This design comes from an exercise in tuning for small area, a short achievable clock period and few clock cycles on the open sky130 flow, not from production work. The RTL was checked by simulation tests, not by an equivalence proof against the original design. Not every run is shown, and edits may drop behaviour that the tests do not exercise. Power is estimated from default activity; no workload was simulated.

<file path="flow/run.sh">
#!/bin/bash
# Own layout flow: the standard layout (standard.sh, unchanged synthesis,
# floorplan, power grid and routing), with two settings changed:
#  - the port buffers are buf_2 cells (the standard flow picks clkdlybuf4s50_1);
#  - timing repair aims for SETUP_MARGIN ns of setup slack at the design's
#    clock period (the constraints themselves are unchanged).
# The make output goes to flow_make.log; each ORFS step logs under orfs/logs.
set -euo pipefail
SETUP_MARGIN=$(cat flow/margin.txt)
bash standard.sh "BUFFER_PORTS_ARGS=-buffer_cell sky130_fd_sc_hd__buf_2" \
     "SETUP_SLACK_MARGIN=$SETUP_MARGIN" finish > flow_make.log 2>&1
</file>
<file path="flow/margin.txt">
7.5
</file>
<file path="standard.sh">
#!/bin/bash
# synth_recipe.tcl (not shown) runs the flow's synth.tcl, then flattens the netlist and writes it again
# the make line also repeats each setting of config.mk as NAME=value (left out here)
make -C /OpenROAD-flow-scripts/flow DESIGN_CONFIG=/design/flow/config.mk WORK_HOME=/design/flow/orfs CLKGATE_MAP_FILE= SYNTH_SCRIPT=/design/flow/synth_recipe.tcl "${@:-finish}"
</file>
<file path="config.mk">
export PLATFORM = sky130hd
export DESIGN_NAME = proc
export DESIGN_NICKNAME = proc
export VERILOG_FILES = /design/flow/design.v
export SDC_FILE = /design/flow/constraint.sdc
export NUM_CORES = 4
export LEC_CHECK = 0
export CAP_MARGIN = 20
export CORE_MARGIN = 2
export CORE_UTILIZATION = 40
export SLEW_MARGIN = 20
</file>
<file path="constraint.sdc">
create_clock -name core_clock -period 12.0 [get_ports {clk}]
set_input_delay 2.4000 -clock core_clock [delete_from_list [all_inputs] [get_ports {clk}]]
set_output_delay 2.4000 -clock core_clock [all_outputs]
set_load 0.01 [all_outputs]
</file>
<file path="design.v">
`default_nettype none
module regFile (clk, rst, sa, sb, rdata_a, rdata_b, we, waddr, wdata);
   input wire        clk, rst;
   input wire [7:0]  sa, sb;
   output wire [15:0] rdata_a, rdata_b;
   input wire        we;
   input wire [2:0]  waddr;
   input wire [15:0] wdata;
   wire [7:0]  wsel = we ? (8'd1 << waddr) : 8'd0;
   wire [15:0] wd = rst ? 16'd0 : wdata;
   wire [15:0] r [0:7];
   genvar g;
   generate
      for (g = 0; g < 8; g = g + 1) begin : rg
         reg [15:0] q;
         always @(posedge clk)
            if (wsel[g] | rst) q <= wd;
         assign r[g] = q;
      end
   endgenerate
   reg [15:0] oa, ob;
   integer i;
   always @(*) begin
      oa = 16'd0; ob = 16'd0;
      for (i = 0; i < 8; i = i + 1) begin
         oa = oa | ({16{sa[i]}} & r[i]);
         ob = ob | ({16{sb[i]}} & r[i]);
      end
   end
   assign rdata_a = oa;
   assign rdata_b = ob;
endmodule
`default_nettype wire
`default_nettype none
module alu (a, b, inv_a, sh_op, sel_add, sel_xor, sel_andn, sel_sh, sel_set,
            set_op, sum, res);
   input wire [15:0] a;        
   input wire [15:0] b;        
   input wire        inv_a;    
   input wire [1:0]  sh_op;    
   input wire        sel_add, sel_xor, sel_andn, sel_sh, sel_set;
   input wire [1:0]  set_op;   
   output wire [15:0] sum;
   output wire [15:0] res;
   wire [15:0] x = a ^ {16{inv_a}};
   wire [16:0] s17 = {1'b0, x} + {1'b0, b} + {16'd0, inv_a};
   assign sum = s17[15:0];
   wire cout = s17[16];
   wire b_ge_a = (a[15] ^ b[15]) ? b[15] == 1'b0 : ~sum[15];
   wire eq = (a == b);
   wire setbit = (set_op == 2'b00) ? eq :
                 (set_op == 2'b01) ? (b_ge_a & ~eq) :
                 (set_op == 2'b10) ? b_ge_a :
                                     cout;
   wire [3:0] s = b[3:0];
   wire       right = sh_op[1];
   wire [15:0] a1 = right ? {a[14:0], a[15]} : a;
   wire [3:0] amt = s ^ {4{right}};
   wire [15:0] r0 = amt[0] ? {a1[14:0], a1[15]}   : a1;
   wire [15:0] r1 = amt[1] ? {r0[13:0], r0[15:14]} : r0;
   wire [15:0] r2 = amt[2] ? {r1[11:0], r1[15:12]} : r1;
   wire [15:0] r3 = amt[3] ? {r2[7:0], r2[15:8]}   : r2;
   reg [15:0] keep_l;    
   integer i;
   always @(*)
      for (i = 0; i < 16; i = i + 1) keep_l[i] = (i >= s);
   wire [15:0] keep_r;   
   genvar g;
   generate for (g = 0; g < 16; g = g + 1) begin : rv
      assign keep_r[g] = keep_l[15 - g];
   end endgenerate
   wire [15:0] mask = ~sh_op[0] ? 16'hffff : right ? keep_r : keep_l;
   wire [15:0] shres = r3 & mask;
   assign res = ({16{sel_add}}  & sum) |
                ({16{sel_xor}}  & (a ^ b)) |
                ({16{sel_andn}} & (a & ~b)) |
                ({16{sel_sh}}   & shres) |
                {15'd0, sel_set & setbit};
endmodule
`default_nettype wire
`default_nettype none
module proc ( 
   imem_addr, dmem_addr, dmem_wdata, dmem_wr, halt,
   clk, rst, imem_data, dmem_rdata
   );
   input wire clk;
   input wire rst;
   output wire [15:0] imem_addr;
   input wire [15:0]  imem_data;
   output wire [15:0] dmem_addr;
   output wire [15:0] dmem_wdata;
   output wire        dmem_wr;
   input wire [15:0]  dmem_rdata;
   output wire        halt;
   reg [15:0] pc;         
   reg [15:0] ir;         
   reg        ev;         
   reg        halted;
   reg [15:0] m_res, m_wdata;    
   reg        m_wr, m_ld, m_we;
   reg [2:0]  m_rd;
   wire [4:0] op = imem_data[15:11];
   wire [1:0] fn = imem_data[1:0];
   wire f_halt = (op == 5'b00000);
   wire f_jmp  = (op == 5'b00100) | (op == 5'b00110);    
   wire f_jrx  = (op == 5'b00101) | (op == 5'b00111);    
   wire f_link = (op == 5'b00110) | (op == 5'b00111);    
   wire f_alui = (op[4:2] == 3'b010);
   wire f_br   = (op[4:2] == 3'b011);
   wire f_st   = (op == 5'b10000) | (op == 5'b10011);    
   wire f_ld   = (op == 5'b10001);
   wire f_slbi = (op == 5'b10010);
   wire f_stu  = (op == 5'b10011);
   wire f_shi  = (op[4:2] == 3'b101);
   wire f_lbi  = (op == 5'b11000);
   wire f_btr  = (op == 5'b11001);
   wire f_shr  = (op == 5'b11010);
   wire f_alur = (op == 5'b11011);
   wire f_set  = (op[4:2] == 3'b111);
   wire [1:0] f_aop = f_alur ? fn : op[1:0];    
   wire f_alu = f_alui | f_alur;
   wire f_wr_rt = f_alui | f_shi;
   wire f_wr_rs = f_lbi | f_slbi | f_stu;
   wire f_wr_rd = f_btr | f_shr | f_alur | f_set;
   wire [2:0] f_dst = f_wr_rt ? imem_data[7:5] : f_wr_rs ? imem_data[10:8] :
                      f_wr_rd ? imem_data[4:2] : 3'd7;
   wire f_sx5 = (f_alui & ~op[1]) | (op[4:2] == 3'b100);    
   wire f_ihi = f_sx5 & imem_data[4];
   wire f_ctl = f_jmp | f_jrx | f_br;    
   wire f_apc = f_jmp | f_br;            
   wire [2:0] f_rs = imem_data[10:8];
   wire [2:0] f_rb = f_br ? imem_data[10:8] : imem_data[7:5];
   wire f_fw = ev & d_we & ~d_ld;
   wire f_fa = f_fw & (d_dst == f_rs);
   wire f_fb = f_fw & (d_dst == f_rb);
   reg        d_use_imm, d_inv_a, d_add, d_xor, d_andn, d_sh, d_set, d_btr, d_lbi,
              d_slbi, d_link, d_we, d_ld, d_st, d_halt, d_br, d_jmp, d_jrx, d_apc;
   reg [1:0]  d_sh_op;
   reg [2:0]  d_dst;
   reg [2:0]  d_rb;       
   reg [7:0]  d_sa, d_sb;   
   reg        d_fa, d_fb;   
   reg [2:0]  d_imm75;    
   reg [2:0]  d_imm108;   
   reg        d_imms;     
   always @(posedge clk) begin
      ir        <= imem_data;
      d_use_imm <= ~(op[4] & op[3]);
      d_inv_a   <= (f_alu & (f_aop == 2'b01)) | (f_set & (op[1] ^ op[0]));
      d_add     <= (f_alu & ~f_aop[1]) | (op[4:2] == 3'b100 & ~(op[1] & ~op[0]));
      d_xor     <= f_alu & (f_aop == 2'b10);
      d_andn    <= f_alu & (f_aop == 2'b11);
      d_sh      <= f_shi | f_shr;
      d_sh_op   <= f_shi ? op[1:0] : fn;
      d_set     <= f_set;
      d_btr     <= f_btr;
      d_lbi     <= f_lbi;
      d_slbi    <= f_slbi;
      d_link    <= f_link;
      d_we      <= f_wr_rt | f_wr_rs | f_wr_rd | f_link | f_ld;
      d_dst     <= f_ld ? imem_data[7:5] : f_dst;
      d_ld      <= f_ld;
      d_st      <= f_st;
      d_halt    <= f_halt;
      d_br      <= f_br;
      d_jmp     <= f_jmp;
      d_jrx     <= f_jrx;
      d_apc     <= f_apc;
      d_rb      <= f_rb;
      d_sa      <= (8'd1 << f_rs) & {8{~f_fa & ~f_apc}};
      d_sb      <= (8'd1 << f_rb) & {8{~f_fb}};
      d_fa      <= f_fa & ~f_apc;
      d_fb      <= f_fb;
      d_imm75   <= f_ctl ? imem_data[7:5] : {3{f_ihi}};
      d_imm108  <= f_jmp ? imem_data[10:8] : f_ctl ? {3{imem_data[7]}} : {3{f_ihi}};
      d_imms    <= f_jmp ? imem_data[10] : f_ctl ? imem_data[7] : f_ihi;
   end
   wire [2:0] rt = ir[7:5];
   wire [15:0] rfa, rfb;
   wire        rf_we;
   wire [2:0]  rf_wa;
   wire [15:0] rf_wd;
   regFile RF(.clk(clk), .rst(rst), .sa(d_sa), .sb(d_sb), .rdata_a(rfa), .rdata_b(rfb),
              .we(rf_we), .waddr(rf_wa), .wdata(rf_wd));
   wire [15:0] ra_d = rfa | ({16{d_fa}} & m_res) | ({16{d_apc}} & pc);
   wire [15:0] rb_d = rfb | ({16{d_fb}} & m_res);
   wire [15:0] imm = {{5{d_imms}}, d_imm108, d_imm75, ir[4:0]};
   wire [15:0] opb = d_use_imm ? imm : rb_d;
   wire [15:0] sum, alu_res;
   alu ALU(.a(ra_d), .b(opb), .inv_a(d_inv_a), .sh_op(d_sh_op), .sel_add(d_add),
           .sel_xor(d_xor), .sel_andn(d_andn), .sel_sh(d_sh), .sel_set(d_set),
           .set_op(ir[12:11]), .sum(sum), .res(alu_res));
   wire [15:0] btr;
   genvar g;
   generate for (g = 0; g < 16; g = g + 1) begin : bt
      assign btr[g] = ra_d[15 - g];
   end endgenerate
   wire [15:0] e_res = alu_res |
                       ({16{d_btr}}  & btr) |
                       ({16{d_lbi}}  & {{8{ir[7]}}, ir[7:0]}) |
                       ({16{d_slbi}} & {ra_d[7:0], ir[7:0]}) |
                       ({16{d_link}} & pc);
   wire zero = (rb_d == 16'd0);
   wire cond = (ir[12:11] == 2'b00) ? zero :
               (ir[12:11] == 2'b01) ? ~zero :
               (ir[12:11] == 2'b10) ? rb_d[15] : ~rb_d[15];
   wire taken = ev & (d_jmp | d_jrx | (d_br & cond));
   wire [15:0] target = sum;
   wire e_halt = ev & d_halt;
   wire f_hz = (imem_data[10:8] == rt) | (imem_data[7:5] == rt);
   wire stop = (ev & ((d_ld & f_hz) | d_halt)) | halted;
   wire [15:0] pc_inc = pc + 16'd2;
   assign rf_we = m_we;
   assign rf_wa = m_rd;
   assign rf_wd = m_ld ? dmem_rdata : m_res;
   always @(posedge clk) begin
      m_res   <= e_res;
      m_wdata <= rb_d;
      m_rd    <= d_dst;
      if (rst) begin
         pc     <= 16'd0;
         ev     <= 1'b0;
         halted <= 1'b0;
         m_wr   <= 1'b0;
         m_ld   <= 1'b0;
         m_we   <= 1'b0;
      end else begin
         pc     <= taken ? target : stop ? pc : pc_inc;
         ev     <= ~taken & ~stop;
         halted <= halted | e_halt;
         m_wr   <= ev & d_st;
         m_ld   <= ev & d_ld;
         m_we   <= ev & d_we;
      end
   end
   assign imem_addr  = pc;
   assign dmem_addr  = m_res;
   assign dmem_wdata = m_wdata;
   assign dmem_wr    = m_wr;
   assign halt       = e_halt | halted;
endmodule  
`default_nettype wire
</file>
Run 1, IR drop map:
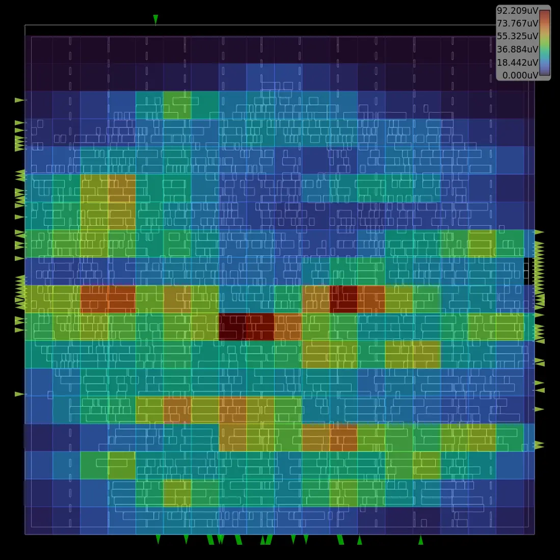
Internal Power: 0.00167 W
power after layout: 0.00250 W
P per Cell Area: 173 nW/um2
switching pwr: 0.000833 W

Run 1, pin placement:
Scale bar: 50 um. Pins as bars across the die edge, other pins in gray.
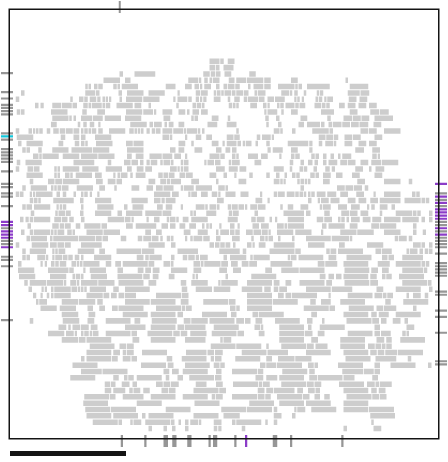
color	port	pins	direction	edge
cyan	dmem_wr	1	output	left
purple	dmem_wdata	16	output	9 right, 6 left, 1 bottom
Die Wd: 184 um
Die Ht: 184 um
number of buffer cells added on primary ports: 83

==> summary.txt, run 1 <==
The run finished with no timing, DRC or antenna violations. The leakage component of the power came out at ~5.7 nW. The die covers ~34000 um2. The startpoint of the most critical register-to-register path is d_sa[6]$_DFF_P_. The cell that appears most often on the critical path is sky130_fd_sc_hd__xor2_1. Broken down by cell family, the worst path's largest delay share belongs to compound AO/OA/AOI/OAI gates. The routability-driven placement congestion ratio is 0.989. Among all stages on the critical path, the largest delay is contributed by sky130_fd_sc_hd__dfxtp_1.

The max-capacitance violation count came out at 0. The area taken by multi-input logic gates is 6230 um2. The net count reported at finish came out at 1330.

The setup violation total in the final timing report is 0. The I/O pin total came out at 84. The deepest clock path buffer count is 3. The number of pins exceeding their max-slew limit in the final report was 0. The total CTS buffers came out at 25. The total number of H-tree levels came out at 1. The aggregate routed wire length came out at 47.0 mm. The area of the core is between 30000 and 40000 um2. The post-placement setup slack came out at 7.56 ns. The peak supply drop came out at 0.000110 V. The register bit total from synthesis is 242. The worst hold-check path type is reg2reg. The final setup TNS is 0 ns. The minimum period implied by the final worst setup slack is about 4.4 ns.

The worst setup path is of the reg2reg kind. The initial cell density of the core is 0.408. The share of final-layout standard cells stronger than drive strength 1 came out at 0.175. The sequential cell area in the final layout is 6130 um2. The number of buffer and inverter instances along the worst setup path is 0. The number of enable-type register cells in the synthesized netlist came out at around 130. STA classifies the critical path startpoint as a register. The cell area after placement came out at 13600 um2. The share of flip-flops with an asynchronous set or reset after synthesis is 0.

The maximum fanout count along the critical path is 16. Synthesis produced 1208 cells. The row count came out at 65. The post-synthesis instance area came out at 12900 um2.

TritonCTS built the clock tree. The estimated wirelength of the detail-placed design is 32.6 mm.
Testbench counts for the RTL of run 1, summed over its fixed seeds: cycles 68,275.
Run 1, clock wires, drivers and flops:
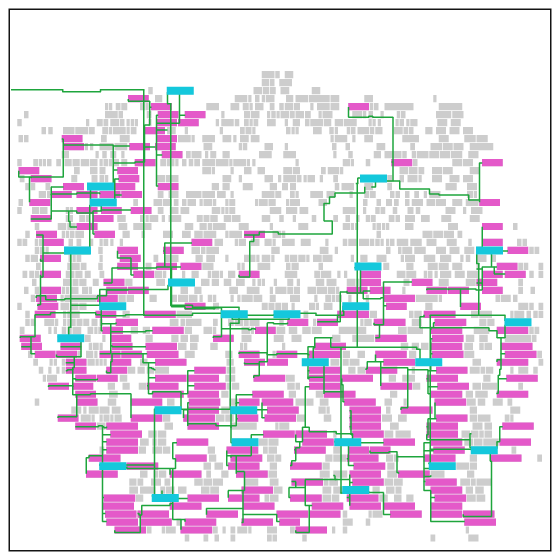
[cyan] clock drivers | count: 25
[magenta] flip-flops | count: 242
[green] clock wires | length: 2910 um
routed clock nets	26
final clock skew: 0.0180 ns
worst skew pair latency: 0.53 ns
clock network fraction of design power: 0.320
power drawn by the clock network: 0.000799 W

Run 1, metal layers overlaid:
Only two layers are drawn.
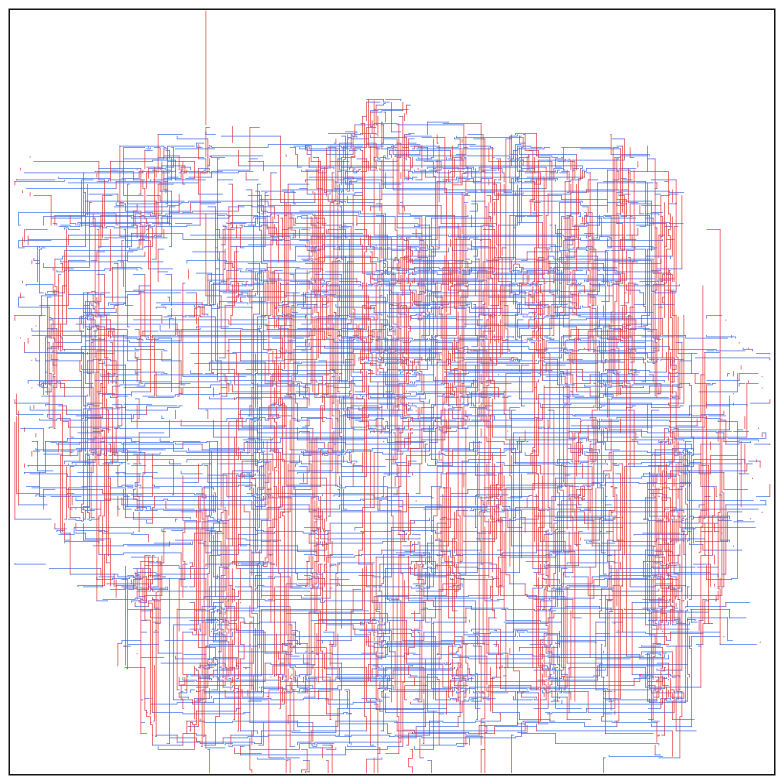
color	layer	wire length
blue	metal 1	19500 um
red	metal 2	19700 um

## run 1: where the power goes
group	internal [W]	leakage [nW]	switching, W
combinational	0.000224	3.05	0.000412
sequential	0.000975	2.26	0.0000911
clock	0.000470	0.419	0.000330
## run 1: routing by layer
| layer | GRT usage | share of wire | vias to the layer above |
|---|---|---|---|
| li1 | - | - | 4713 |
| met1 | 0.381 | 0.41 | 5255 |
| met2 | 0.396 | 0.42 | 762 |
| met3 | 0.0612 | 0.11 | 158 |
| met4 | 0.127 | 0.051 | 0 |
| met5 | 0 | 0 | - |
## run 1: worst register-to-register path: cells and delay by family, from the launching register on
family                   cells  cell delay (ns)
XOR/XNOR                     2             0.68
flip-flops                   1             0.67
AND/OR/NAND/NOR              4             0.91
adder cells (fa/ha/maj)      1             0.38
AO/OA/AOI/OAI                6             1.56
## run 1: repair_timing
| action | 4_1_cts | 5_1_grt |
|---|---|---|
| setup buffers | 0 | 3 |
| hold buffers | 0 | 0 |
| endpoints found under the setup margin | 0 | 1 |
| gates resized for setup | 0 | 1 |
## run 1: cell type report
type,count,area share
clock inverters,9,0.00561
flip-flops and latches,242,0.423
multi-input cells,836,0.430
clock buffers,37,0.0534
repair buffers,108,0.0416
diodes,1,0.000173
inverters,46,0.0119
well taps,402,0.0347
## run 1: worst max path at each step
| stage | from | end | slack [ns] | depth (start not counted) |
|---|---|---|---|---|
| 3_5_place_dp | imem_data[7] | pc[15]$_SDFFE_PP0P_ | 7.56 | 10 |
| 2_1_floorplan | imem_data[9] | pc[15]$_SDFFE_PP0P_ | 7.86 | 9 |
| 5_1_grt | d_sa[6]$_DFF_P_ | m_res[13]$_DFF_P_ | 7.54 | 13 |
| 4_1_cts | d_sb[3]$_DFF_P_ | m_res[13]$_DFF_P_ | 7.70 | 14 |
| 3_3_place_gp | imem_data[7] | pc[13]$_SDFFE_PP0P_ | 7.58 | 10 |
| 6_report | d_sa[6]$_DFF_P_ | m_res[13]$_DFF_P_ | 7.59 | 13 |
## run 1: logic make-up after synthesis
kind of cell / share of synthesized area
compound gates: 0.199
xor+xnor: 0.0426
buf+inv: 0.0459
fa+ha+maj: 0.0364
flops: 0.473
simple gates: 0.117
mux: 0.0852
## run 1: cell usage after synthesis, types with 9 or more instances
library cell	n	area (um2)
sky130_fd_sc_hd__nor2b_1	9	56.3
sky130_fd_sc_hd__a22oi_1	76	571
sky130_fd_sc_hd__clkbuf_1	54	203
sky130_fd_sc_hd__a22o_1	30	263
sky130_fd_sc_hd__inv_1	42	158
sky130_fd_sc_hd__xor2_1	27	236
sky130_fd_sc_hd__o21ai_0	43	215
sky130_fd_sc_hd__dfxtp_1	114	2280
sky130_fd_sc_hd__nor2_1	84	315
sky130_fd_sc_hd__nand2_1	82	308
sky130_fd_sc_hd__and2_1	13	81.3
sky130_fd_sc_hd__a222oi_1	16	160
sky130_fd_sc_hd__mux2i_1	76	761
sky130_fd_sc_hd__a221oi_2	10	150
sky130_fd_sc_hd__edfxtp_1	128	3840
sky130_fd_sc_hd__xnor2_1	31	272
sky130_fd_sc_hd__buf_2	16	80.1
sky130_fd_sc_hd__and3_1	15	93.8
sky130_fd_sc_hd__o221ai_1	9	78.8
sky130_fd_sc_hd__a21oi_1	41	205
sky130_fd_sc_hd__a221oi_1	30	263
sky130_fd_sc_hd__a21o_1	9	67.6
sky130_fd_sc_hd__nand3_1	32	160
sky130_fd_sc_hd__mux2_2	25	282
sky130_fd_sc_hd__ha_1	36	450
## run 1: through the flow
step	power, W	hold slack (ns)
final	0.00250	0.427
after detailed placement	0.00169	0.418
after CTS	0.00248	0.425
after global routing	0.00257	0.427
after floorplan	0.00144	0.374
after global placement	0.00169	0.412
## run 1: cell usage in the layout (no fill, tap or decap), drive strengths merged, types with 8 or more instances in the layout
cell	instances
or2	8
o221ai	9
buf	108
nand3	32
a22o	30
and2	13
a21o	9
nand2b	8
xor2	27
a222oi	16
nor2	84
a221oi	41
dfxtp	114
inv	48
nand2	82
and3	15
a22oi	76
mux2	26
mux2i	78
nand4	15
clkbuf	37
ha	36
xnor2	33
nor2b	9
o21ai	48
edfxtp	128
a21oi	43
a31oi	8
o21a	8
## run 1: flip-flops by register name, summed over array words and instances, names as in the netlist, 2 cells and up
name and cells:
m_res 16, pc 16, d_imm75 3, m_wdata 16, d_sa 8, d_sh_op 2, m_rd 3, ir 10
d_sb 8, d_imm108 3, RF.rg.q 128, d_dst 3
Run 1, gate-type map:
Scale bar: 50 um.
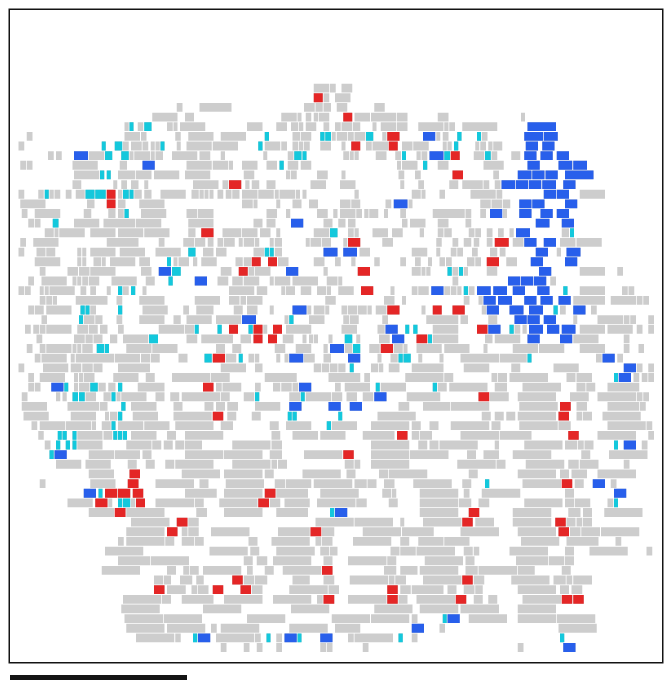

--- run 2 (diff from run 1) ---
==> flow/margin.txt (replaced) <==
7.0
Run 2, gate-type map:
Scale bar: 50 um.
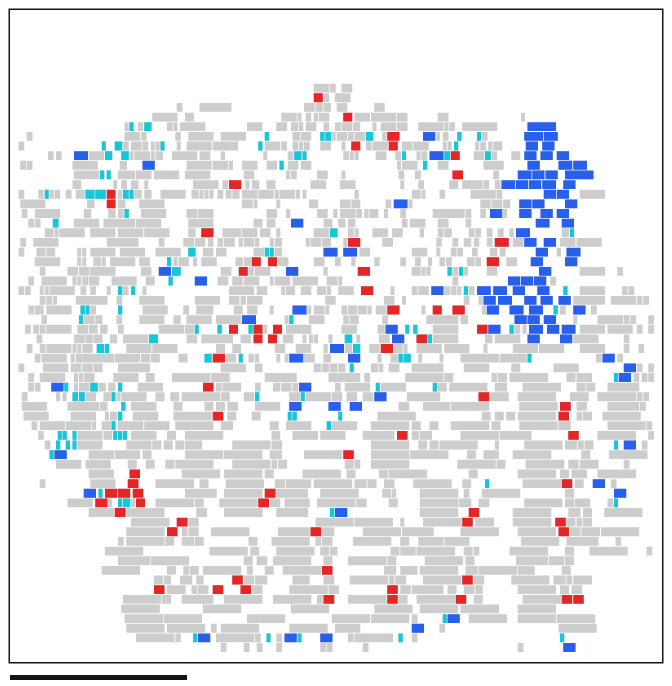
color	family	cells
blue	mux cells	104
cyan	nor cells	110
red	non-inverting ao/oa cells	69
commonest non-fill, non-tap cell in the layout: sky130_fd_sc_hd__edfxtp_1
multi-input combinational area share: 0.431

Run 2, pin placement:
Scale bar: 50 um. Pins as bars across the die edge, other pins in gray.
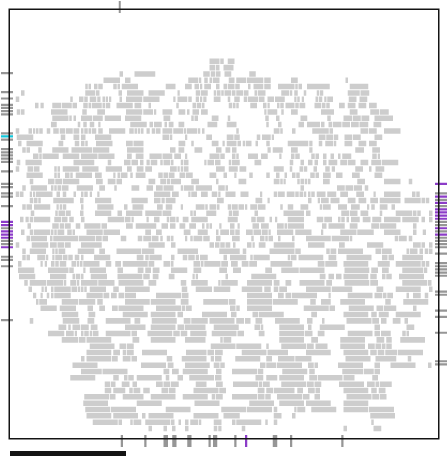

==> run 2 against run 1 <==
Compared with the run above:
- critical endpoint unchanged
- core utilization shrank 0.083 points
- first-iteration DRC count down 3.0%
- die area did not move
- critical path depth rose by 1
- critical path type unchanged
- count of clock-buffer cells in the layout unchanged
==> summary.txt, run 2 <==
The worst clock skew came out at 0.0189 ns (+0.000911 ns). The post-cts resize count came out at 0 (unchanged). The total number of H-tree levels is 1 (unchanged). The register bit total from synthesis came to 242 (unchanged).

The number of enable-type register cells in the synthesized netlist was 128 (unchanged). The estimated wirelength of the detail-placed design is 32.6 mm (unchanged). The top metal layer carrying routed signals is met4.

TritonCTS built the clock tree. The area of the die came out at 33800 um2 (unchanged). The area of the core was 31700 um2 (unchanged). The total CTS buffers is 25 (unchanged).

The average size of a mapped cell is 10.7 um2. The routed metal-1 wire length is 19.5 mm (+0.18%). The antenna diode count came out at 0 (-1).

The maximum fanout count along the critical path came to 16 (unchanged). Counting instances in the post-synthesis netlist gives the leading cell types as 128 x sky130_fd_sc_hd__edfxtp_1, 114 x sky130_fd_sc_hd__dfxtp_1, 84 x sky130_fd_sc_hd__nor2_1. The number of flip-flops in the largest register came out at 128 (unchanged).

The flow ran to the end and the layout has no timing, DRC or antenna violations. The clock input transition at the sequential cells of the worst setup and hold paths is 0.07 ns. The measured slew at the worst slew-check pin came out at 1.10 ns. In the layout the commonest cells are 128 x sky130_fd_sc_hd__edfxtp_1, 114 x sky130_fd_sc_hd__dfxtp_1, 84 x sky130_fd_sc_hd__nor2_1.

The horizontal die dimension is 184 um (unchanged). The row count is 65 (unchanged). The cts-stage hold buffer count came out at 0 (unchanged).

STA classifies the critical path startpoint as a register. The number of port buffers came out at 83 (unchanged). The number of pins exceeding their max-slew limit in the final report is 0 (unchanged).

The number of buffer and inverter instances along the worst setup path was 1 (+1). The aggregate routed wire length is 47.0 mm (about the same). The number of routed nets with antenna violations came out at 0.

Sorting the synthesized cells by area gives the leading types as sky130_fd_sc_hd__edfxtp_1 30%, sky130_fd_sc_hd__dfxtp_1 18%, sky130_fd_sc_hd__mux2i_1 5.9%. The required time of the critical path came out at 12.33 ns. The initial cell density of the core came out at 0.408 (unchanged). The maximum frequency from static timing analysis is 225 MHz. The most used standard cell by instance count after synthesis is sky130_fd_sc_hd__edfxtp_1.

The wire length on met2 is 19.4 mm (-1.4%). Of all cell types, the one taking the most synthesized area is sky130_fd_sc_hd__edfxtp_1. The family with the most delay on the worst path is compound AO/OA/AOI/OAI gates. The I/O pin total came out at 84 (unchanged). The routability-driven placement congestion ratio came out at 0.989 (unchanged). The synthesized instance count is 1208 (unchanged). The worst setup path is of the reg2reg kind. The setup violation total in the final timing report is 0 (unchanged). The die outline height came out at 184 um (unchanged). The cell area after placement came out at 13600 um2 (unchanged). The cell with the biggest individual delay on the critical path is sky130_fd_sc_hd__dfxtp_1. The deepest clock path buffer count came to 3 (unchanged). The share of flip-flops with an asynchronous set or reset after synthesis came out at 0 (unchanged). The minimum period implied by the final worst setup slack came to 4.44 ns (+0.0356 ns).

The most numerous cell type found on the critical path is sky130_fd_sc_hd__a21o_1. The leakage component of the power came out at 5.72 nW (-0.27%). The proportion of netlist area held by the largest area contributor is 0.297 (unchanged). The min-delay analysis places its worst path in the category reg2reg. The share of final-layout standard cells stronger than drive strength 1 came out at 0.173 (-0.00272). The final setup TNS is 0 ns (unchanged).
Run 2, IR drop map:
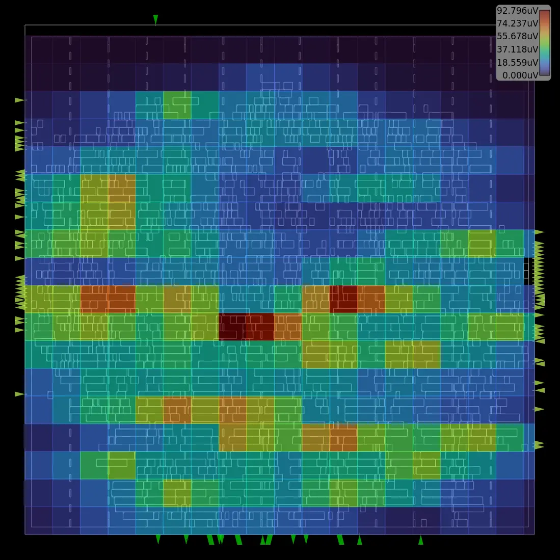
switching pwr: 0.000832 W
Internal Power: 0.00167 W
P per Cell Area: 173 nW/um2

run 2: layer usage:
metal,vias up,GRT usage
li1,4697,-
met2,757,0.396
met5,-,0
met1,5179,0.381
met4,0,0.127
met3,150,0.0612
run 2: final timing paths:
kind	startpoint	endpoint	slack (ns)	depth (start not counted)
min reg2reg	d_dst[0]$_DFF_P_	m_rd[0]$_DFF_P_	0.42	0
max	d_sb[3]$_DFF_P_	m_res[13]$_DFF_P_	7.56	14
max reg2reg	d_sb[3]$_DFF_P_	m_res[13]$_DFF_P_	7.56	14
min	d_dst[0]$_DFF_P_	m_rd[0]$_DFF_P_	0.42	0
run 2: per-stage QoR:
stage / total power (W) / worst slack [ns] / hold slack (ns)
6_report: 0.00250 / 7.56 / 0.424
5_1_grt: 0.00257 / 7.45 / 0.427
2_1_floorplan: 0.00144 / 7.86 / 0.374
3_3_place_gp: 0.00169 / 7.58 / 0.412
4_1_cts: 0.00248 / 7.70 / 0.425
3_5_place_dp: 0.00169 / 7.56 / 0.418
run 2: power breakdown:
group          switching (W)  internal [W]  leakage [nW]
Combinational       0.000411      0.000222          3.04
Sequential         0.0000912      0.000975          2.26
Clock               0.000330      0.000470         0.419
Total               0.000832       0.00167          5.72
run 2: cell type report:
type,count,area [um2]
Sequential cell,242,6130
Clock inverter,9,81.3
Fill cell,2986,17300
Clock buffer,37,773
Multi-Input combinational cell,836,6230
Timing Repair Buffer,105,581
Tap cell,402,503
Inverter,46,173
run 2: logic make-up (layout without fill, tap and decap cells):
family,after synthesis,count (layout),share of synthesized area
AO/OA/AOI/OAI,335,335,0.199
buffers and inverters,130,197,0.0459
XOR/XNOR,60,60,0.0426
AND/OR/NAND/NOR,300,300,0.117
adder cells (fa/ha/maj),37,37,0.0364
flip-flops,242,242,0.473
multiplexers,104,104,0.0852
Run 2, metal layers overlaid:
Only two layers are drawn.
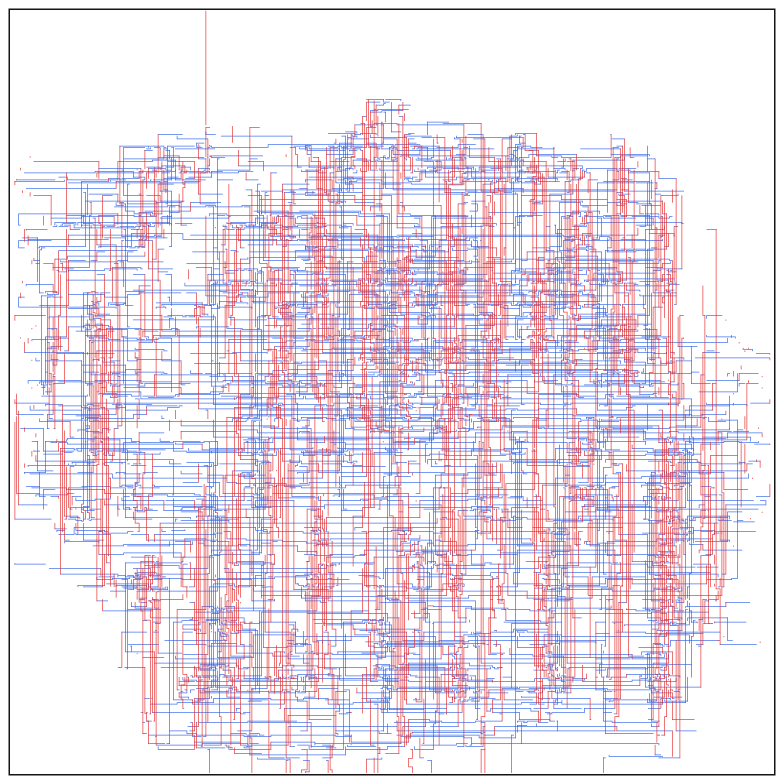

--- run 3 (diff from run 2) ---
==> flow/margin.txt (replaced) <==
8.0
Run 3, metal layers overlaid:
Only two layers are drawn.
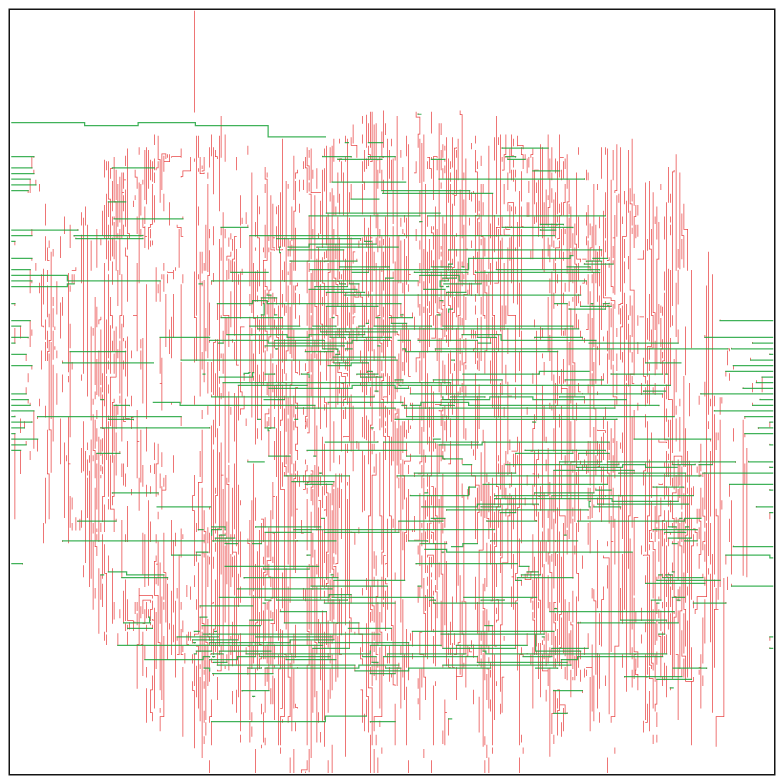
count of vias placed by the detailed router: 10900
global-route usage over all layers: 0.269
detailed-route wire length: 46.6 mm

Run 3, pin placement:
Scale bar: 50 um. Pins as bars across the die edge, other pins in gray.
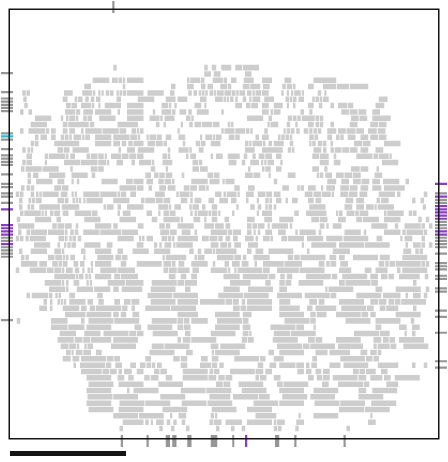

==> run 3 against run 2 <==
Compared with the run above:
- synthesized cell count did not move
- cell count grew 0.60%
- largest cell class unchanged
- synthesized area stayed put
- critical path depth unchanged
==> summary.txt, run 3 <==
The maximum fanout count along the critical path is 16 (unchanged). After synthesis, the most frequently instantiated cells are 128 x sky130_fd_sc_hd__edfxtp_1, 114 x sky130_fd_sc_hd__dfxtp_1, 84 x sky130_fd_sc_hd__nor2_1. The total number of H-tree levels came out at 1 (unchanged). The synthesized instance count is 1208 (unchanged). The number of cells traversed by the worst register-to-register path came out at 14 (unchanged). The share of final-layout standard cells stronger than drive strength 1 came out at 0.193 (+0.0204). The number of routed nets with antenna violations came to 0 (unchanged). The average size of a mapped cell is 10.7 um2 (unchanged). The final setup TNS was 0 ns (unchanged).

The post-synthesis instance area came out at 12900 um2. The row count came out at 65 (unchanged). The largest total area in the synthesized netlist belongs to sky130_fd_sc_hd__edfxtp_1. The worst hold-check path type is reg2reg.

The measured slew at the worst slew-check pin was 1.13 ns (+0.0281 ns). The die outline height came out at 184 um (unchanged). The maximum frequency from static timing analysis was 258 MHz (+14%). The run finished with no timing, DRC or antenna violations.

The estimated wirelength of the detail-placed design came out at 32.3 mm (-0.78%). The non-filler instance count after layout came out at 1687. The I/O pin total came out at 84 (unchanged). The total CTS buffers is 25 (unchanged). The number of flip-flops in the largest register is 128 (unchanged). By instance count, the leading cell after synthesis is sky130_fd_sc_hd__edfxtp_1. The initial cell density of the core was 0.408 (unchanged). The area of the core came out at 31700 um2 (unchanged). The library cells used most frequently in the layout, excluding fill and tap cells, are 128 x sky130_fd_sc_hd__edfxtp_1, 110 x sky130_fd_sc_hd__dfxtp_1, 84 x sky130_fd_sc_hd__nor2_1. The net load switching power came to 0.000827 W (-0.67%). The horizontal die dimension came out at 184 um (unchanged).

The leakage component of the power is 5.81 nW (+1.6%). The switching share of total power was 0.329 (-0.00396). The worst setup path is launched from a register. The deepest clock path buffer count came out at 3 (unchanged). The total chip power is 0.00251 W (+0.52%). The critical path in this run is classified as reg2reg. The wire length of the first global-routing pass came out at 66.8 mm.

The worst relative slew slack is 0.245. The number of pins exceeding their max-slew limit in the final report was 0 (unchanged). The required time of the critical path is 12.42 ns (+0.09 ns).

The minimum period implied by the final worst setup slack came out at 3.88 ns (-0.560 ns). The clock input transition at the sequential cells of the worst setup and hold paths is 0.07 ns (about the same). The sequential cell fraction of total power came to 0.425 (-0.002). In the post-synthesis netlist, the biggest area contributors are sky130_fd_sc_hd__edfxtp_1 30%, sky130_fd_sc_hd__dfxtp_1 18%, sky130_fd_sc_hd__mux2i_1 5.9%. The antenna diode count is 0 (unchanged). The proportion of netlist area held by the largest area contributor came out at 0.297 (unchanged). The number of port buffers came out at 83 (unchanged). The library cell used most frequently in the layout, excluding fill and tap cells, is sky130_fd_sc_hd__edfxtp_1. At the end of the flow, the number of nets in the layout was 1337.

The number of cells traversed by the worst hold path came to 0 (unchanged). The share of flip-flops with an asynchronous set or reset after synthesis is 0 (unchanged). TritonCTS built the clock tree.

The count of placed standard cells including taps came out at 1630. The total power per unit cell area is 171 nW/um2 (-0.79%). The combinational share of power came to 0.255 (+0.002). The area of the die came out at 33800 um2 (unchanged).

The cts-stage hold buffer count came out at 0 (unchanged). The register bit total from synthesis is 242 (unchanged). The internal power of the cells is 0.00169 W (+1.1%).

The routability-driven placement congestion ratio is 0.974 (-1.5%). The number of enable-type register cells in the synthesized netlist came to 128 (unchanged). The setup violation total in the final timing report came out at 0 (unchanged).
Run 3, clock wires, drivers and flops:
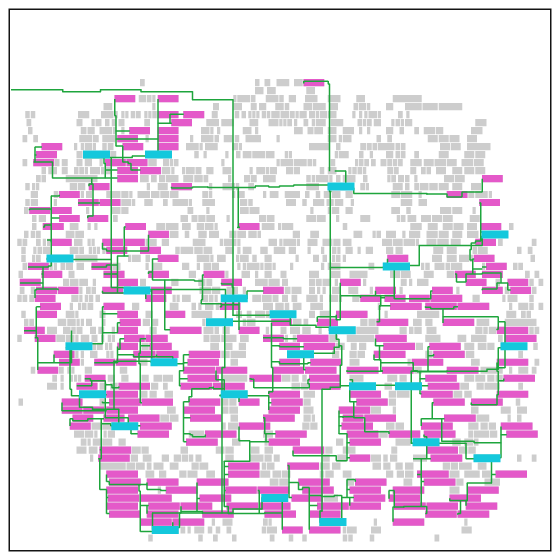
clock network fraction of design power: 0.319
final clock skew: 0.0137 ns

run 3: cell counts after synthesis:
No cell type changed its count.
run 3: cell type report:
type | instances | area (um2)
fillers | 2963 | 17100
flip-flops and latches | 242 | 6130
clock buffers | 35 | 746
multi-input cells | 836 | 6320
repair buffers | 115 | 668
well taps | 402 | 503
inverters | 46 | 173
clock inverters | 11 | 111
run 3: path summary, 6_finish.rpt:
path                                       start               end  slack [ns]
worst max-delay path             d_sa[4]$_DFF_P_  m_res[0]$_DFF_P_        8.12
worst min-delay path            d_dst[2]$_DFF_P_   m_rd[2]$_DFF_P_        0.41
worst max register to register   d_sa[4]$_DFF_P_  m_res[0]$_DFF_P_        8.12
worst min register to register  d_dst[2]$_DFF_P_   m_rd[2]$_DFF_P_        0.41
run 3: metal layers:
metal  track usage  vias up  part of all wire
li1              -     4731                 -
met1         0.376     5265              0.42
met2         0.399      758              0.42
met3        0.0664      138              0.12
met4         0.108        2             0.041
met5             0        -           0.00021
run 3: metrics by stage:
| stage | worst slack (ns) | util | hold WS [ns] | area [um2] |
|---|---|---|---|---|
| floorplan | 8.03 | - | 0.374 | 12900 |
| global placement | 7.63 | 0.429 | 0.406 | 13600 |
| detailed placement | 7.57 | 0.429 | 0.403 | 13600 |
| CTS | 8.05 | 0.457 | 0.415 | 14500 |
| global route | 7.99 | 0.462 | 0.417 | 14700 |
| finish | 8.12 | 0.462 | 0.410 | 14700 |
run 3: critical path, stage by stage (launching register included):
cell and delay, ns:
sky130_fd_sc_hd__dfxtp_1 0.30, sky130_fd_sc_hd__buf_4 0.23, sky130_fd_sc_hd__a22o_1 0.28, sky130_fd_sc_hd__a221oi_2 0.20, sky130_fd_sc_hd__nand4_2 0.41, sky130_fd_sc_hd__xor2_1 0.27, sky130_fd_sc_hd__ha_1 0.39, sky130_fd_sc_hd__and3_1 0.22
sky130_fd_sc_hd__nand3_1 0.10, sky130_fd_sc_hd__o21ai_2 0.18, sky130_fd_sc_hd__o2111ai_1 0.15, sky130_fd_sc_hd__a31oi_2 0.37, sky130_fd_sc_hd__a221oi_2 0.11, sky130_fd_sc_hd__xor2_1 0.21, sky130_fd_sc_hd__a311o_1 0.33
run 3: logic make-up (layout without fill, tap and decap cells):
kind of cell / after synthesis / count (layout) / share of synthesized area
adders and majority gates: 37 / 37 / 0.0364
buffers and inverters: 130 / 207 / 0.0459
AOI/OAI and AO/OA: 335 / 335 / 0.199
DFF: 242 / 242 / 0.473
muxes: 104 / 104 / 0.0852
and+or+nand+nor: 300 / 300 / 0.117
xor gates and xnor gates: 60 / 60 / 0.0426
run 3: power groups by stage:
stage / logic [W] / clock network, W / registers, W
after floorplan: 0.000395 / 0 / 0.00105
after global placement: 0.000604 / 0 / 0.00108
after detailed placement: 0.000604 / 0 / 0.00108
after CTS: 0.000610 / 0.000811 / 0.00106
after global routing: 0.000678 / 0.000843 / 0.00107
final: 0.000641 / 0.000802 / 0.00107
run 3: timing repair:
| action | in CTS | in global routing |
|---|---|---|
| setup endpoints to repair | 10 | 18 |
| gates resized for setup | 5 | 22 |
| pin swaps | 1 | 5 |
| setup buffers | 3 | 8 |
Run 3, IR drop map:
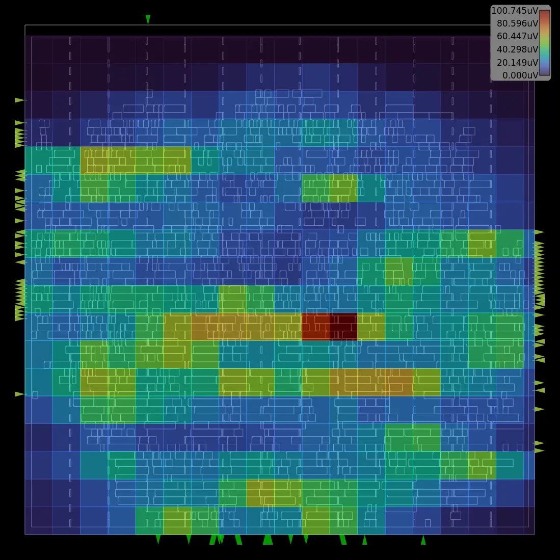

--- run 4 (diff from run 3) ---
--- a/design.v
+++ b/design.v
@@ -55,7 +55,6 @@
    wire [3:0] s = b[3:0];
    wire       right = sh_op[1];
-   wire [15:0] a1 = right ? {a[14:0], a[15]} : a;
-   wire [3:0] amt = s ^ {4{right}};
-   wire [15:0] r0 = amt[0] ? {a1[14:0], a1[15]}   : a1;
+   wire [3:0] amt = right ? (4'd0 - s) : s;
+   wire [15:0] r0 = amt[0] ? {a[14:0], a[15]}     : a;
    wire [15:0] r1 = amt[1] ? {r0[13:0], r0[15:14]} : r0;
    wire [15:0] r2 = amt[2] ? {r1[11:0], r1[15:12]} : r1;
@@ -127,5 +126,5 @@
    wire f_sx5 = (f_alui & ~op[1]) | (op[4:2] == 3'b100);    
    wire f_ihi = f_sx5 & imem_data[4];
-   wire f_ctl = f_jmp | f_jrx | f_br;    
+   wire f_ctl = f_jmp | f_jrx | f_br | f_lbi;    
    wire f_apc = f_jmp | f_br;            
    wire [2:0] f_rs = imem_data[10:8];
@@ -134,5 +133,5 @@
    wire f_fa = f_fw & (d_dst == f_rs);
    wire f_fb = f_fw & (d_dst == f_rb);
-   reg        d_use_imm, d_inv_a, d_add, d_xor, d_andn, d_sh, d_set, d_btr, d_lbi,
+   reg        d_use_imm, d_inv_a, d_add, d_xor, d_andn, d_sh, d_set, d_btr,
               d_slbi, d_link, d_we, d_ld, d_st, d_halt, d_br, d_jmp, d_jrx, d_apc;
    reg [1:0]  d_sh_op;
@@ -146,7 +145,7 @@
    always @(posedge clk) begin
       ir        <= imem_data;
-      d_use_imm <= ~(op[4] & op[3]);
+      d_use_imm <= ~(op[4] & op[3]) | f_lbi;
       d_inv_a   <= (f_alu & (f_aop == 2'b01)) | (f_set & (op[1] ^ op[0]));
-      d_add     <= (f_alu & ~f_aop[1]) | (op[4:2] == 3'b100 & ~(op[1] & ~op[0]));
+      d_add     <= (f_alu & ~f_aop[1]) | (op[4:2] == 3'b100 & ~(op[1] & ~op[0])) | f_lbi;
       d_xor     <= f_alu & (f_aop == 2'b10);
       d_andn    <= f_alu & (f_aop == 2'b11);
@@ -155,5 +154,4 @@
       d_set     <= f_set;
       d_btr     <= f_btr;
-      d_lbi     <= f_lbi;
       d_slbi    <= f_slbi;
       d_link    <= f_link;
@@ -168,7 +166,7 @@
       d_apc     <= f_apc;
       d_rb      <= f_rb;
-      d_sa      <= (8'd1 << f_rs) & {8{~f_fa & ~f_apc}};
+      d_sa      <= (8'd1 << f_rs) & {8{~f_fa & ~f_apc & ~f_lbi}};
       d_sb      <= (8'd1 << f_rb) & {8{~f_fb}};
-      d_fa      <= f_fa & ~f_apc;
+      d_fa      <= f_fa & ~f_apc & ~f_lbi;
       d_fb      <= f_fb;
       d_imm75   <= f_ctl ? imem_data[7:5] : {3{f_ihi}};
@@ -198,5 +196,4 @@
    wire [15:0] e_res = alu_res |
                        ({16{d_btr}}  & btr) |
-                       ({16{d_lbi}}  & {{8{ir[7]}}, ir[7:0]}) |
                        ({16{d_slbi}} & {ra_d[7:0], ir[7:0]}) |
                        ({16{d_link}} & pc);
Run 4, IR drop map:
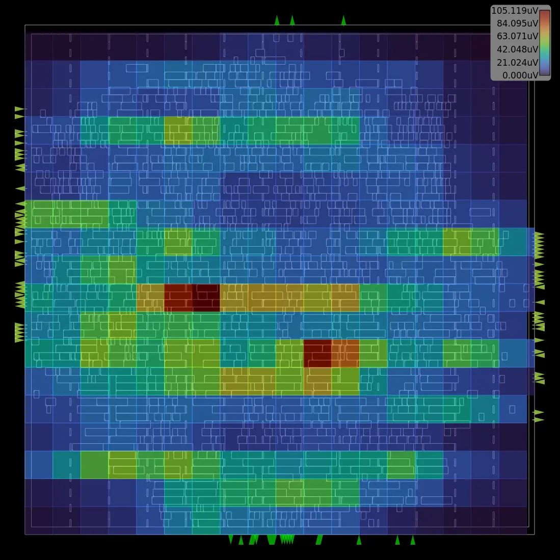
switching pwr: 0.000864 W
power after layout: 0.00257 W
Internal Power: 0.00171 W

Run 4, gate-type map:
Scale bar: 50 um.
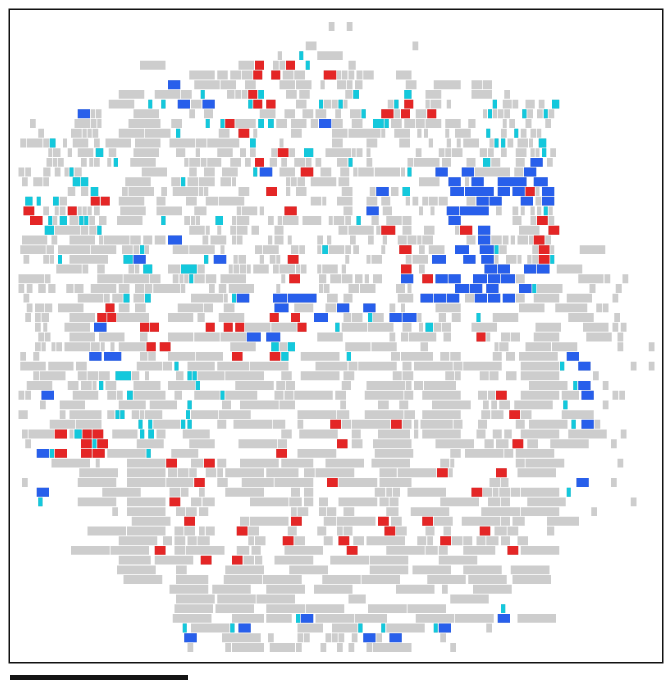
color	family	cells
blue	mux cells	88
red	non-inverting ao/oa cells	91
cyan	nor cells	116
fin cells: 1688
multi-input combinational area share: 0.428

==> run 4 against run 3 <==
Compared with the run above:
- still clean
- worst hold slack lost 0.016 ns
- sequential share of layout area is 0.33 points higher
- global-route usage is 0.13 points higher
- combinational power is 0.9% higher
- routed wire length shrank 1.5%
- clock skew decreased by 0.0029 ns
- worst setup slack got worse by 0.017 ns
- via count is 0.59% lower
- count of clock-buffer cells in the layout shrank 2
- non-clock buffer count is 8 lower
- critical path type unchanged
- largest cell class unchanged
==> summary.txt, run 4 <==
The flow ran to the end and the layout has no timing, DRC or antenna violations. The share of flip-flops with an asynchronous set or reset after synthesis is 0 (unchanged). The via total after detailed routing came out at 10800 (-0.59%). The area taken by multi-input logic gates is 6220 um2 (-1.7%). The leakage component of the power is 5.80 nW (-0.22%). The maximum fanout count along the critical path came out at 25 (+9).

The routability-driven placement congestion ratio is 0.963 (-1.1%). Ranked by instance count, the synthesized netlist is headed by 128 x sky130_fd_sc_hd__edfxtp_1, 113 x sky130_fd_sc_hd__dfxtp_1, 80 x sky130_fd_sc_hd__nand2_1, 80 x sky130_fd_sc_hd__nor2_1, 74 x sky130_fd_sc_hd__a22oi_1. The sequential cell area in the final layout came to 6130 um2 (about the same).

The largest incremental delay on the critical path is 0.45 ns (+0.04 ns). The number of port buffers is 83 (unchanged). The layout filler cell count was 2940 (-0.78%). The deepest clock path buffer count is 3 (unchanged). The area of the core was 31600 um2 (-0.51%). The estimated wirelength of the detail-placed design came to 32.6 mm (+0.98%). The minimum period implied by the final worst setup slack is 3.90 ns (+0.0172 ns). Among the stages of the critical path, the cell type that occurs most often is sky130_fd_sc_hd__a21oi_1.

The row count came to 65 (unchanged). The total number of H-tree levels is 1 (unchanged). The average size of a mapped cell came to 10.5 um2 (-2.3%). The worst setup path is launched from a register. The proportion of netlist area held by the largest area contributor is 0.301 (+0.00360). The initial cell density of the core came out at 0.405 (-0.00281). The required time of the critical path is 12.38 ns (-0.04 ns). The antenna diode count was 0 (unchanged).

The overall track demand over capacity in global routing was 0.270 (+0.00134). The worst relative slew slack came out at 0.292 (+0.0466). The net count reported at finish came to 1341 (+0.30%).

The number of flip-flops in the largest register came out at 128 (unchanged). The final setup TNS is 0 ns (unchanged). The wire length of the first global-routing pass is 67.1 mm (+0.44%). The number of pins exceeding their max-slew limit in the final report came out at 0 (unchanged). The cell with the biggest individual delay on the critical path is sky130_fd_sc_hd__dfxtp_2. The synthesized design spends more area on one cell type than any other, namely sky130_fd_sc_hd__edfxtp_1.

The area of the die came out at 33400 um2 (-1.2%). The total CTS buffers came out at 25 (unchanged). The worst hold-check path type is reg2reg. The aggregate routed wire length is 45.9 mm (-1.5%). The post-synthesis instance area is 12800 um2 (-1.2%). The register bit total from synthesis is 241 (-0.41%). The clock tree from TritonCTS is yes. The measured slew at the worst slew-check pin is 1.06 ns (-0.0700 ns). The critical path goes through a222oi_1, nand4_2, mux2i_4, buf_8, nor2_1, a21oi_1, fa_1, nor2b_1, o21a_1, o21ai_1, a21oi_1, a21oi_2, xnor2_1, a221oi_2, o21ai_0. The most common cell in the synthesized netlist is sky130_fd_sc_hd__edfxtp_1.

By area the synthesized netlist is led by sky130_fd_sc_hd__edfxtp_1 30%, sky130_fd_sc_hd__dfxtp_1 18%, sky130_fd_sc_hd__mux2i_1 5.4%.
Testbench counts for the RTL of run 4, summed over its fixed seeds: cycles 68,275.
Run 4, pin placement:
Scale bar: 50 um. Pins as bars across the die edge, other pins in gray.
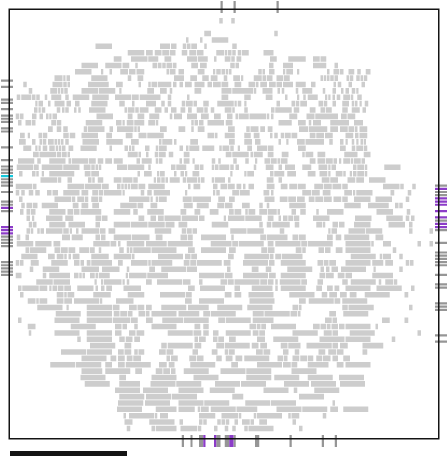
color	port	pins	direction	edge
cyan	dmem_wr	1	output	left
purple	dmem_wdata	16	output	8 right, 4 left, 4 bottom

[run 4: changes by cell type in the layout (fill, tap and decap cells not counted), moves of 10 or more]
| cell | previous run | this run |
|---|---|---|
| sky130_fd_sc_hd__a21oi_1 | 38 | 28 |
| sky130_fd_sc_hd__dfxtp_1 | 110 | 97 |
| sky130_fd_sc_hd__mux2_2 | 25 | 15 |
| sky130_fd_sc_hd__dfxtp_2 | 4 | 16 |
| sky130_fd_sc_hd__a221oi_2 | 12 | 2 |
[run 4: cell families (layout without fill, tap and decap cells)]
group           Yosys count  after routing  synth area share
compound gates          350            350             0.206
xor+xnor                 59             60            0.0404
fa+ha+maj                40             40            0.0397
buf+inv                 139            202            0.0448
flops                   241            241             0.478
mux                      88             88            0.0743
simple gates            305            305             0.118
[run 4: final timing paths]
path                         start               end  slack [ns]  depth (start not counted)
setup reg to reg   d_sb[1]$_DFF_P_  m_res[8]$_DFF_P_        8.10                         15
setup / recovery   d_sb[1]$_DFF_P_  m_res[8]$_DFF_P_        8.10                         15
hold reg to reg   d_dst[1]$_DFF_P_   m_rd[1]$_DFF_P_        0.39                          0
hold / removal    d_dst[1]$_DFF_P_   m_rd[1]$_DFF_P_        0.39                          0
[run 4: worst max-delay path: cells and delay by family (launching register included)]
family | cells | cell delay (ns)
compound gates | 8 | 2.00
mux | 1 | 0.20
flops | 1 | 0.45
fa+ha+maj | 1 | 0.27
simple gates | 3 | 0.38
xor+xnor | 1 | 0.19
buf+inv | 1 | 0.25
[run 4: repair_timing]
item                       CTS  global route
hold buffers                 0             0
gates cloned                 0             1
pin swaps                    0             6
setup buffers                0            14
setup endpoints to repair   10            27
resized for setup           11            21
[run 4: power breakdown]
group / switching [W] / leakage (nW) / internal [W]
Combinational: 0.000405 / 3.09 / 0.000243
Sequential: 0.000117 / 2.26 / 0.000979
Clock: 0.000343 / 0.448 / 0.000484
[run 4: layout make-up]
type                            instances  area share
Multi-Input combinational cell        843       0.428
Sequential cell                       241       0.422
Clock buffer                           33      0.0537
Timing Repair Buffer                  107      0.0417
Tap cell                              402      0.0346
Inverter                               49      0.0127
Clock inverter                         13     0.00766
[run 4: through the flow]
step | worst slack [ns] | cell area, um2 | utilization | std cells | power, W
2_1_floorplan | 8.01 | 12800 | - | 1222 | 0.00146
3_3_place_gp | 7.63 | 13400 | 0.425 | 1627 | 0.00171
3_5_place_dp | 7.57 | 13400 | 0.425 | 1627 | 0.00171
4_1_cts | 7.96 | 14300 | 0.455 | 1673 | 0.00253
5_1_grt | 7.93 | 14500 | 0.460 | 1688 | 0.00266
6_report | 8.10 | 14500 | 0.460 | 1688 | 0.00257
[run 4: metal layers]
metal | vias to the layer above | track usage | routed length (um)
met5 | - | 0 | 16
met4 | 2 | 0.0918 | 1860
met3 | 152 | 0.0643 | 5260
met2 | 716 | 0.410 | 19700
met1 | 5209 | 0.380 | 19100
li1 | 4751 | - | -
Run 4, metal layers overlaid:
Only two layers are drawn.
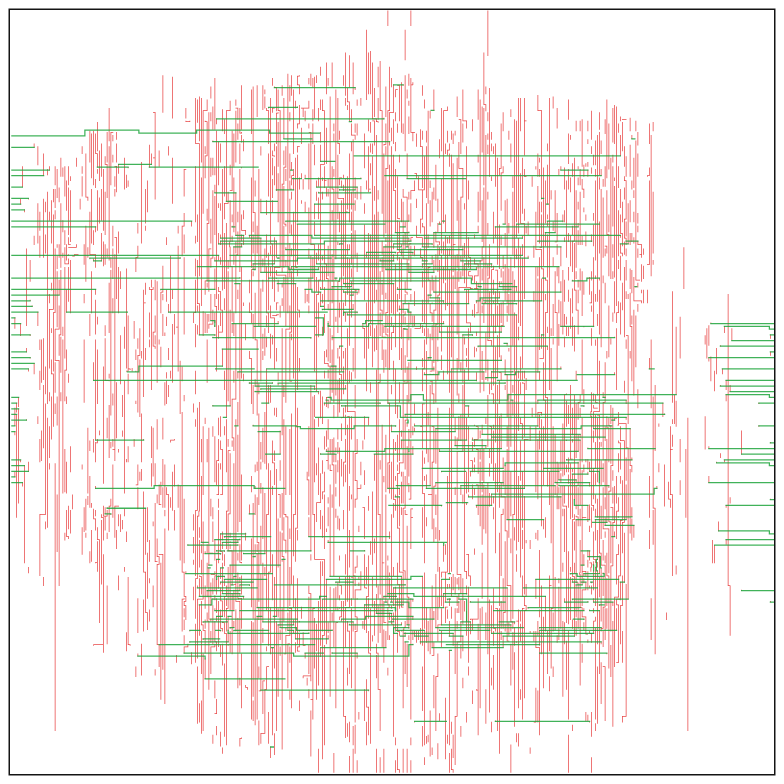

--- run 5 (diff from run 4) ---
==> flow/margin.txt (replaced) <==
8.5
Run 5, metal layers overlaid:
Only two layers are drawn.
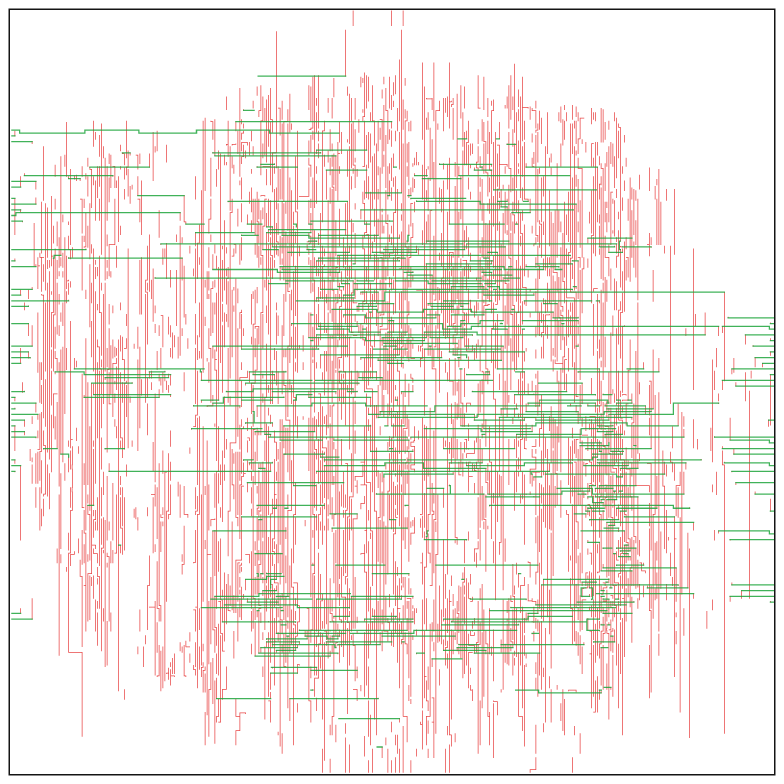
count of vias placed by the detailed router: 11400
detailed-route wire length: 48.7 mm

Run 5, clock wires, drivers and flops:
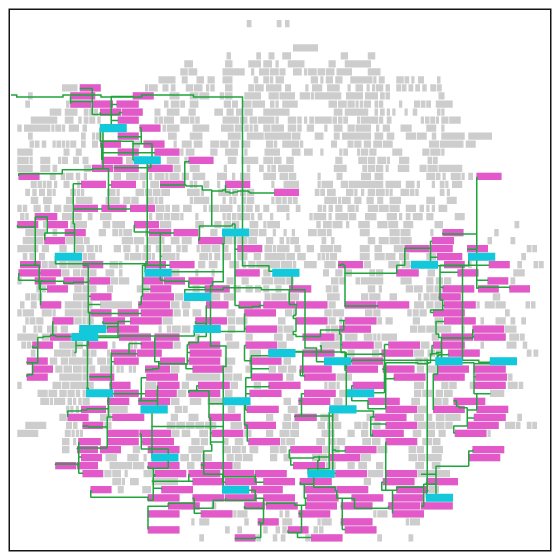
[cyan] clock drivers | count: 25
[green] clock wires | length: 2860 um
[magenta] flip-flops | count: 241
routed clock nets	26

Run 5, IR drop map:
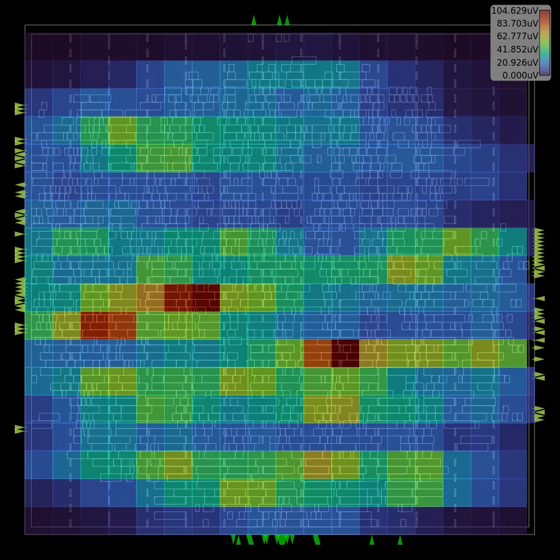
P per Cell Area: 167 nW/um2
switching pwr: 0.000927 W

==> run 5 against run 4 <==
Compared with the run above:
- still clean
- power grew 5.0%
- sequential power hardly changed
- clock skew rose by 0.013 ns
- count of clock-buffer cells in the layout is 3 lower
- worst setup slack better by 0.30 ns
- first-iteration DRC count rose by 9.9%
- synthesized area is the same
- via count grew 5.5%
- core utilization rose by 5.2 points
- critical endpoint is now halt
- largest cell class unchanged
==> summary.txt, run 5 <==
The die outline height came out at 183 um. The final number of hold-violating endpoints came to 0. The setup violation total in the final timing report came out at 0. The number of pins exceeding their max-slew limit in the final report came out at 0 (unchanged). Across the VDD grid, the largest voltage drop is 0.0000975 V. The number of buffer and inverter instances along the worst setup path was 2 (+1). The measured slew at the worst slew-check pin came out at 0.853 ns (-0.209 ns). Compared with the post-synthesis result, the final layout area differs by 26.4%.

Leaving out fill and tap cells, the most frequent cells in the layout are 128 x sky130_fd_sc_hd__edfxtp_1, 109 x sky130_fd_sc_hd__buf_4, 78 x sky130_fd_sc_hd__nand2_1. The flow ran to the end and the layout has no timing, DRC or antenna violations. The register bank with the most flops is RF.rg.q. The CTS sink count came out at 241.

The number of nets in the synthesized netlist is 1296. Walking the worst path, the cells encountered are a21oi_4, inv_1, buf_2. The largest net degree at the start of global routing is 44. Setup repair after global routing could not meet its margin everywhere. The endpoint arrival time on the critical path came out at 1.20 ns. Leaving out fill and tap cells, the most frequent cell in the layout is sky130_fd_sc_hd__edfxtp_1. After global routing the overflow that remains totals 0. Using the TritonRoute via totals, the vias-per-cell ratio works out to 6.41. The worst relative slew slack is 0.430 (+0.138). The I/O pin total came out at 84. The register bit total from synthesis is 241 (unchanged). The type of destination of the critical path is an output port.

The required time of the critical path came out at 9.60 ns (-2.78 ns). After technology mapping, the gate count stands at 1222. The share of flip-flops with an asynchronous set or reset after synthesis was 0 (unchanged). After detailed routing, the average wire length per cell comes to 27.3 um.

The overall track demand over capacity in global routing came to 0.284 (+0.0135). The post-synthesis instance area came out at 12800 um2 (unchanged). The row count came out at 65 (unchanged). Grouping stages by cell kind, the critical path spends the most delay in flip-flops. The number of port buffers is 83 (unchanged).

The tightest hold margin came out at 0.427 ns. TritonCTS built the clock tree. The number of routed nets with antenna violations came out at 0. The leakage component of the power is 6.49 nW (+12%). Counting flops with a built-in enable in the synthesized netlist gives approximately 130. The number of warnings issued by yosys is 3. The estimated wirelength of the detail-placed design is 32.7 mm (+0.34%). The area of the core is 31600 um2 (unchanged). The routability-driven placement congestion ratio is 0.918 (-4.7%). The sequential share of the synthesized area is 0.478.

The max-capacitance violation count came out at 0. Dividing the final minimum period by the clock period gives 0.300. The startpoint class of the critical path is a register.

The biggest area contributor in the post-synthesis netlist is sky130_fd_sc_hd__edfxtp_1. The share of final-layout standard cells stronger than drive strength 1 came out at 0.325. The net count reported at finish is 1435 (+7.0%). The initial antenna violation count is 1. The cell chosen for the clock root is sky130_fd_sc_hd__clkbuf_16.

In the synthesized netlist the dominant register cell turns out to be sky130_fd_sc_hd__edfxtp_1. The number of global-route vias before repair was 10400. The wire length of the first global-routing pass is 70.0 mm (+4.3%).

The maximum fanout count along the critical path came out at 2 (-92%). The number of flip-flops in the largest register came to 128 (unchanged). The proportion of netlist area held by the largest area contributor is 0.301 (unchanged).

The horizontal die dimension came out at approximately 180 um. The antenna diode count is 0 (unchanged). The cell area after placement came out at 13600 um2 (+1.2%). The final setup TNS is 0 ns (unchanged).

The area of the die was 33400 um2 (unchanged). By area the synthesized netlist is led by sky130_fd_sc_hd__edfxtp_1 30%, sky130_fd_sc_hd__dfxtp_1 18%, sky130_fd_sc_hd__mux2i_1 5.4%. The cell area after layout is 16200 um2 (+11%). The total number of H-tree levels is 1 (unchanged). The total CTS buffers came to 25 (unchanged). The critical path in this run is classified as reg2out.

The clock input transition at the sequential cells of the worst setup and hold paths is 0.06 ns. The later-pin clock latency in the skew report is 0.55 ns. The most used standard cell by instance count after synthesis is sky130_fd_sc_hd__edfxtp_1. The largest incremental delay on the critical path came out at 0.33 ns (-0.12 ns).

The average size of a mapped cell is 10.5 um2 (unchanged). The minimum period implied by the final worst setup slack came to 3.60 ns (-0.296 ns). The initial cell density of the core came out at 0.405 (unchanged).

The path class of the tightest hold or removal check is reg2reg. The deepest clock path buffer count came to 3 (unchanged). The number of distinct library cells after synthesis came out at 70. The number of detailed-routing iterations run before antenna repair came out at 9.

On the critical path, the stage with the largest delay is an instance of sky130_fd_sc_hd__dfxtp_2. The iteration-0 DRC count of the detailed router is 1782. The maximum frequency from static timing analysis came out at 277 MHz. The worst clock skew came out at between 0.02 and 0.025 ns. The layout filler cell count is 2754 (-6.3%). After detailed routing, the number of remaining DRC violations is 0. The commonest cells after synthesis are 128 x sky130_fd_sc_hd__edfxtp_1, 113 x sky130_fd_sc_hd__dfxtp_1, 80 x sky130_fd_sc_hd__nand2_1, 80 x sky130_fd_sc_hd__nor2_1, 74 x sky130_fd_sc_hd__a22oi_1.
==> run 5: changes by cell type in the layout (fill, tap and decap cells not counted), moves of 7 or more <==
cell,previous run,this run
sky130_fd_sc_hd__ha_1,39,28
sky130_fd_sc_hd__a221oi_2,2,9
sky130_fd_sc_hd__xor2_2,0,7
sky130_fd_sc_hd__buf_12,0,8
sky130_fd_sc_hd__buf_4,23,109
sky130_fd_sc_hd__buf_2,82,69
sky130_fd_sc_hd__xor2_1,24,17
sky130_fd_sc_hd__dfxtp_1,97,64
sky130_fd_sc_hd__xnor2_1,31,24
sky130_fd_sc_hd__a21oi_1,28,20
sky130_fd_sc_hd__a221oi_1,36,29
sky130_fd_sc_hd__buf_6,0,11
sky130_fd_sc_hd__dfxtp_4,0,34
==> run 5: cell type report <==
type                            instances  area, um2  share of cell area
Tap cell                              402        503              0.0311
Clock inverter                         16        158             0.00975
Timing Repair Buffer                  202       1560              0.0964
Sequential cell                       241       6250               0.387
Clock buffer                           30        686              0.0424
Inverter                               49        204              0.0126
Multi-Input combinational cell        842       6810               0.421
==> run 5: layer usage <==
metal / global-route usage / part of all wire / vias up
li1: - / - / 4939
met1: 0.397 / 0.41 / 5506
met2: 0.421 / 0.42 / 807
met3: 0.0705 / 0.12 / 176
met4: 0.117 / 0.051 / 2
met5: 0 / 0.00023 / -
==> run 5: timing repair <==
item / 4_1_cts / 5_1_grt
gates resized for setup: 165 / 97
setup endpoints to repair: 181 / 45
setup buffers: 50 / 48
pin swaps: 30 / 52
hold buffers: 0 / 0
cloned: 3 / 0
==> run 5: worst paths after layout <==
| path | from | end | slack, ns | cells after the start |
|---|---|---|---|---|
| worst max-delay path | d_halt$_DFF_P_ | halt | 8.40 | 3 |
| worst min-delay path | d_dst[0]$_DFF_P_ | m_rd[0]$_DFF_P_ | 0.43 | 0 |
| worst min register to register | d_dst[0]$_DFF_P_ | m_rd[0]$_DFF_P_ | 0.43 | 0 |
| worst max register to register | d_sb[1]$_DFF_P_ | m_res[15]$_DFF_P_ | 8.45 | 15 |
==> run 5: through the flow <==
| step | total power (W) | cells | utilization | setup slack (ns) |
|---|---|---|---|---|
| 2_1_floorplan | 0.00147 | 1222 | - | 8.11 |
| 3_3_place_gp | 0.00172 | 1635 | 0.430 | 7.65 |
| 3_5_place_dp | 0.00172 | 1635 | 0.430 | 7.62 |
| 4_1_cts | 0.00260 | 1734 | 0.487 | 8.37 |
| 5_1_grt | 0.00278 | 1782 | 0.512 | 8.36 |
| 6_report | 0.00270 | 1782 | 0.512 | 8.40 |
==> run 5: logic make-up after synthesis <==
group	share of synthesized area
AND/OR/NAND/NOR	0.118
buffers and inverters	0.0448
flip-flops	0.478
adder cells (fa/ha/maj)	0.0397
XOR/XNOR	0.0404
AO/OA/AOI/OAI	0.206
multiplexers	0.0743
==> run 5: worst register-to-register path, delay by kind of cell (launching register included) <==
family	cells	cell delay [ns]
flip-flops	1	0.37
AND/OR/NAND/NOR	2	0.46
AO/OA/AOI/OAI	8	1.52
adder cells (fa/ha/maj)	1	0.25
buffers and inverters	2	0.30
multiplexers	1	0.36
XOR/XNOR	1	0.17
==> run 5: report_power, final <==
part	internal [W]	switching [W]	total [W]	leakage, nW
sequential	0.000983	0.000102	0.00109	2.28
clock	0.000455	0.000339	0.000794	0.409
combinational	0.000334	0.000486	0.000820	3.80
Run 5, gate-type map:
Scale bar: 50 um.
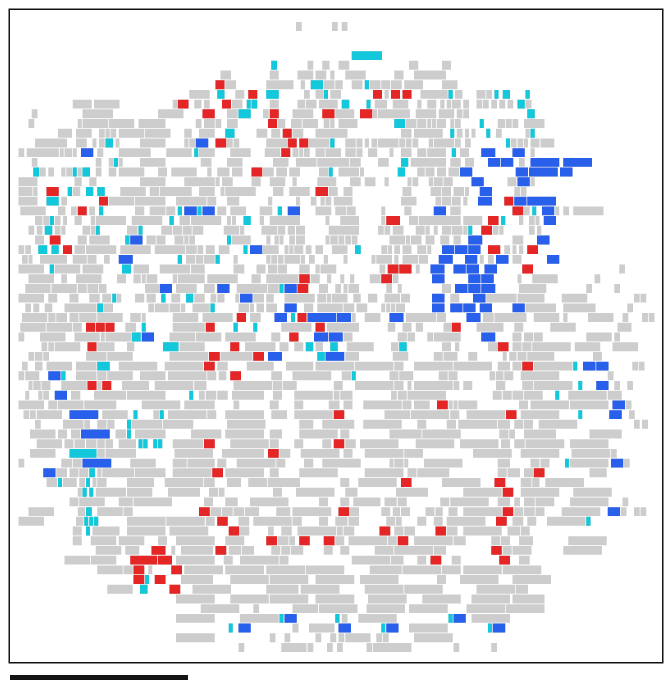

--- run 6 (diff from run 5) ---
==> flow/margin.txt (replaced) <==
8.0
--- a/config.mk
+++ b/config.mk
@@ -8,4 +8,4 @@
 export CAP_MARGIN = 20
 export CORE_MARGIN = 2
-export CORE_UTILIZATION = 40
+export CORE_UTILIZATION = 60
 export SLEW_MARGIN = 20
Run 6, gate-type map:
Scale bar: 50 um.
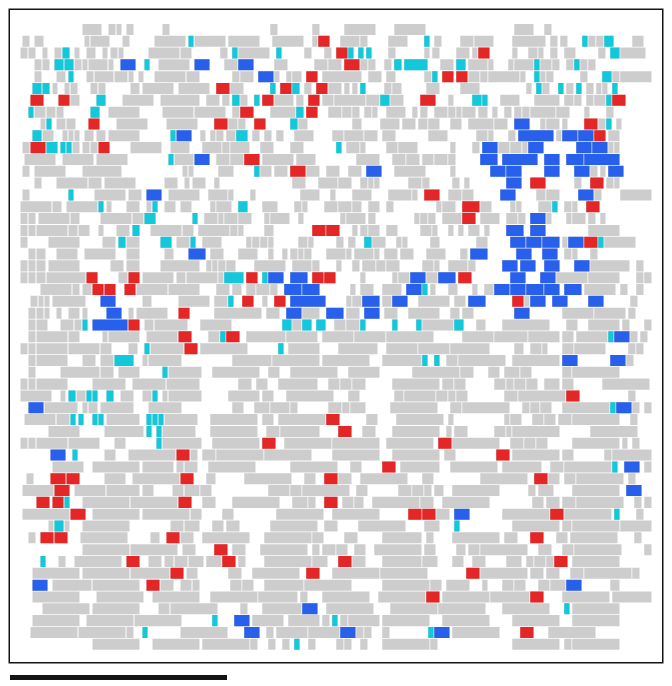
color	family	cells
cyan	nor cells	116
red	non-inverting ao/oa cells	91
blue	mux cells	88

Run 6, metal layers overlaid:
Only two layers are drawn.
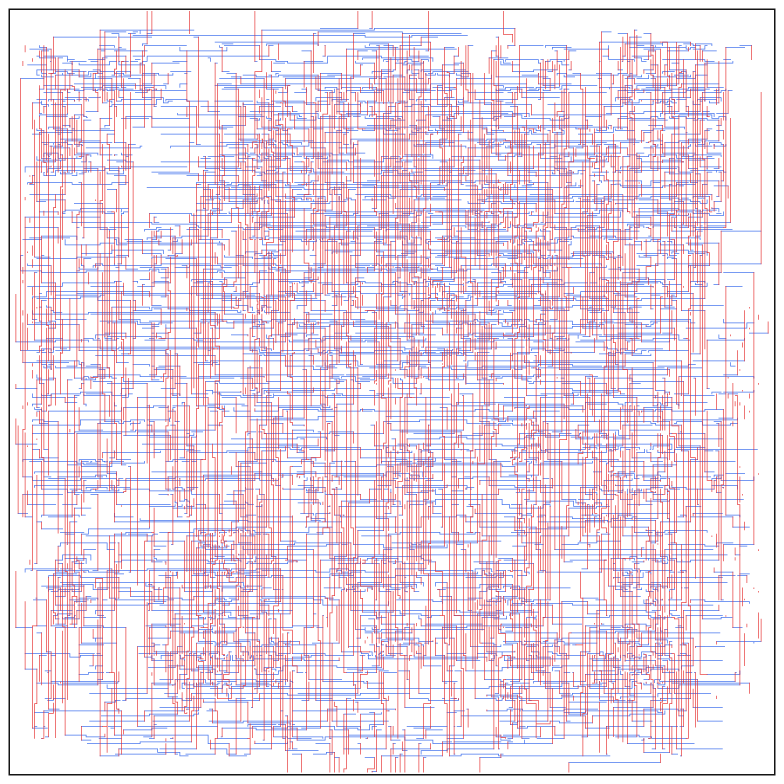
global-route usage over all layers: 0.388
detailed-route wire length: 43.9 mm
average wire per cell in the routed design: 28.3 um
count of vias placed by the detailed router: 11000

Run 6, pin placement:
Scale bar: 50 um. Pins as bars across the die edge, other pins in gray.
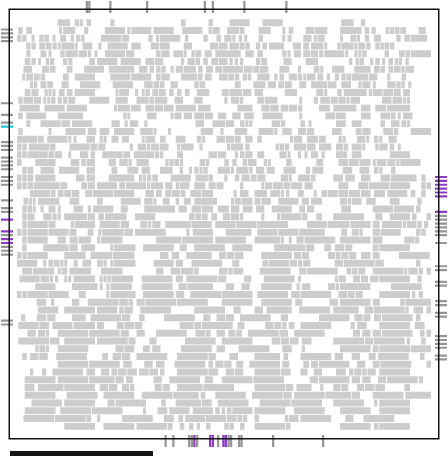
color	port	pins	direction	edge
purple	dmem_wdata	16	output	7 right, 5 bottom, 4 left
cyan	dmem_wr	1	output	left
Die Wd: 150 um
Die Ht: 150 um

==> run 6 against run 5 <==
Compared with the run above:
- critical endpoint is now m_res[0]$_DFF_P_
- worst setup slack worse by 0.28 ns
- register-to-register slack got worse by 0.34 ns
- still clean on timing, DRC and antenna
- first-iteration DRC count fell by 6.3%
- combinational power decreased by 22%
- sequential share of layout area increased by 4.3 points
- largest power group unchanged
- fmax shrank 7.3%
- critical path depth increased by 9
- clock skew shrank 0.0073 ns
- flip-flop and latch count is the same
- synthesized area is the same
- via count is 4.1% lower
- highest routed layer is now met4
- die area is 33% lower
==> summary.txt, run 6 <==
The run finished with no timing, DRC or antenna violations. The number of flip-flops in the largest register came out at 128 (unchanged). The endpoint arrival time on the critical path came out at 4.29 ns (+3.09 ns).

The measured slew at the worst slew-check pin came out at 1.05 ns (+0.192 ns). The antenna diode count came out at 0 (unchanged). The setup slack of the critical path after layout is 8.11 ns (-0.285 ns). The sequential share of the synthesized area came out at 0.478 (unchanged). The startpoint class of the critical path is a register. The post-synthesis instance area is 12800 um2 (unchanged). Relative to the synthesized area, the layout overhead comes to 11.6%. The largest incremental delay on the critical path is 0.85 ns (+0.52 ns). The area of the die came out at 22500 um2 (-33%). The number of warnings issued by yosys came out at 3 (unchanged). The total power per unit cell area is 176 nW/um2 (+5.3%).

The maximum fanout count along the critical path came out at 16 (+14). The peak supply drop came to 0.000141 V (+45%). The type of destination of the critical path is a register. The clock input transition at the sequential cells of the worst setup and hold paths came to 0.06 ns (about the same). The number of global-route vias before repair came to 9981 (-4.4%). The register bit total from synthesis is 241 (unchanged).

The total CTS buffers came out at 25 (unchanged). The final number of hold-violating endpoints came out at 0 (unchanged). The share of final-layout standard cells stronger than drive strength 1 came out at 0.171 (-0.154). The area of the core is 21000 um2 (-34%).

In this run the critical register-to-register path is launched from d_apc$_DFF_P_. The later-pin clock latency in the skew report came out at 0.54 ns (about the same). The worst relative slew slack is 0.303 (-0.127). The leakage component of the power is 5.73 nW (-12%). The number of pins exceeding their max-slew limit in the final report is 0 (unchanged). RF.rg.q holds more flip-flops than any other register. The wire length of the first global-routing pass came out at 64.0 mm (-8.6%). The estimated wirelength of the detail-placed design is 30.5 mm (-6.7%). The synthesized instance count came out at 1222 (unchanged). The sequential cell fraction of total power came out at 0.437 (+0.035).

The cell chosen for the clock root is sky130_fd_sc_hd__clkbuf_16. The largest net degree at the start of global routing came out at 44 (unchanged). For this run, the leading register cell type out of synthesis is sky130_fd_sc_hd__edfxtp_1. The sequential cell area in the final layout came out at 6130 um2 (-2.0%). The number of enable-type register cells in the synthesized netlist is 128 (unchanged). The final cycle utilization of the critical path came to 0.324 (+0.0237). The net load switching power came out at 0.000845 W (-8.9%). The CTS sink count came out at 241 (unchanged). The proportion of netlist area held by the largest area contributor is 0.301 (unchanged). The setup violation total in the final timing report is 0 (unchanged). The net count after synthesis came out at 1296 (unchanged). The combinational share of power came to 0.254 (-0.050). The total chip power came out at 0.00251 W (-7.1%).

The minimum period implied by the final worst setup slack is 3.89 ns (+0.285 ns). The most used standard cell by instance count after synthesis is sky130_fd_sc_hd__edfxtp_1. The DRC violation count after routing is 0 (unchanged). The overflow left after global routing came out at 0 (unchanged).

The post-detailed-route via-to-cell ratio was 7.05 (+10%). The number of detailed-routing iterations run before antenna repair came out at 6 (-3). The average size of a mapped cell is 10.5 um2 (unchanged). The number of routed nets with antenna violations was 0 (unchanged). Setup repair after global routing left no endpoint under its margin. The area taken by multi-input logic gates came out at 6230 um2 (-8.5%). The number of port buffers is 83 (unchanged). The most critical setup path has its startpoint at d_apc$_DFF_P_. The I/O pin total is 84 (unchanged). The routability-driven placement congestion ratio was 1.01 (+10%).

The row count was 53 (-18%). Leaving out fill and tap cells, the most frequent cells in the layout are 128 x sky130_fd_sc_hd__edfxtp_1, 97 x sky130_fd_sc_hd__dfxtp_1, 83 x sky130_fd_sc_hd__buf_2. The largest total area in the synthesized netlist belongs to sky130_fd_sc_hd__edfxtp_1. The deepest clock path buffer count is 3 (unchanged).

The initial antenna violation count is 1 (unchanged). The number of distinct library cells after synthesis came out at 70 (unchanged). The layout filler cell count was 1684 (-39%). The post-placement setup slack came out at 7.55 ns (-0.0718 ns).

The internal power of the cells came out at 0.00166 W (-6.1%).
-- run 6: area by class of cell --
type / instances / share of cell area
clock buffer: 37 / 0.0538
clock inverter: 8 / 0.00447
multi-input combinational: 842 / 0.437
tap: 275 / 0.0241
sequential: 241 / 0.429
timing repair buffer: 101 / 0.0388
inverter: 49 / 0.0130
-- run 6: logic make-up (layout without fill, tap and decap cells) --
kind of cell | count (synthesis) | count (layout) | share of synthesized area
compound gates | 350 | 350 | 0.206
simple gates | 305 | 305 | 0.118
flops | 241 | 241 | 0.478
buf+inv | 139 | 195 | 0.0448
mux | 88 | 88 | 0.0743
xor+xnor | 59 | 59 | 0.0404
fa+ha+maj | 40 | 40 | 0.0397
-- run 6: layer usage --
metal,track usage,up-vias,share of wire
li1,-,4742,-
met1,0.557,5167,0.38
met2,0.571,881,0.43
met3,0.0930,166,0.14
met4,0.148,0,0.050
met5,0,-,0
-- run 6: path summary, 6_finish.rpt --
kind	cells past startpoint	slack, ns	endpoint
hold reg to reg	0	0.41	m_rd[0]$_DFF_P_
hold / removal	0	0.41	m_rd[0]$_DFF_P_
setup reg to reg	12	8.11	m_res[0]$_DFF_P_
setup / recovery	12	8.11	m_res[0]$_DFF_P_
-- run 6: worst max-delay path: cells and delay by family, from the launching register on --
kind	cells	cell delay (ns)
adders and majority gates	1	0.38
AOI/OAI and AO/OA	8	1.74
xor gates and xnor gates	1	0.20
and+or+nand+nor	2	0.57
DFF	1	0.85
-- run 6: per-stage QoR --
stage	cell area [um2]	hold slack [ns]	utilization
global route	14300	0.421	0.681
floorplan	12800	0.374	-
detailed placement	13300	0.405	0.633
finish	14300	0.409	0.681
global placement	13300	0.401	0.633
CTS	14100	0.409	0.674
-- run 6: power groups by stage --
stage / registers (W) / clock network [W] / logic, W
finish: 0.00110 / 0.000777 / 0.000636
CTS: 0.00109 / 0.000774 / 0.000603
global placement: 0.00111 / 0 / 0.000593
global route: 0.00110 / 0.000808 / 0.000678
floorplan: 0.00105 / 0 / 0.000408
detailed placement: 0.00110 / 0 / 0.000595
-- run 6: timing repair --
item | 4_1_cts | 5_1_grt
setup endpoints to repair | 10 | 27
hold buffers | 0 | 0
buffers inserted | 0 | 8
pin swaps | 0 | 7
resized for setup | 13 | 22
Run 6, IR drop map:
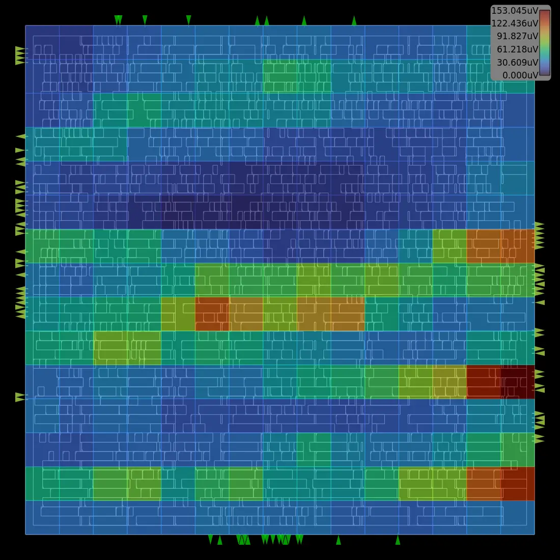

--- run 7 (diff from run 6) ---
--- a/config.mk
+++ b/config.mk
@@ -9,3 +9,5 @@
 export CORE_MARGIN = 2
 export CORE_UTILIZATION = 60
+export CTS_CLUSTER_DIAMETER = 100
+export CTS_CLUSTER_SIZE = 25
 export SLEW_MARGIN = 20
Run 7, IR drop map:
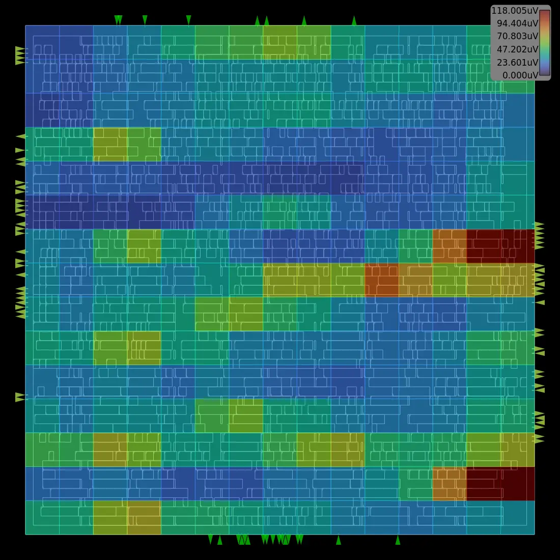
P per Cell Area: 162 nW/um2
Internal Power: 0.00145 W
switching pwr: 0.000799 W
power after layout: 0.00225 W

Run 7, metal layers overlaid:
Only two layers are drawn.
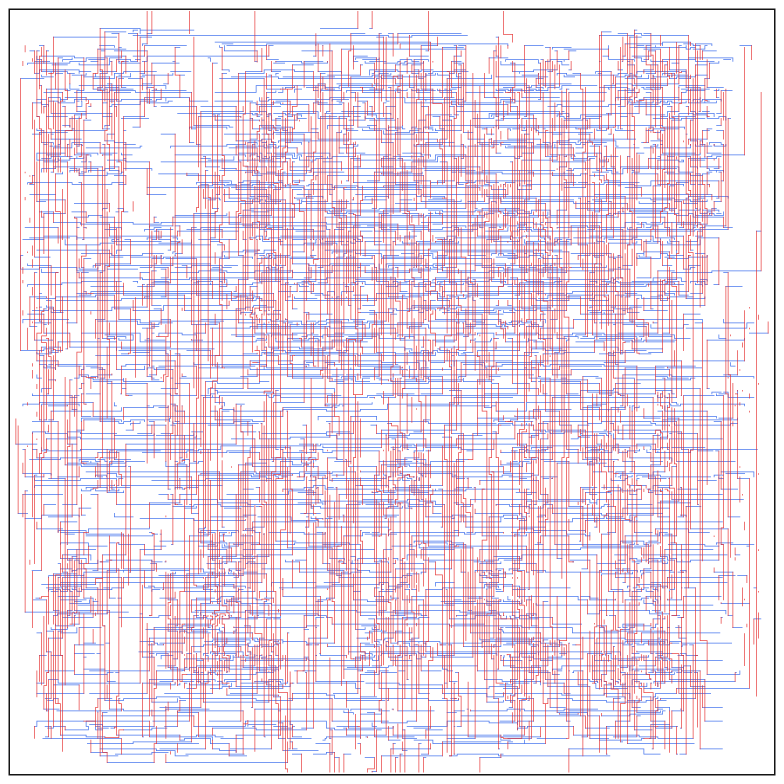
average wire per cell in the routed design: 28.4 um
count of vias placed by the detailed router: 10800
global-route usage over all layers: 0.383

Run 7, clock wires, drivers and flops:
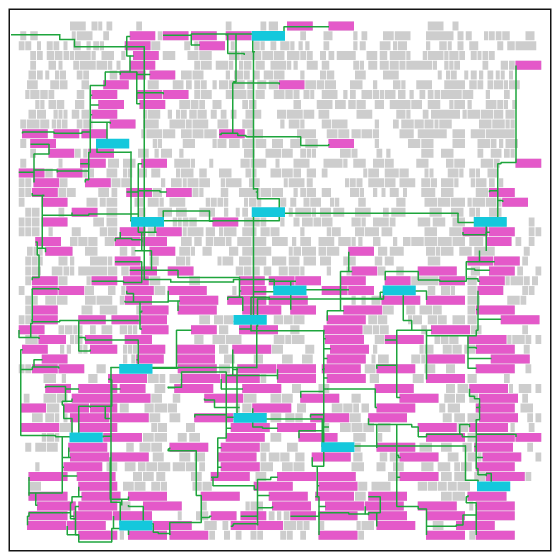
power drawn by the clock network: 0.000515 W
final clock skew: 0.0316 ns
worst skew pair latency: 0.51 ns
clock network fraction of design power: 0.229

==> run 7 against run 6 <==
Compared with the run above:
- sequential share of layout area rose by 1.2 points
- register-to-register slack barely moved
- power fell by 10%
- fmax fell by 1.5%
- still clean on timing, DRC and antenna
==> summary.txt, run 7 <==
The net count after synthesis came out at 1296 (unchanged). The setup slack of the worst register-to-register path came out at 8.10 ns (about the same). The number of distinct library cells after synthesis was 70 (unchanged).

The number of global-route vias before repair came out at 9849 (-1.3%). The number of routed nets with antenna violations came out at 0 (unchanged). The die outline height is 150 um (unchanged). The flip-flop cell with the highest count after synthesis is sky130_fd_sc_hd__edfxtp_1. The type of destination of the critical path is a register. The average size of a mapped cell was 10.5 um2 (unchanged). The area overhead of the layout relative to synthesis came out at 8.59%. In this run the critical register-to-register path is launched from d_apc$_DFF_P_.

The clock input transition at the sequential cells of the worst setup and hold paths is 0.09 ns (+0.03 ns). The area taken by multi-input logic gates was 6230 um2 (about the same). Setup repair after global routing left no endpoint under its margin.

The wire length of the first global-routing pass came to 63.1 mm (-1.3%). The largest net degree at the start of global routing is 44 (unchanged). The number of pins exceeding their max-slew limit in the final report is 0 (unchanged). The DRC violation count after routing came out at 0 (unchanged). The cell chosen for the clock root is sky130_fd_sc_hd__clkbuf_16.

Yosys instantiated no cell more often than sky130_fd_sc_hd__edfxtp_1. The initial antenna violation count is 1 (unchanged). The final cycle utilization of the critical path came out at 0.329 (+0.00499). The post-synthesis instance area came out at 12800 um2 (unchanged).

The flow ran to the end and the layout has no timing, DRC or antenna violations. The endpoint arrival time on the critical path is 4.35 ns (+0.06 ns). The area of the core came out at 21000 um2 (unchanged). The total CTS buffers is 14 (-44%). The maximum fanout count along the critical path is 10 (-6). The row count was 53 (unchanged). The number of cells traversed by the worst register-to-register path is 12 (unchanged). The sequential share of the synthesized area came out at 0.478 (unchanged). The CTS sink count is 241 (unchanged). The leakage component of the power came out at 5.53 nW (-3.5%). The sequential cell area in the final layout came to 6130 um2 (unchanged). The layout filler cell count came out at 1722 (+2.3%).

The synthesized instance count is 1222 (unchanged). The utilization after layout is 0.663 (-0.0183). The register bit total from synthesis came out at 241 (unchanged).

The aggregate routed wire length is 43.6 mm (-0.78%). The final number of hold-violating endpoints is 0 (unchanged). The overflow left after global routing came out at 0 (unchanged). The number of detailed-routing iterations run before antenna repair is 8 (+2). The horizontal die dimension came out at 150 um (unchanged). The proportion of netlist area held by the largest area contributor came out at 0.301 (unchanged). The tightest hold margin came out at 0.414 ns (+0.00561 ns). The post-detailed-route via-to-cell ratio is 7.06 (+0.14%).

The measured slew at the worst slew-check pin is 1.07 ns (+0.0202 ns). The number of warnings issued by yosys is 3 (unchanged). The minimum period implied by the final worst setup slack came out at 3.95 ns (+0.0599 ns). The worst setup path is launched from an input pin. Leaving out fill and tap cells, the most frequent cells in the layout are 128 x sky130_fd_sc_hd__edfxtp_1, 97 x sky130_fd_sc_hd__dfxtp_1, 83 x sky130_fd_sc_hd__buf_2.

The worst relative slew slack is 0.290 (-0.0134). The routability-driven placement congestion ratio came to 1.01 (unchanged). The number of port buffers came to 83 (unchanged).

The worst hold path terminates at m_rd[0]$_DFF_P_. The biggest area contributor in the post-synthesis netlist is sky130_fd_sc_hd__edfxtp_1. The antenna diode count was 0 (unchanged).

The estimated wirelength of the detail-placed design came out at 30.5 mm (unchanged).
[run 7: per-layer routing]
layer | GRT usage | wire length [um] | share of wire
met5 | 0 | 0 | 0
met4 | 0.153 | 2150 | 0.049
met3 | 0.0802 | 6050 | 0.14
met2 | 0.561 | 18300 | 0.42
met1 | 0.556 | 17100 | 0.39
[run 7: what timing repair did]
item                                    CTS  global route
gates resized for setup                  15            21
setup buffers                             0            10
pin swaps                                 0            10
gates cloned                              0             0
endpoints found under the hold margin     0             0
endpoints found under the setup margin   11            25
[run 7: worst max-delay path by stage]
stage	end	startpoint	cells past startpoint	slack [ns]
floorplan	d_sb[0]$_DFF_P_	imem_data[13]	9	8.01
global placement	d_sb[2]$_DFF_P_	imem_data[14]	9	7.68
detailed placement	d_sb[0]$_DFF_P_	imem_data[14]	9	7.55
CTS	m_res[8]$_DFF_P_	d_sb[4]$_DFF_P_	15	7.98
global route	pc[13]$_SDFFE_PP0P_	d_sa[3]$_DFF_P_	17	7.99
finish	pc[15]$_SDFFE_PP0P_	imem_data[8]	10	8.05
[run 7: layout make-up]
class / count / share of cell area
timing repair buffer: 103 / 0.0410
clock buffer: 20 / 0.0269
sequential: 241 / 0.441
multi-input combinational: 842 / 0.449
inverter: 49 / 0.0133
clock inverter: 4 / 0.00415
tap: 275 / 0.0248
[run 7: kinds of logic after synthesis]
| logic type | count (synthesis) | synth area share |
|---|---|---|
| flops | 241 | 0.478 |
| buf+inv | 139 | 0.0448 |
| simple gates | 305 | 0.118 |
| compound gates | 350 | 0.206 |
| xor+xnor | 59 | 0.0404 |
| mux | 88 | 0.0743 |
| fa+ha+maj | 40 | 0.0397 |
[run 7: power breakdown]
group / leakage (nW) / switching, W / internal [W] / total (W)
registers: 2.26 / 0.000116 / 0.000977 / 0.00109
logic: 3.06 / 0.000397 / 0.000241 / 0.000638
clock network: 0.205 / 0.000286 / 0.000229 / 0.000515
total: 5.53 / 0.000799 / 0.00145 / 0.00225
[run 7: metrics by stage]
step | worst slack [ns] | area, um2
2_1_floorplan | 8.01 | 12800
3_3_place_gp | 7.68 | 13300
3_5_place_dp | 7.55 | 13300
4_1_cts | 7.98 | 13700
5_1_grt | 7.99 | 13900
6_report | 8.05 | 13900
[run 7: worst max-delay path, stage by stage]
cell	delay, ns
sky130_fd_sc_hd__buf_2	0.23
sky130_fd_sc_hd__xor2_1	0.18
sky130_fd_sc_hd__nor3_1	0.07
sky130_fd_sc_hd__o211ai_1	0.28
sky130_fd_sc_hd__and4_1	0.33
sky130_fd_sc_hd__and2_1	0.21
sky130_fd_sc_hd__nand3_1	0.14
sky130_fd_sc_hd__xnor2_1	0.22
sky130_fd_sc_hd__nor2_1	0.07
sky130_fd_sc_hd__a211oi_1	0.22
Run 7, gate-type map:
Scale bar: 50 um.
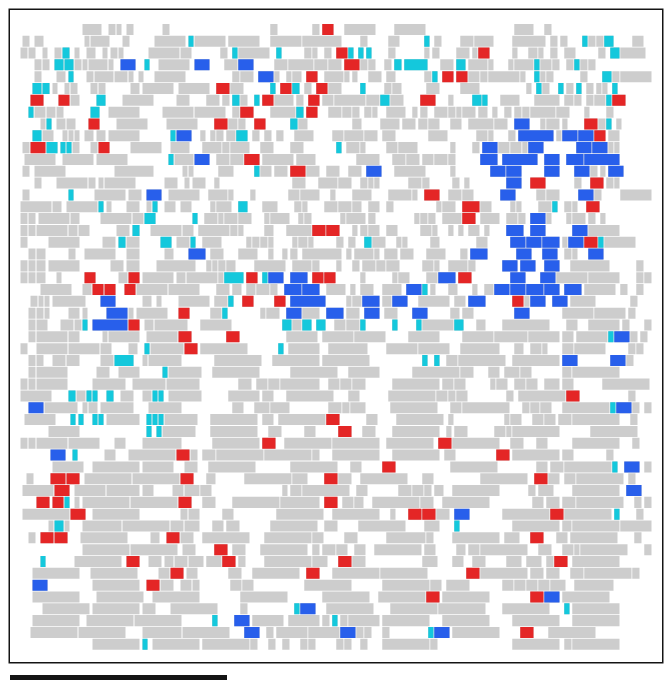

--- run 8 (diff from run 7) ---
==> flow/margin.txt (replaced) <==
8.25
--- a/config.mk
+++ b/config.mk
@@ -8,6 +8,4 @@
 export CAP_MARGIN = 20
 export CORE_MARGIN = 2
-export CORE_UTILIZATION = 60
-export CTS_CLUSTER_DIAMETER = 100
-export CTS_CLUSTER_SIZE = 25
+export CORE_UTILIZATION = 70
 export SLEW_MARGIN = 20
Run 8, gate-type map:
Scale bar: 50 um.
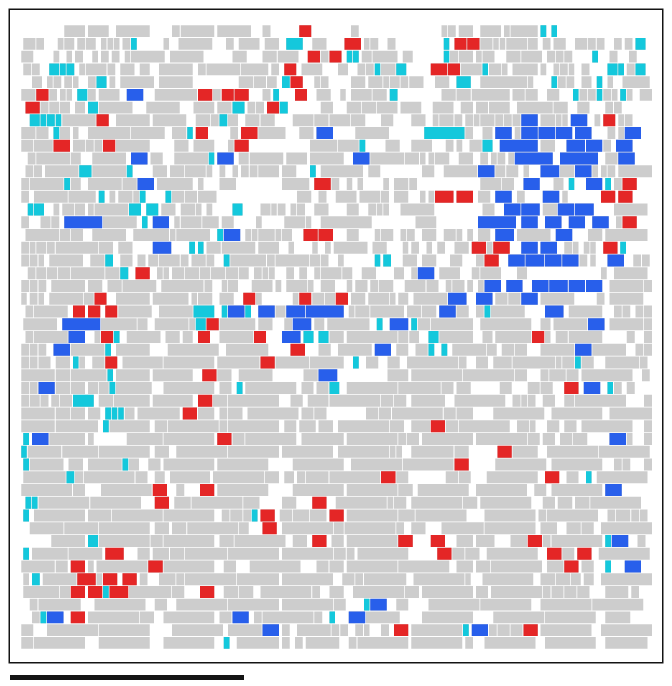
multi-input combinational area share: 0.440
fin cells: 1524

Run 8, IR drop map:
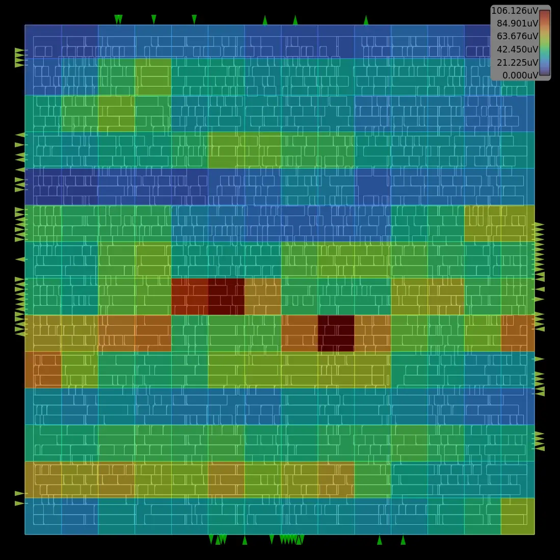
switching pwr: 0.000863 W
power after layout: 0.00254 W

==> run 8 against run 7 <==
Compared with the run above:
- still clean
- clock power up 48%
- register-to-register slack better by 0.14 ns
- synthesized cell count unchanged
- via count up 6.1%
- count of clock-buffer cells in the layout up 13
- flip-flop and latch count unchanged
- routed wire length up 3.0%
- cell count down 0.65%
- cell area up 4.5%
- largest cell class unchanged
- largest power group unchanged
==> summary.txt, run 8 <==
The aggregate routed wire length came to 44.9 mm (+3.0%). The library cell used most frequently in the layout, excluding fill and tap cells, is sky130_fd_sc_hd__edfxtp_1. Sorting the synthesized cells by area gives the leading types as sky130_fd_sc_hd__edfxtp_1 30%, sky130_fd_sc_hd__dfxtp_1 18%, sky130_fd_sc_hd__mux2i_1 5.4%. The clock input transition at the sequential cells of the worst setup and hold paths was 0.06 ns (-0.03 ns). The worst relative slew slack came out at 0.237 (-0.0531). The area overhead of the layout relative to synthesis came out at 13.4%. The net count after synthesis came out at 1296 (unchanged). The flip-flop cell with the highest count after synthesis is sky130_fd_sc_hd__edfxtp_1. The number of pins exceeding their max-slew limit in the final report is 0 (unchanged).

The minimum period implied by the final worst setup slack came out at 3.81 ns (-0.135 ns). The CTS sink count is 241 (unchanged). Among all stages on the critical path, the largest delay is contributed by sky130_fd_sc_hd__dfxtp_1. The share of synthesized area spent on multiplexers came out at 0.0743 (unchanged). sky130_fd_sc_hd__edfxtp_1 takes more of the synthesized area than any other cell. Setup repair after global routing could not meet its margin everywhere. The family with the most delay on the worst path is flip-flops. The die outline height was 139 um (-7.2%). The area of the core came to 18000 um2 (-14%). The horizontal die dimension came to 139 um (-7.2%).

The routability-driven placement congestion ratio came out at 1.03 (+2.2%). The post-placement setup slack is 7.58 ns (+0.0397 ns). The total number of H-tree levels is 1. The number of enable-type register cells in the synthesized netlist came out at around 130.

The leakage component of the power came to 5.84 nW (+5.5%). The number of routed nets with antenna violations is 0 (unchanged). The complex-gate fraction of the synthesized area came out at 0.206 (unchanged). The peak supply drop came out at 0.000167 V. Traced cell by cell, the critical path runs through buf_2. The post-detailed-route via-to-cell ratio is 7.55 (+6.8%). The register bank with the most flops is RF.rg.q. The final number of hold-violating endpoints is 0 (unchanged). The number of detailed-routing iterations run before antenna repair came to 10 (+2).

The share of synthesized cell area in full adder, half adder and majority cells is 0.0397 (unchanged). The number of distinct library cells after synthesis came to 70 (unchanged). The synthesized instance count is 1222 (unchanged). The proportion of netlist area held by the largest area contributor came out at 0.301 (unchanged).

The share of final-layout standard cells stronger than drive strength 1 is 0.204. The number of port buffers came to 83 (unchanged). The DRC violation count after routing came to 0 (unchanged).

The final routed wire length divided by cell count is 29.4 um (+3.6%). The library cells used most frequently in the layout, excluding fill and tap cells, are 128 x sky130_fd_sc_hd__edfxtp_1, 94 x sky130_fd_sc_hd__dfxtp_1, 79 x sky130_fd_sc_hd__nand2_1. The type of destination of the critical path is an output port.

The register bit total from synthesis came out at 241 (unchanged). The net count reported at finish is between 1000 and 1500. The final setup TNS came out at 0 ns. The worst clock skew is 0.0297 ns (-0.00183 ns). The sequential share of the synthesized area came out at 0.478 (unchanged).

For this configuration, the core starts out at a cell density of 0.712. TritonCTS built the clock tree. The setup slack of the worst register-to-register path came out at 8.24 ns (+0.14 ns). The iteration-0 DRC count of the detailed router came out at 2394. The number of buffer and inverter instances along the worst setup path is 1 (unchanged). The cell chosen for the clock root is sky130_fd_sc_hd__clkbuf_16. The die covers 19400 um2. The xor and xnor area share after synthesis came to 0.0404 (unchanged). The I/O pin total came out at 84.

The measured slew at the worst slew-check pin is 1.14 ns (+0.0781 ns). The largest net degree at the start of global routing is 44 (unchanged). The antenna diode count is 0 (unchanged).

The initial antenna violation count came out at 1 (unchanged). The via total after detailed routing is 11500 (+6.1%). The run finished with no timing, DRC or antenna violations. The simple-gate area share of the yosys netlist came out at 0.118 (unchanged). The maximum fanout count along the critical path is 6 (-4). The endpoint arrival time on the critical path was 1.41 ns (-2.94 ns). The wire length of the first global-routing pass came out at 64.6 mm (+2.4%). The total power per unit cell area came to 175 nW/um2 (+8.2%). The critical path in this run is classified as reg2out. The overall track demand over capacity in global routing came out at 0.442 (+0.0588). The later-pin clock latency in the skew report is 0.55 ns (+0.04 ns).

The total CTS buffers came out at 25 (+11). The most common cell in the synthesized netlist is sky130_fd_sc_hd__edfxtp_1. The overflow left after global routing came out at 0 (unchanged). The required time of the critical path came out at roughly 9.6 ns. The final cycle utilization of the critical path came to 0.318 (-0.0113). The largest family of logic cells by synthesized area is compound AO/OA/AOI/OAI gates. The cts-stage hold buffer count came out at 0. The clock passes through at most 3 buffers. The row count came to 49 (-7.5%).

By count the netlist is led by 128 x sky130_fd_sc_hd__edfxtp_1, 113 x sky130_fd_sc_hd__dfxtp_1, 80 x sky130_fd_sc_hd__nand2_1, 80 x sky130_fd_sc_hd__nor2_1, 74 x sky130_fd_sc_hd__a22oi_1. The average size of a mapped cell is 10.5 um2 (unchanged). The post-synthesis instance area came out at 12800 um2 (unchanged). The number of global-route vias before repair is 10600 (+7.7%).

Static timing analysis puts the maximum clock frequency at 262 MHz. The setup slack of the critical path after layout is 8.19 ns (+0.135 ns). The largest incremental delay on the critical path is 0.66 ns (+0.33 ns). The startpoint class of the critical path is a register. The estimated wirelength of the detail-placed design came out at 29.9 mm (-2.1%). After synthesis, the share of flip-flops with an asynchronous set or reset is 0. In this run the worst hold path is classified as reg2reg.

The number of warnings issued by yosys is 3 (unchanged). The max-capacitance violation count is 0.
Run 8, metal layers overlaid:
Only two layers are drawn.
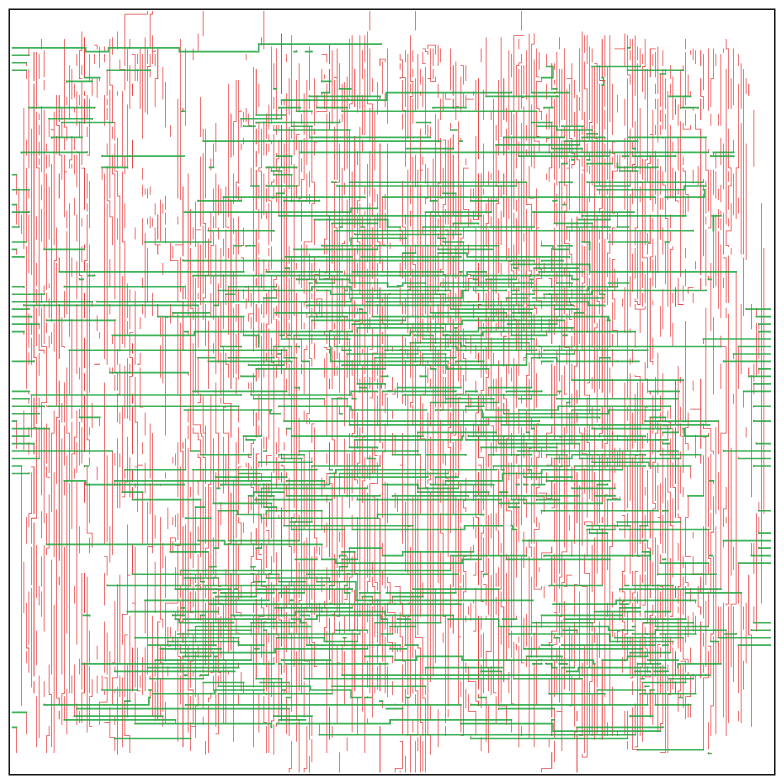
color	layer	wire length
green	metal 3	7080 um
red	metal 2	19100 um

-- run 8: cell counts after synthesis --
Identical to the previous run, type by type.
-- run 8: per-layer routing --
metal | GRT usage | share of wire | routed length [um]
met1 | 0.611 | 0.35 | 15600
met2 | 0.656 | 0.43 | 19100
met3 | 0.109 | 0.16 | 7080
met4 | 0.218 | 0.068 | 3060
met5 | 0 | 0.00036 | 16
-- run 8: area by class of cell --
class	count	area, um2
clock inverters	13	105
clock buffers	33	707
multi-input cells	843	6380
repair buffers	116	688
well taps	229	287
fillers	1106	3460
inverters	49	190
flip-flops and latches	241	6140
-- run 8: metrics by stage --
step	cells	utilization	instance area, um2	hold WS (ns)
3_5_place_dp	1454	0.737	13200	0.419
4_1_cts	1511	0.791	14200	0.424
2_1_floorplan	1222	-	12900	0.374
3_3_place_gp	1454	0.737	13200	0.416
6_report	1524	0.807	14500	0.427
5_1_grt	1524	0.807	14500	0.418
-- run 8: kinds of logic after synthesis --
kind of cell	Yosys count
muxes	88
DFF	241
adders and majority gates	40
buffers and inverters	139
and+or+nand+nor	305
AOI/OAI and AO/OA	350
xor gates and xnor gates	59
-- run 8: path summary, 6_finish.rpt --
check                startpoint                end  cells after the start
max reg2reg     d_sb[5]$_DFF_P_  m_res[15]$_DFF_P_                     14
min reg2reg    d_dst[2]$_DFF_P_    m_rd[2]$_DFF_P_                      0
max          pc[3]$_SDFFE_PP0P_       imem_addr[3]                      1
min            d_dst[2]$_DFF_P_    m_rd[2]$_DFF_P_                      0
-- run 8: report_power, final --
group          switching, W  internal, W  leakage, nW  total [W]
clock              0.000325     0.000439        0.405   0.000764
combinational      0.000420     0.000259         3.17   0.000678
sequential         0.000118     0.000979         2.26    0.00110
-- run 8: timing repair --
| action | in CTS | in global routing |
|---|---|---|
| setup endpoints to repair | 86 | 32 |
| setup buffers | 10 | 13 |
| resized for setup | 34 | 50 |
| pin swaps | 8 | 22 |
| gates cloned | 1 | 0 |
-- run 8: worst register-to-register path, delay by kind of cell, from the launching register on --
family | cells | cell delay (ns)
adders and majority gates | 1 | 0.35
xor gates and xnor gates | 1 | 0.21
buffers and inverters | 1 | 0.21
AOI/OAI and AO/OA | 7 | 1.60
muxes | 1 | 0.40
DFF | 1 | 0.30
and+or+nand+nor | 3 | 0.58
Run 8, clock wires, drivers and flops:
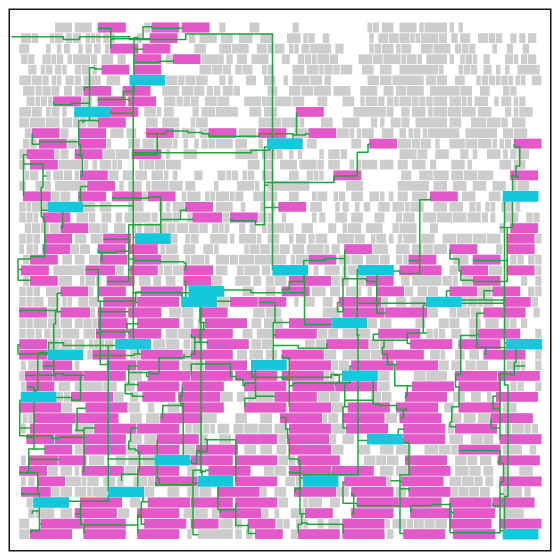

--- run 9 (diff from run 8) ---
==> flow/margin.txt (replaced) <==
8.5
--- a/config.mk
+++ b/config.mk
@@ -8,4 +8,5 @@
 export CAP_MARGIN = 20
 export CORE_MARGIN = 2
-export CORE_UTILIZATION = 70
+export CORE_UTILIZATION = 40
+export CTS_BUF_LIST = sky130_fd_sc_hd__clkbuf_4 sky130_fd_sc_hd__clkbuf_8
 export SLEW_MARGIN = 20
Run 9, clock wires, drivers and flops:
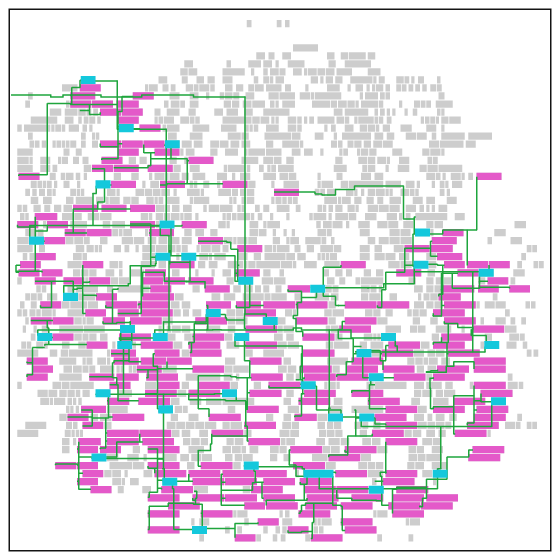
power drawn by the clock network: 0.000849 W
clock network fraction of design power: 0.307
worst skew pair latency: 0.55 ns

Run 9, IR drop map:
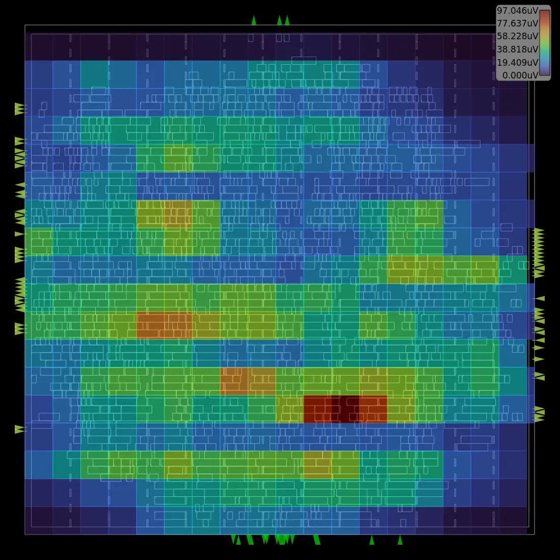
Internal Power: 0.00183 W
power after layout: 0.00277 W
P per Cell Area: 169 nW/um2

==> run 9 against run 8 <==
Compared with the run above:
- power is 9.0% higher
- largest power group unchanged
- clock skew is 0.0056 ns lower
- core utilization is 29 points lower
- critical endpoint is now halt
- highest routed layer is now met4
- still clean
- synthesized cell count stayed put
- combinational power is 23% higher
- register-to-register slack better by 0.17 ns
- routed wire length is 9.6% higher
- critical path depth is 2 higher
==> summary.txt, run 9 <==
The number of distinct library cells after synthesis came out at 70 (unchanged). TritonCTS built the clock tree. The worst clock skew came out at 0.0241 ns (-0.00559 ns). The DRC violation count after routing came out at 0 (unchanged). The aggregate routed wire length came out at 49.2 mm (+9.6%). The met3 track demand over resource is 0.0774 (-0.0313). The final number of hold-violating endpoints is 0 (unchanged). The measured slew at the worst slew-check pin came out at 0.884 ns (-0.259 ns). By startpoint and endpoint, the worst setup path is classified as reg2out. The routing usage on met1 came out at 0.397 (-0.215). The required time of the critical path came out at 9.60 ns (about the same). The tightest hold margin is 0.416 ns (-0.0102 ns). The flip-flop cell with the highest count after synthesis is sky130_fd_sc_hd__edfxtp_1. The initial cell density of the core came out at 0.405 (-0.307).

The worst setup path is launched from a register. The number of enable-type register cells in the synthesized netlist came out at 128 (unchanged). The endpoint arrival time on the critical path came out at 1.20 ns (-0.21 ns). The post-placement setup slack came to 7.62 ns (+0.0321 ns). The synthesized instance count was 1222 (unchanged). The setup slack of the critical path after layout came out at 8.40 ns (+0.218 ns). The worst relative slew slack is 0.410 (+0.173). The area of the die is 33400 um2 (+73%).

sky130_fd_sc_hd__edfxtp_1 is the most common cell in the netlist. The layout filler cell count was 2735 (+150%). The number of pins exceeding their max-slew limit in the final report was 0 (unchanged).

The maximum fanout count along the critical path is 2 (-4). The overall track demand over capacity in global routing is 0.287 (-0.155). The sequential share of the synthesized area came out at 0.478 (unchanged). The post-detailed-route via-to-cell ratio came to 6.38 (-15%). The final routed wire length divided by cell count is 27.1 um (-7.9%).

The CTS sink count came to 241 (unchanged). The area of the core is 31600 um2 (+76%). CTS placed an instance of sky130_fd_sc_hd__clkbuf_8 at the clock tree root. The share of flip-flops with an asynchronous set or reset after synthesis came to 0 (unchanged). The met2 track demand over resource in global routing is 0.429 (-0.227). The wire length of the first global-routing pass is 70.7 mm (+9.4%).

By count the netlist is led by 128 x sky130_fd_sc_hd__edfxtp_1, 113 x sky130_fd_sc_hd__dfxtp_1, 80 x sky130_fd_sc_hd__nand2_1, 80 x sky130_fd_sc_hd__nor2_1, 74 x sky130_fd_sc_hd__a22oi_1. The leakage component of the power came out at 6.60 nW (+13%). The total number of H-tree levels came out at 2 (+1). The library cells used most frequently in the layout, excluding fill and tap cells, are 128 x sky130_fd_sc_hd__edfxtp_1, 107 x sky130_fd_sc_hd__buf_4, 79 x sky130_fd_sc_hd__nand2_1. The post-synthesis instance area came to 12800 um2 (unchanged). The net count after synthesis came out at 1296 (unchanged). Yosys attributes the largest share of cell area to sky130_fd_sc_hd__edfxtp_1 30%, sky130_fd_sc_hd__dfxtp_1 18%, sky130_fd_sc_hd__mux2i_1 5.4%. The row count came to 65 (+33%). The synthesized design spends more area on one cell type than any other, namely sky130_fd_sc_hd__edfxtp_1.

The initial antenna violation count came to 0 (-1). The overflow left after global routing is 0 (unchanged). The number of detailed-routing iterations run before antenna repair is 8 (-2). The routability-driven placement congestion ratio came out at 0.918 (-11%).

The number of port buffers is 83 (unchanged). The I/O pin total came out at 84 (unchanged). The register bit total from synthesis came out at 241 (unchanged). The iteration-0 DRC count of the detailed router came out at 1635 (-32%).

The number of routed nets with antenna violations is 0 (unchanged). The tightest min-delay check is of the reg2reg type. The area overhead of the layout relative to synthesis came out at 28.0%. The minimum period implied by the final worst setup slack was 3.60 ns (-0.218 ns). The number of warnings issued by yosys is 3 (unchanged). The worst register-to-register path begins at d_sb[6]$_DFF_P_.

The number of global-route vias before repair came out at 10700 (+0.58%). The maximum frequency from static timing analysis came out at 278 MHz (+6.1%). The via total after detailed routing is 11600 (+0.58%). The final setup TNS is 0 ns (unchanged). The largest net degree at the start of global routing came out at 44 (unchanged). The flow ran to the end and the layout has no timing, DRC or antenna violations. The most common cell after layout, fill and taps aside is sky130_fd_sc_hd__edfxtp_1. The final cycle utilization of the critical path came out at 0.300 (-0.0182). The register with the most flip-flops in the final layout is RF.rg.q. The peak supply drop is 0.000108 V (-35%). The clock input transition at the sequential cells of the worst setup and hold paths is 0.06 ns (about the same). The share of final-layout standard cells stronger than drive strength 1 came to 0.336 (+0.132). The proportion of netlist area held by the largest area contributor came out at 0.301 (unchanged). The estimated wirelength of the detail-placed design came to 32.7 mm (+9.5%). The max-capacitance violation count was 0 (unchanged). The layer flagged by global routing as most heavily used is met2. The deepest clock path buffer count came out at 3 (unchanged).

The average size of a mapped cell is 10.5 um2 (unchanged). The hold path startpoint is d_dst[1]$_DFF_P_. The total CTS buffers is 40 (+60%). STA classifies the critical path endpoint as an output port.
Run 9, pin placement:
Scale bar: 50 um. Pins as bars across the die edge, other pins in gray.
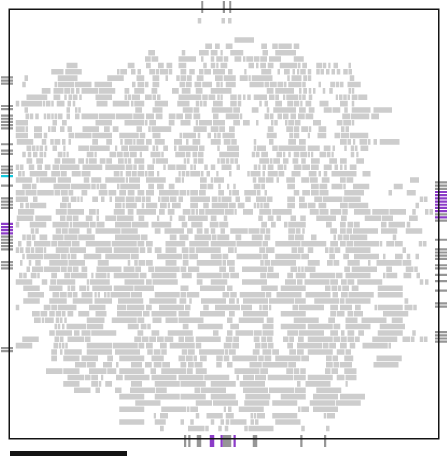
Die Ht: 183 um
Die Wd: 183 um

## run 9: what timing repair did
action,CTS,global route
pin swaps,38,56
endpoints found under the setup margin,181,47
buffers inserted,53,49
gates resized for setup,175,93
cloned,3,0
hold buffers,0,0
## run 9: power by group
| group | switching (W) | internal, W | total [W] |
|---|---|---|---|
| combinational | 0.000493 | 0.000340 | 0.000833 |
| clock | 0.000340 | 0.000509 | 0.000849 |
| sequential | 0.000100 | 0.000984 | 0.00108 |
| total | 0.000933 | 0.00183 | 0.00277 |
## run 9: final timing paths
check,endpoint,slack (ns),cells after the start
hold reg to reg,m_rd[1]$_DFF_P_,0.42,0
setup / recovery,halt,8.40,3
setup reg to reg,m_res[15]$_DFF_P_,8.41,15
hold / removal,m_rd[1]$_DFF_P_,0.42,0
## run 9: logic make-up after synthesis
kind of cell	count (synthesis)	synth area share
and+or+nand+nor	305	0.118
adders and majority gates	40	0.0397
DFF	241	0.478
AOI/OAI and AO/OA	350	0.206
muxes	88	0.0743
xor gates and xnor gates	59	0.0404
buffers and inverters	139	0.0448
## run 9: metal layers
layer | share of wire | vias up
li1 | - | 4983
met1 | 0.40 | 5550
met2 | 0.42 | 875
met3 | 0.13 | 160
met4 | 0.043 | 0
met5 | 0 | -
## run 9: per-stage QoR
stage               std cells  cell area [um2]  utilization
floorplan                1222            13000            -
global placement         1635            13600        0.430
detailed placement       1635            13600        0.430
CTS                      1764            15500        0.492
global route             1813            16400        0.519
finish                   1814            16400        0.519
## run 9: worst max-delay path, cell delays in order (launching register included)
cell                      delay (ns)
sky130_fd_sc_hd__dfxtp_2        0.33
sky130_fd_sc_hd__a21oi_4        0.15
sky130_fd_sc_hd__inv_1          0.05
sky130_fd_sc_hd__buf_2          0.13
## run 9: cell type report
class / instances / area (um2) / area share
antenna: 1 / 2.50 / 0.000153
sequential: 241 / 6260 / 0.383
clock inverter: 14 / 191 / 0.0117
clock buffer: 59 / 749 / 0.0458
tap: 402 / 503 / 0.0307
multi-input combinational: 842 / 6820 / 0.417
inverter: 49 / 204 / 0.0125
timing repair buffer: 206 / 1640 / 0.0999
Run 9, gate-type map:
Scale bar: 50 um.
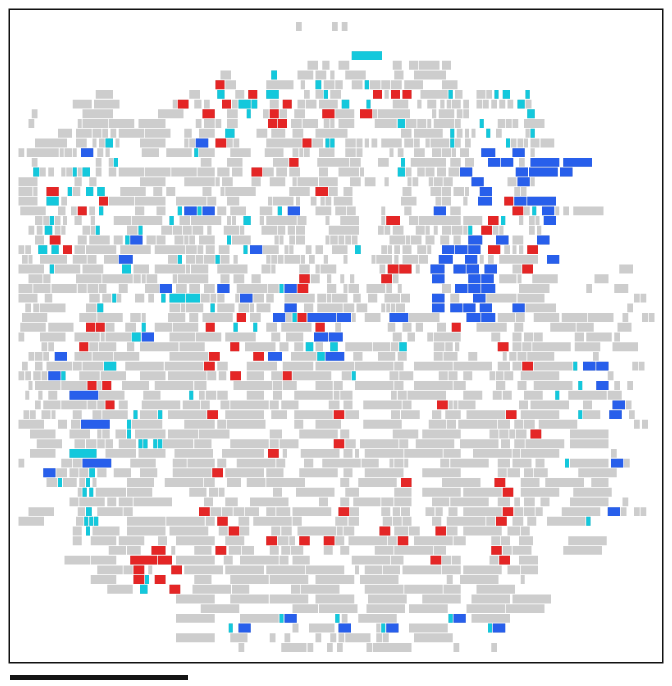

--- run 10 (diff from run 9) ---
==> flow/run.sh (replaced) <==
#!/bin/bash
# Own layout flow: the standard layout (standard.sh, unchanged synthesis,
# floorplan, power grid and routing), with two settings changed:
#  - the port buffers are the cell named in flow/iobuf.txt (the standard flow
#    picks clkdlybuf4s50_1);
set -euo pipefail
SETUP_MARGIN=$(cat flow/margin.txt)
IOBUF=$(cat flow/iobuf.txt)
bash standard.sh "BUFFER_PORTS_ARGS=-buffer_cell $IOBUF" \
     "SETUP_SLACK_MARGIN=$SETUP_MARGIN" finish > flow_make.log 2>&1
==> flow/iobuf.txt (new file) <==
sky130_fd_sc_hd__buf_2
--- a/config.mk
+++ b/config.mk
@@ -8,5 +8,6 @@
 export CAP_MARGIN = 20
 export CORE_MARGIN = 2
-export CORE_UTILIZATION = 40
-export CTS_BUF_LIST = sky130_fd_sc_hd__clkbuf_4 sky130_fd_sc_hd__clkbuf_8
+export CORE_UTILIZATION = 70
+export CTS_CLUSTER_DIAMETER = 100
+export CTS_CLUSTER_SIZE = 25
 export SLEW_MARGIN = 20
Run 10, gate-type map:
Scale bar: 50 um.
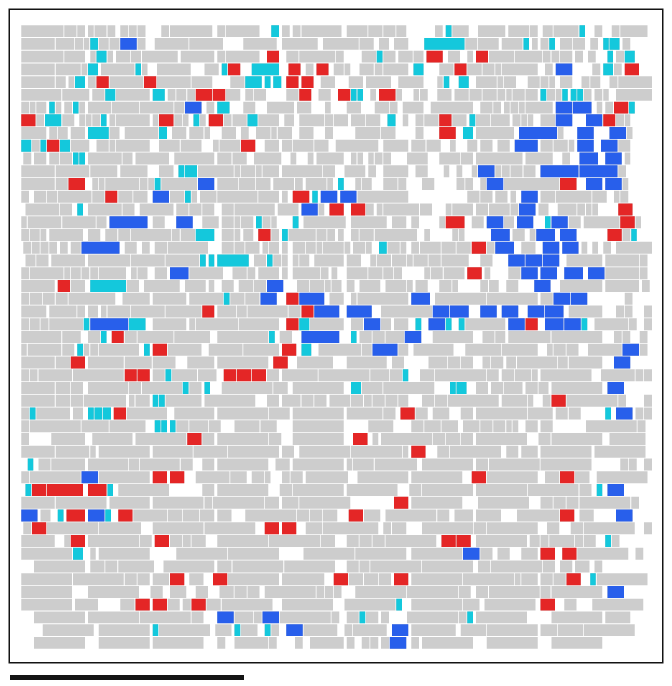
color	family	cells
cyan	nor cells	116
blue	mux cells	88
red	non-inverting ao/oa cells	91
fin cells: 1570
multi-input combinational area share: 0.442

Run 10, clock wires, drivers and flops:
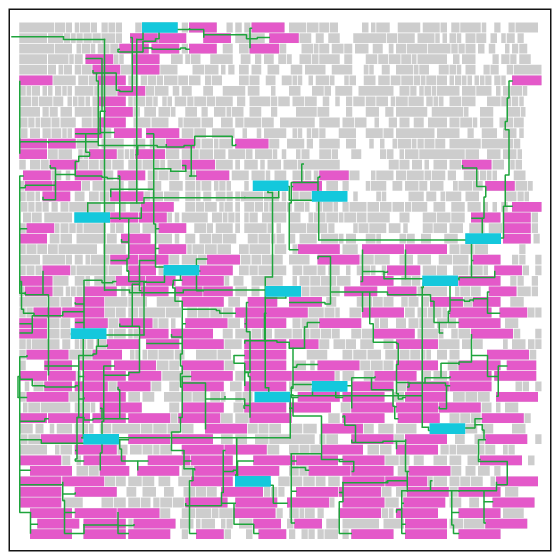
[green] clock wires | length: 2590 um
[magenta] flip-flops | count: 241
[cyan] clock drivers | count: 14
flops lie	all over the die
power drawn by the clock network: 0.000527 W
clock network fraction of design power: 0.217
final clock skew: 0.0490 ns

==> run 10 against run 9 <==
Compared with the run above:
- still clean on timing, DRC and antenna
- sequential share of layout area rose by 2.1 points
- global-route usage increased by 18 points
- sequential power hardly changed
- critical endpoint is now pc[13]$_SDFFE_PP0P_
- highest routed layer is now met5
==> summary.txt, run 10 <==
The flow ran to the end and the layout has no timing, DRC or antenna violations. The endpoint arrival time on the critical path is 4.37 ns (+3.17 ns). The library cell used most frequently in the layout, excluding fill and tap cells, is sky130_fd_sc_hd__edfxtp_1. The overflow left after global routing came to 0 (unchanged). The net count after synthesis is 1296 (unchanged). The via total after detailed routing came to 12300 (+6.4%). The cell area after layout is 15400 um2 (-5.6%). The number of enable-type register cells in the synthesized netlist came out at 128 (unchanged). The later-pin clock latency in the skew report is 0.52 ns (-0.03 ns). Walking the worst path, the cells encountered are buf_12, xor2_2, nor3_2, o211ai_1, and4_4, and2_4, nand4_1, xnor2_1, nor2_1, a211oi_1. The average size of a mapped cell came out at 10.5 um2 (unchanged). The maximum frequency from static timing analysis came out at 254 MHz (-8.6%). The clock input transition at the sequential cells of the worst setup and hold paths came out at 0.10 ns (+0.04 ns). The number of detailed-routing iterations run before antenna repair is 19 (+11). The endpoint of the worst register-to-register path is m_res[15]$_DFF_P_. The startpoint class of the critical path is an input pin.

The overall track demand over capacity in global routing is 0.471 (+0.184). The total number of H-tree levels came to 1 (-1). For hold timing, the worst endpoint is m_rd[0]$_DFF_P_. The antenna diode count is 0 (-1). The area of the core is 18000 um2 (-43%). The register bit total from synthesis came to 241 (unchanged). The number of distinct library cells after synthesis is 70 (unchanged).

The post-detailed-route via-to-cell ratio is 7.84 (+23%). The total CTS buffers is 14 (-65%). The estimated wirelength of the detail-placed design came to 30.0 mm (-8.5%).

The number of warnings issued by yosys came to 3 (unchanged). The number of pins exceeding their max-slew limit in the final report came to 0 (unchanged). The row count was 49 (-25%).

The largest net degree at the start of global routing is 44 (unchanged). The number of cells traversed by the worst hold path is 0 (unchanged). The peak supply drop is 0.000140 V (+30%). The number of port buffers is 83 (unchanged). For this run, the leading register cell type out of synthesis is sky130_fd_sc_hd__edfxtp_1. The hold path startpoint is d_dst[0]$_DFF_P_. The cell area after placement came out at 13300 um2 (-2.0%).

In the layout the commonest cells are 128 x sky130_fd_sc_hd__edfxtp_1, 93 x sky130_fd_sc_hd__buf_4, 78 x sky130_fd_sc_hd__nand2_1, 78 x sky130_fd_sc_hd__nor2_1, 73 x sky130_fd_sc_hd__buf_2. The worst relative slew slack is 0.444 (+0.0345). The post-synthesis instance area was 12800 um2 (unchanged).

The sequential share of the synthesized area is 0.478 (unchanged). The deepest clock path buffer count came out at 3 (unchanged). The aggregate routed wire length is 50.6 mm (+2.9%).

The DRC violation count after routing is 0 (unchanged). By count the netlist is led by 128 x sky130_fd_sc_hd__edfxtp_1, 113 x sky130_fd_sc_hd__dfxtp_1, 80 x sky130_fd_sc_hd__nand2_1, 80 x sky130_fd_sc_hd__nor2_1, 74 x sky130_fd_sc_hd__a22oi_1. The max-capacitance violation count is 0 (unchanged). The routability-driven placement congestion ratio is 1.03 (+12%). The critical path is of the in2reg type. The proportion of netlist area held by the largest area contributor is 0.301 (unchanged). The iteration-0 DRC count of the detailed router came out at 2348 (+44%).

The cts-stage hold buffer count came out at 0 (unchanged).
Run 10, IR drop map:
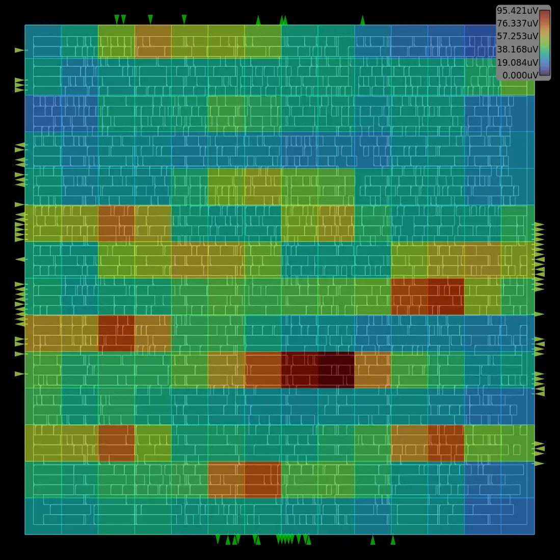
P per Cell Area: 157 nW/um2
power after layout: 0.00243 W

==> run 10: changes by cell type in the layout (fill, tap and decap cells not counted), moves of 5 or more <==
cell,before,now
sky130_fd_sc_hd__clkbuf_16,0,14
sky130_fd_sc_hd__buf_6,17,4
sky130_fd_sc_hd__clkinv_1,6,0
sky130_fd_sc_hd__clkbuf_8,49,1
sky130_fd_sc_hd__clkbuf_4,10,0
sky130_fd_sc_hd__bufinv_16,5,0
sky130_fd_sc_hd__dfxtp_4,38,26
sky130_fd_sc_hd__buf_2,67,73
sky130_fd_sc_hd__buf_4,107,93
sky130_fd_sc_hd__dfxtp_2,11,26
==> run 10: worst max-delay path: cells and delay by family <==
family,cells,cell delay [ns]
XOR/XNOR,2,0.44
AO/OA/AOI/OAI,2,0.61
AND/OR/NAND/NOR,5,0.78
buffers and inverters,1,0.12
==> run 10: logic make-up after synthesis <==
family / count (synthesis) / synth area share
multiplexers: 88 / 0.0743
XOR/XNOR: 59 / 0.0404
flip-flops: 241 / 0.478
adder cells (fa/ha/maj): 40 / 0.0397
AND/OR/NAND/NOR: 305 / 0.118
AO/OA/AOI/OAI: 350 / 0.206
buffers and inverters: 139 / 0.0448
==> run 10: report_power, final <==
part	total, W	switching, W	internal, W
clock	0.000527	0.000294	0.000233
combinational	0.000797	0.000477	0.000320
sequential	0.00110	0.000120	0.000981
==> run 10: routing by layer <==
metal / GRT usage / vias to the layer above / share of wire
met5: 0 / - / 0.00030
met2: 0.710 / 1401 / 0.42
met3: 0.169 / 425 / 0.17
met4: 0.233 / 2 / 0.094
met1: 0.605 / 5603 / 0.32
li1: - / 4874 / -
==> run 10: repair_timing <==
item | 4_1_cts | 5_1_grt
resized for setup | 159 | 100
pin swaps | 36 | 64
setup buffers | 39 | 52
endpoints found under the setup margin | 182 | 49
gates cloned | 2 | 0
==> run 10: worst max-delay path by stage <==
stage / start / to / slack (ns) / cells after the start
global placement: rst / RF.rg[7].q[4]$_DFFE_PP_ / 7.74 / 2
floorplan: imem_data[10] / pc[13]$_SDFFE_PP0P_ / 8.11 / 10
detailed placement: rst / RF.rg[7].q[1]$_DFFE_PP_ / 7.67 / 2
CTS: ev$_SDFF_PP0_ / halt / 8.39 / 3
finish: imem_data[9] / pc[13]$_SDFFE_PP0P_ / 8.07 / 10
global route: imem_data[9] / pc[13]$_SDFFE_PP0P_ / 8.05 / 10
==> run 10: cell type report <==
type	count	area, um2
Clock buffer	19	379
Clock inverter	3	57.6
Fill cell	871	2520
Inverter	49	201
Multi-Input combinational cell	842	6830
Sequential cell	241	6240
Tap cell	229	287
Timing Repair Buffer	187	1460
==> run 10: stage by stage <==
stage	cells	worst slack [ns]
after floorplan	1222	8.11
after global placement	1455	7.74
after detailed placement	1455	7.67
after CTS	1518	8.39
after global routing	1570	8.05
final	1570	8.07

==> re-timing with driven ports <==
The flow's constraints put no driver on any port. The routed layouts listed below were extracted and timed again, unchanged, in two steps. Step 1 (the two cells are an assumption about what drives the block):
set clk [get_ports {clk}]
set_driving_cell -lib_cell sky130_fd_sc_hd__clkbuf_16 $clk
set_driving_cell -lib_cell sky130_fd_sc_hd__buf_2 [delete_from_list [all_inputs] $clk]
Step 2 moves the port delays by t, midway between the first and last clock arrival at a register: inputs arrive t later, outputs are due t later. That takes back most of the time a late clock gives input paths. a / b / c = ideal / step 1 / step 2; a / b = the first two.
run | shift t [ns] | slack for setup (ns) | worst register clock-pin slew, ns
run 1 | 0.575 | 7.592 / 7.592 / 7.489 | 0.08 / 0.08
run 2 | 0.575 | 7.557 / 7.557 / 7.502 | 0.08 / 0.08
run 3 | 0.574 | 8.117 / 8.117 / 7.635 | 0.07 / 0.07
run 4 | 0.587 | 8.100 / 8.079 / 7.618 | 0.07 / 0.07
run 5 | 0.588 | 8.396 / 8.345 / 7.883 | 0.07 / 0.07
run 6 | 0.583 | 8.111 / 8.109 / 7.563 | 0.07 / 0.07
run 7 | 0.546 | 8.051 / 8.005 / 7.533 | 0.10 / 0.10
run 8 | 0.583 | 8.186 / 8.138 / 7.687 | 0.07 / 0.07
run 9 | 0.585 | 8.405 / 8.356 / 7.898 | 0.07 / 0.07
run 10 | 0.549 | 8.067 / 8.052 / 7.502 | 0.11 / 0.11
After both steps every run listed still meets setup and hold. For run 10, which loses most, drivers alone change the setup slack by -0.015 ns; drivers and shift together by -0.565 ns.
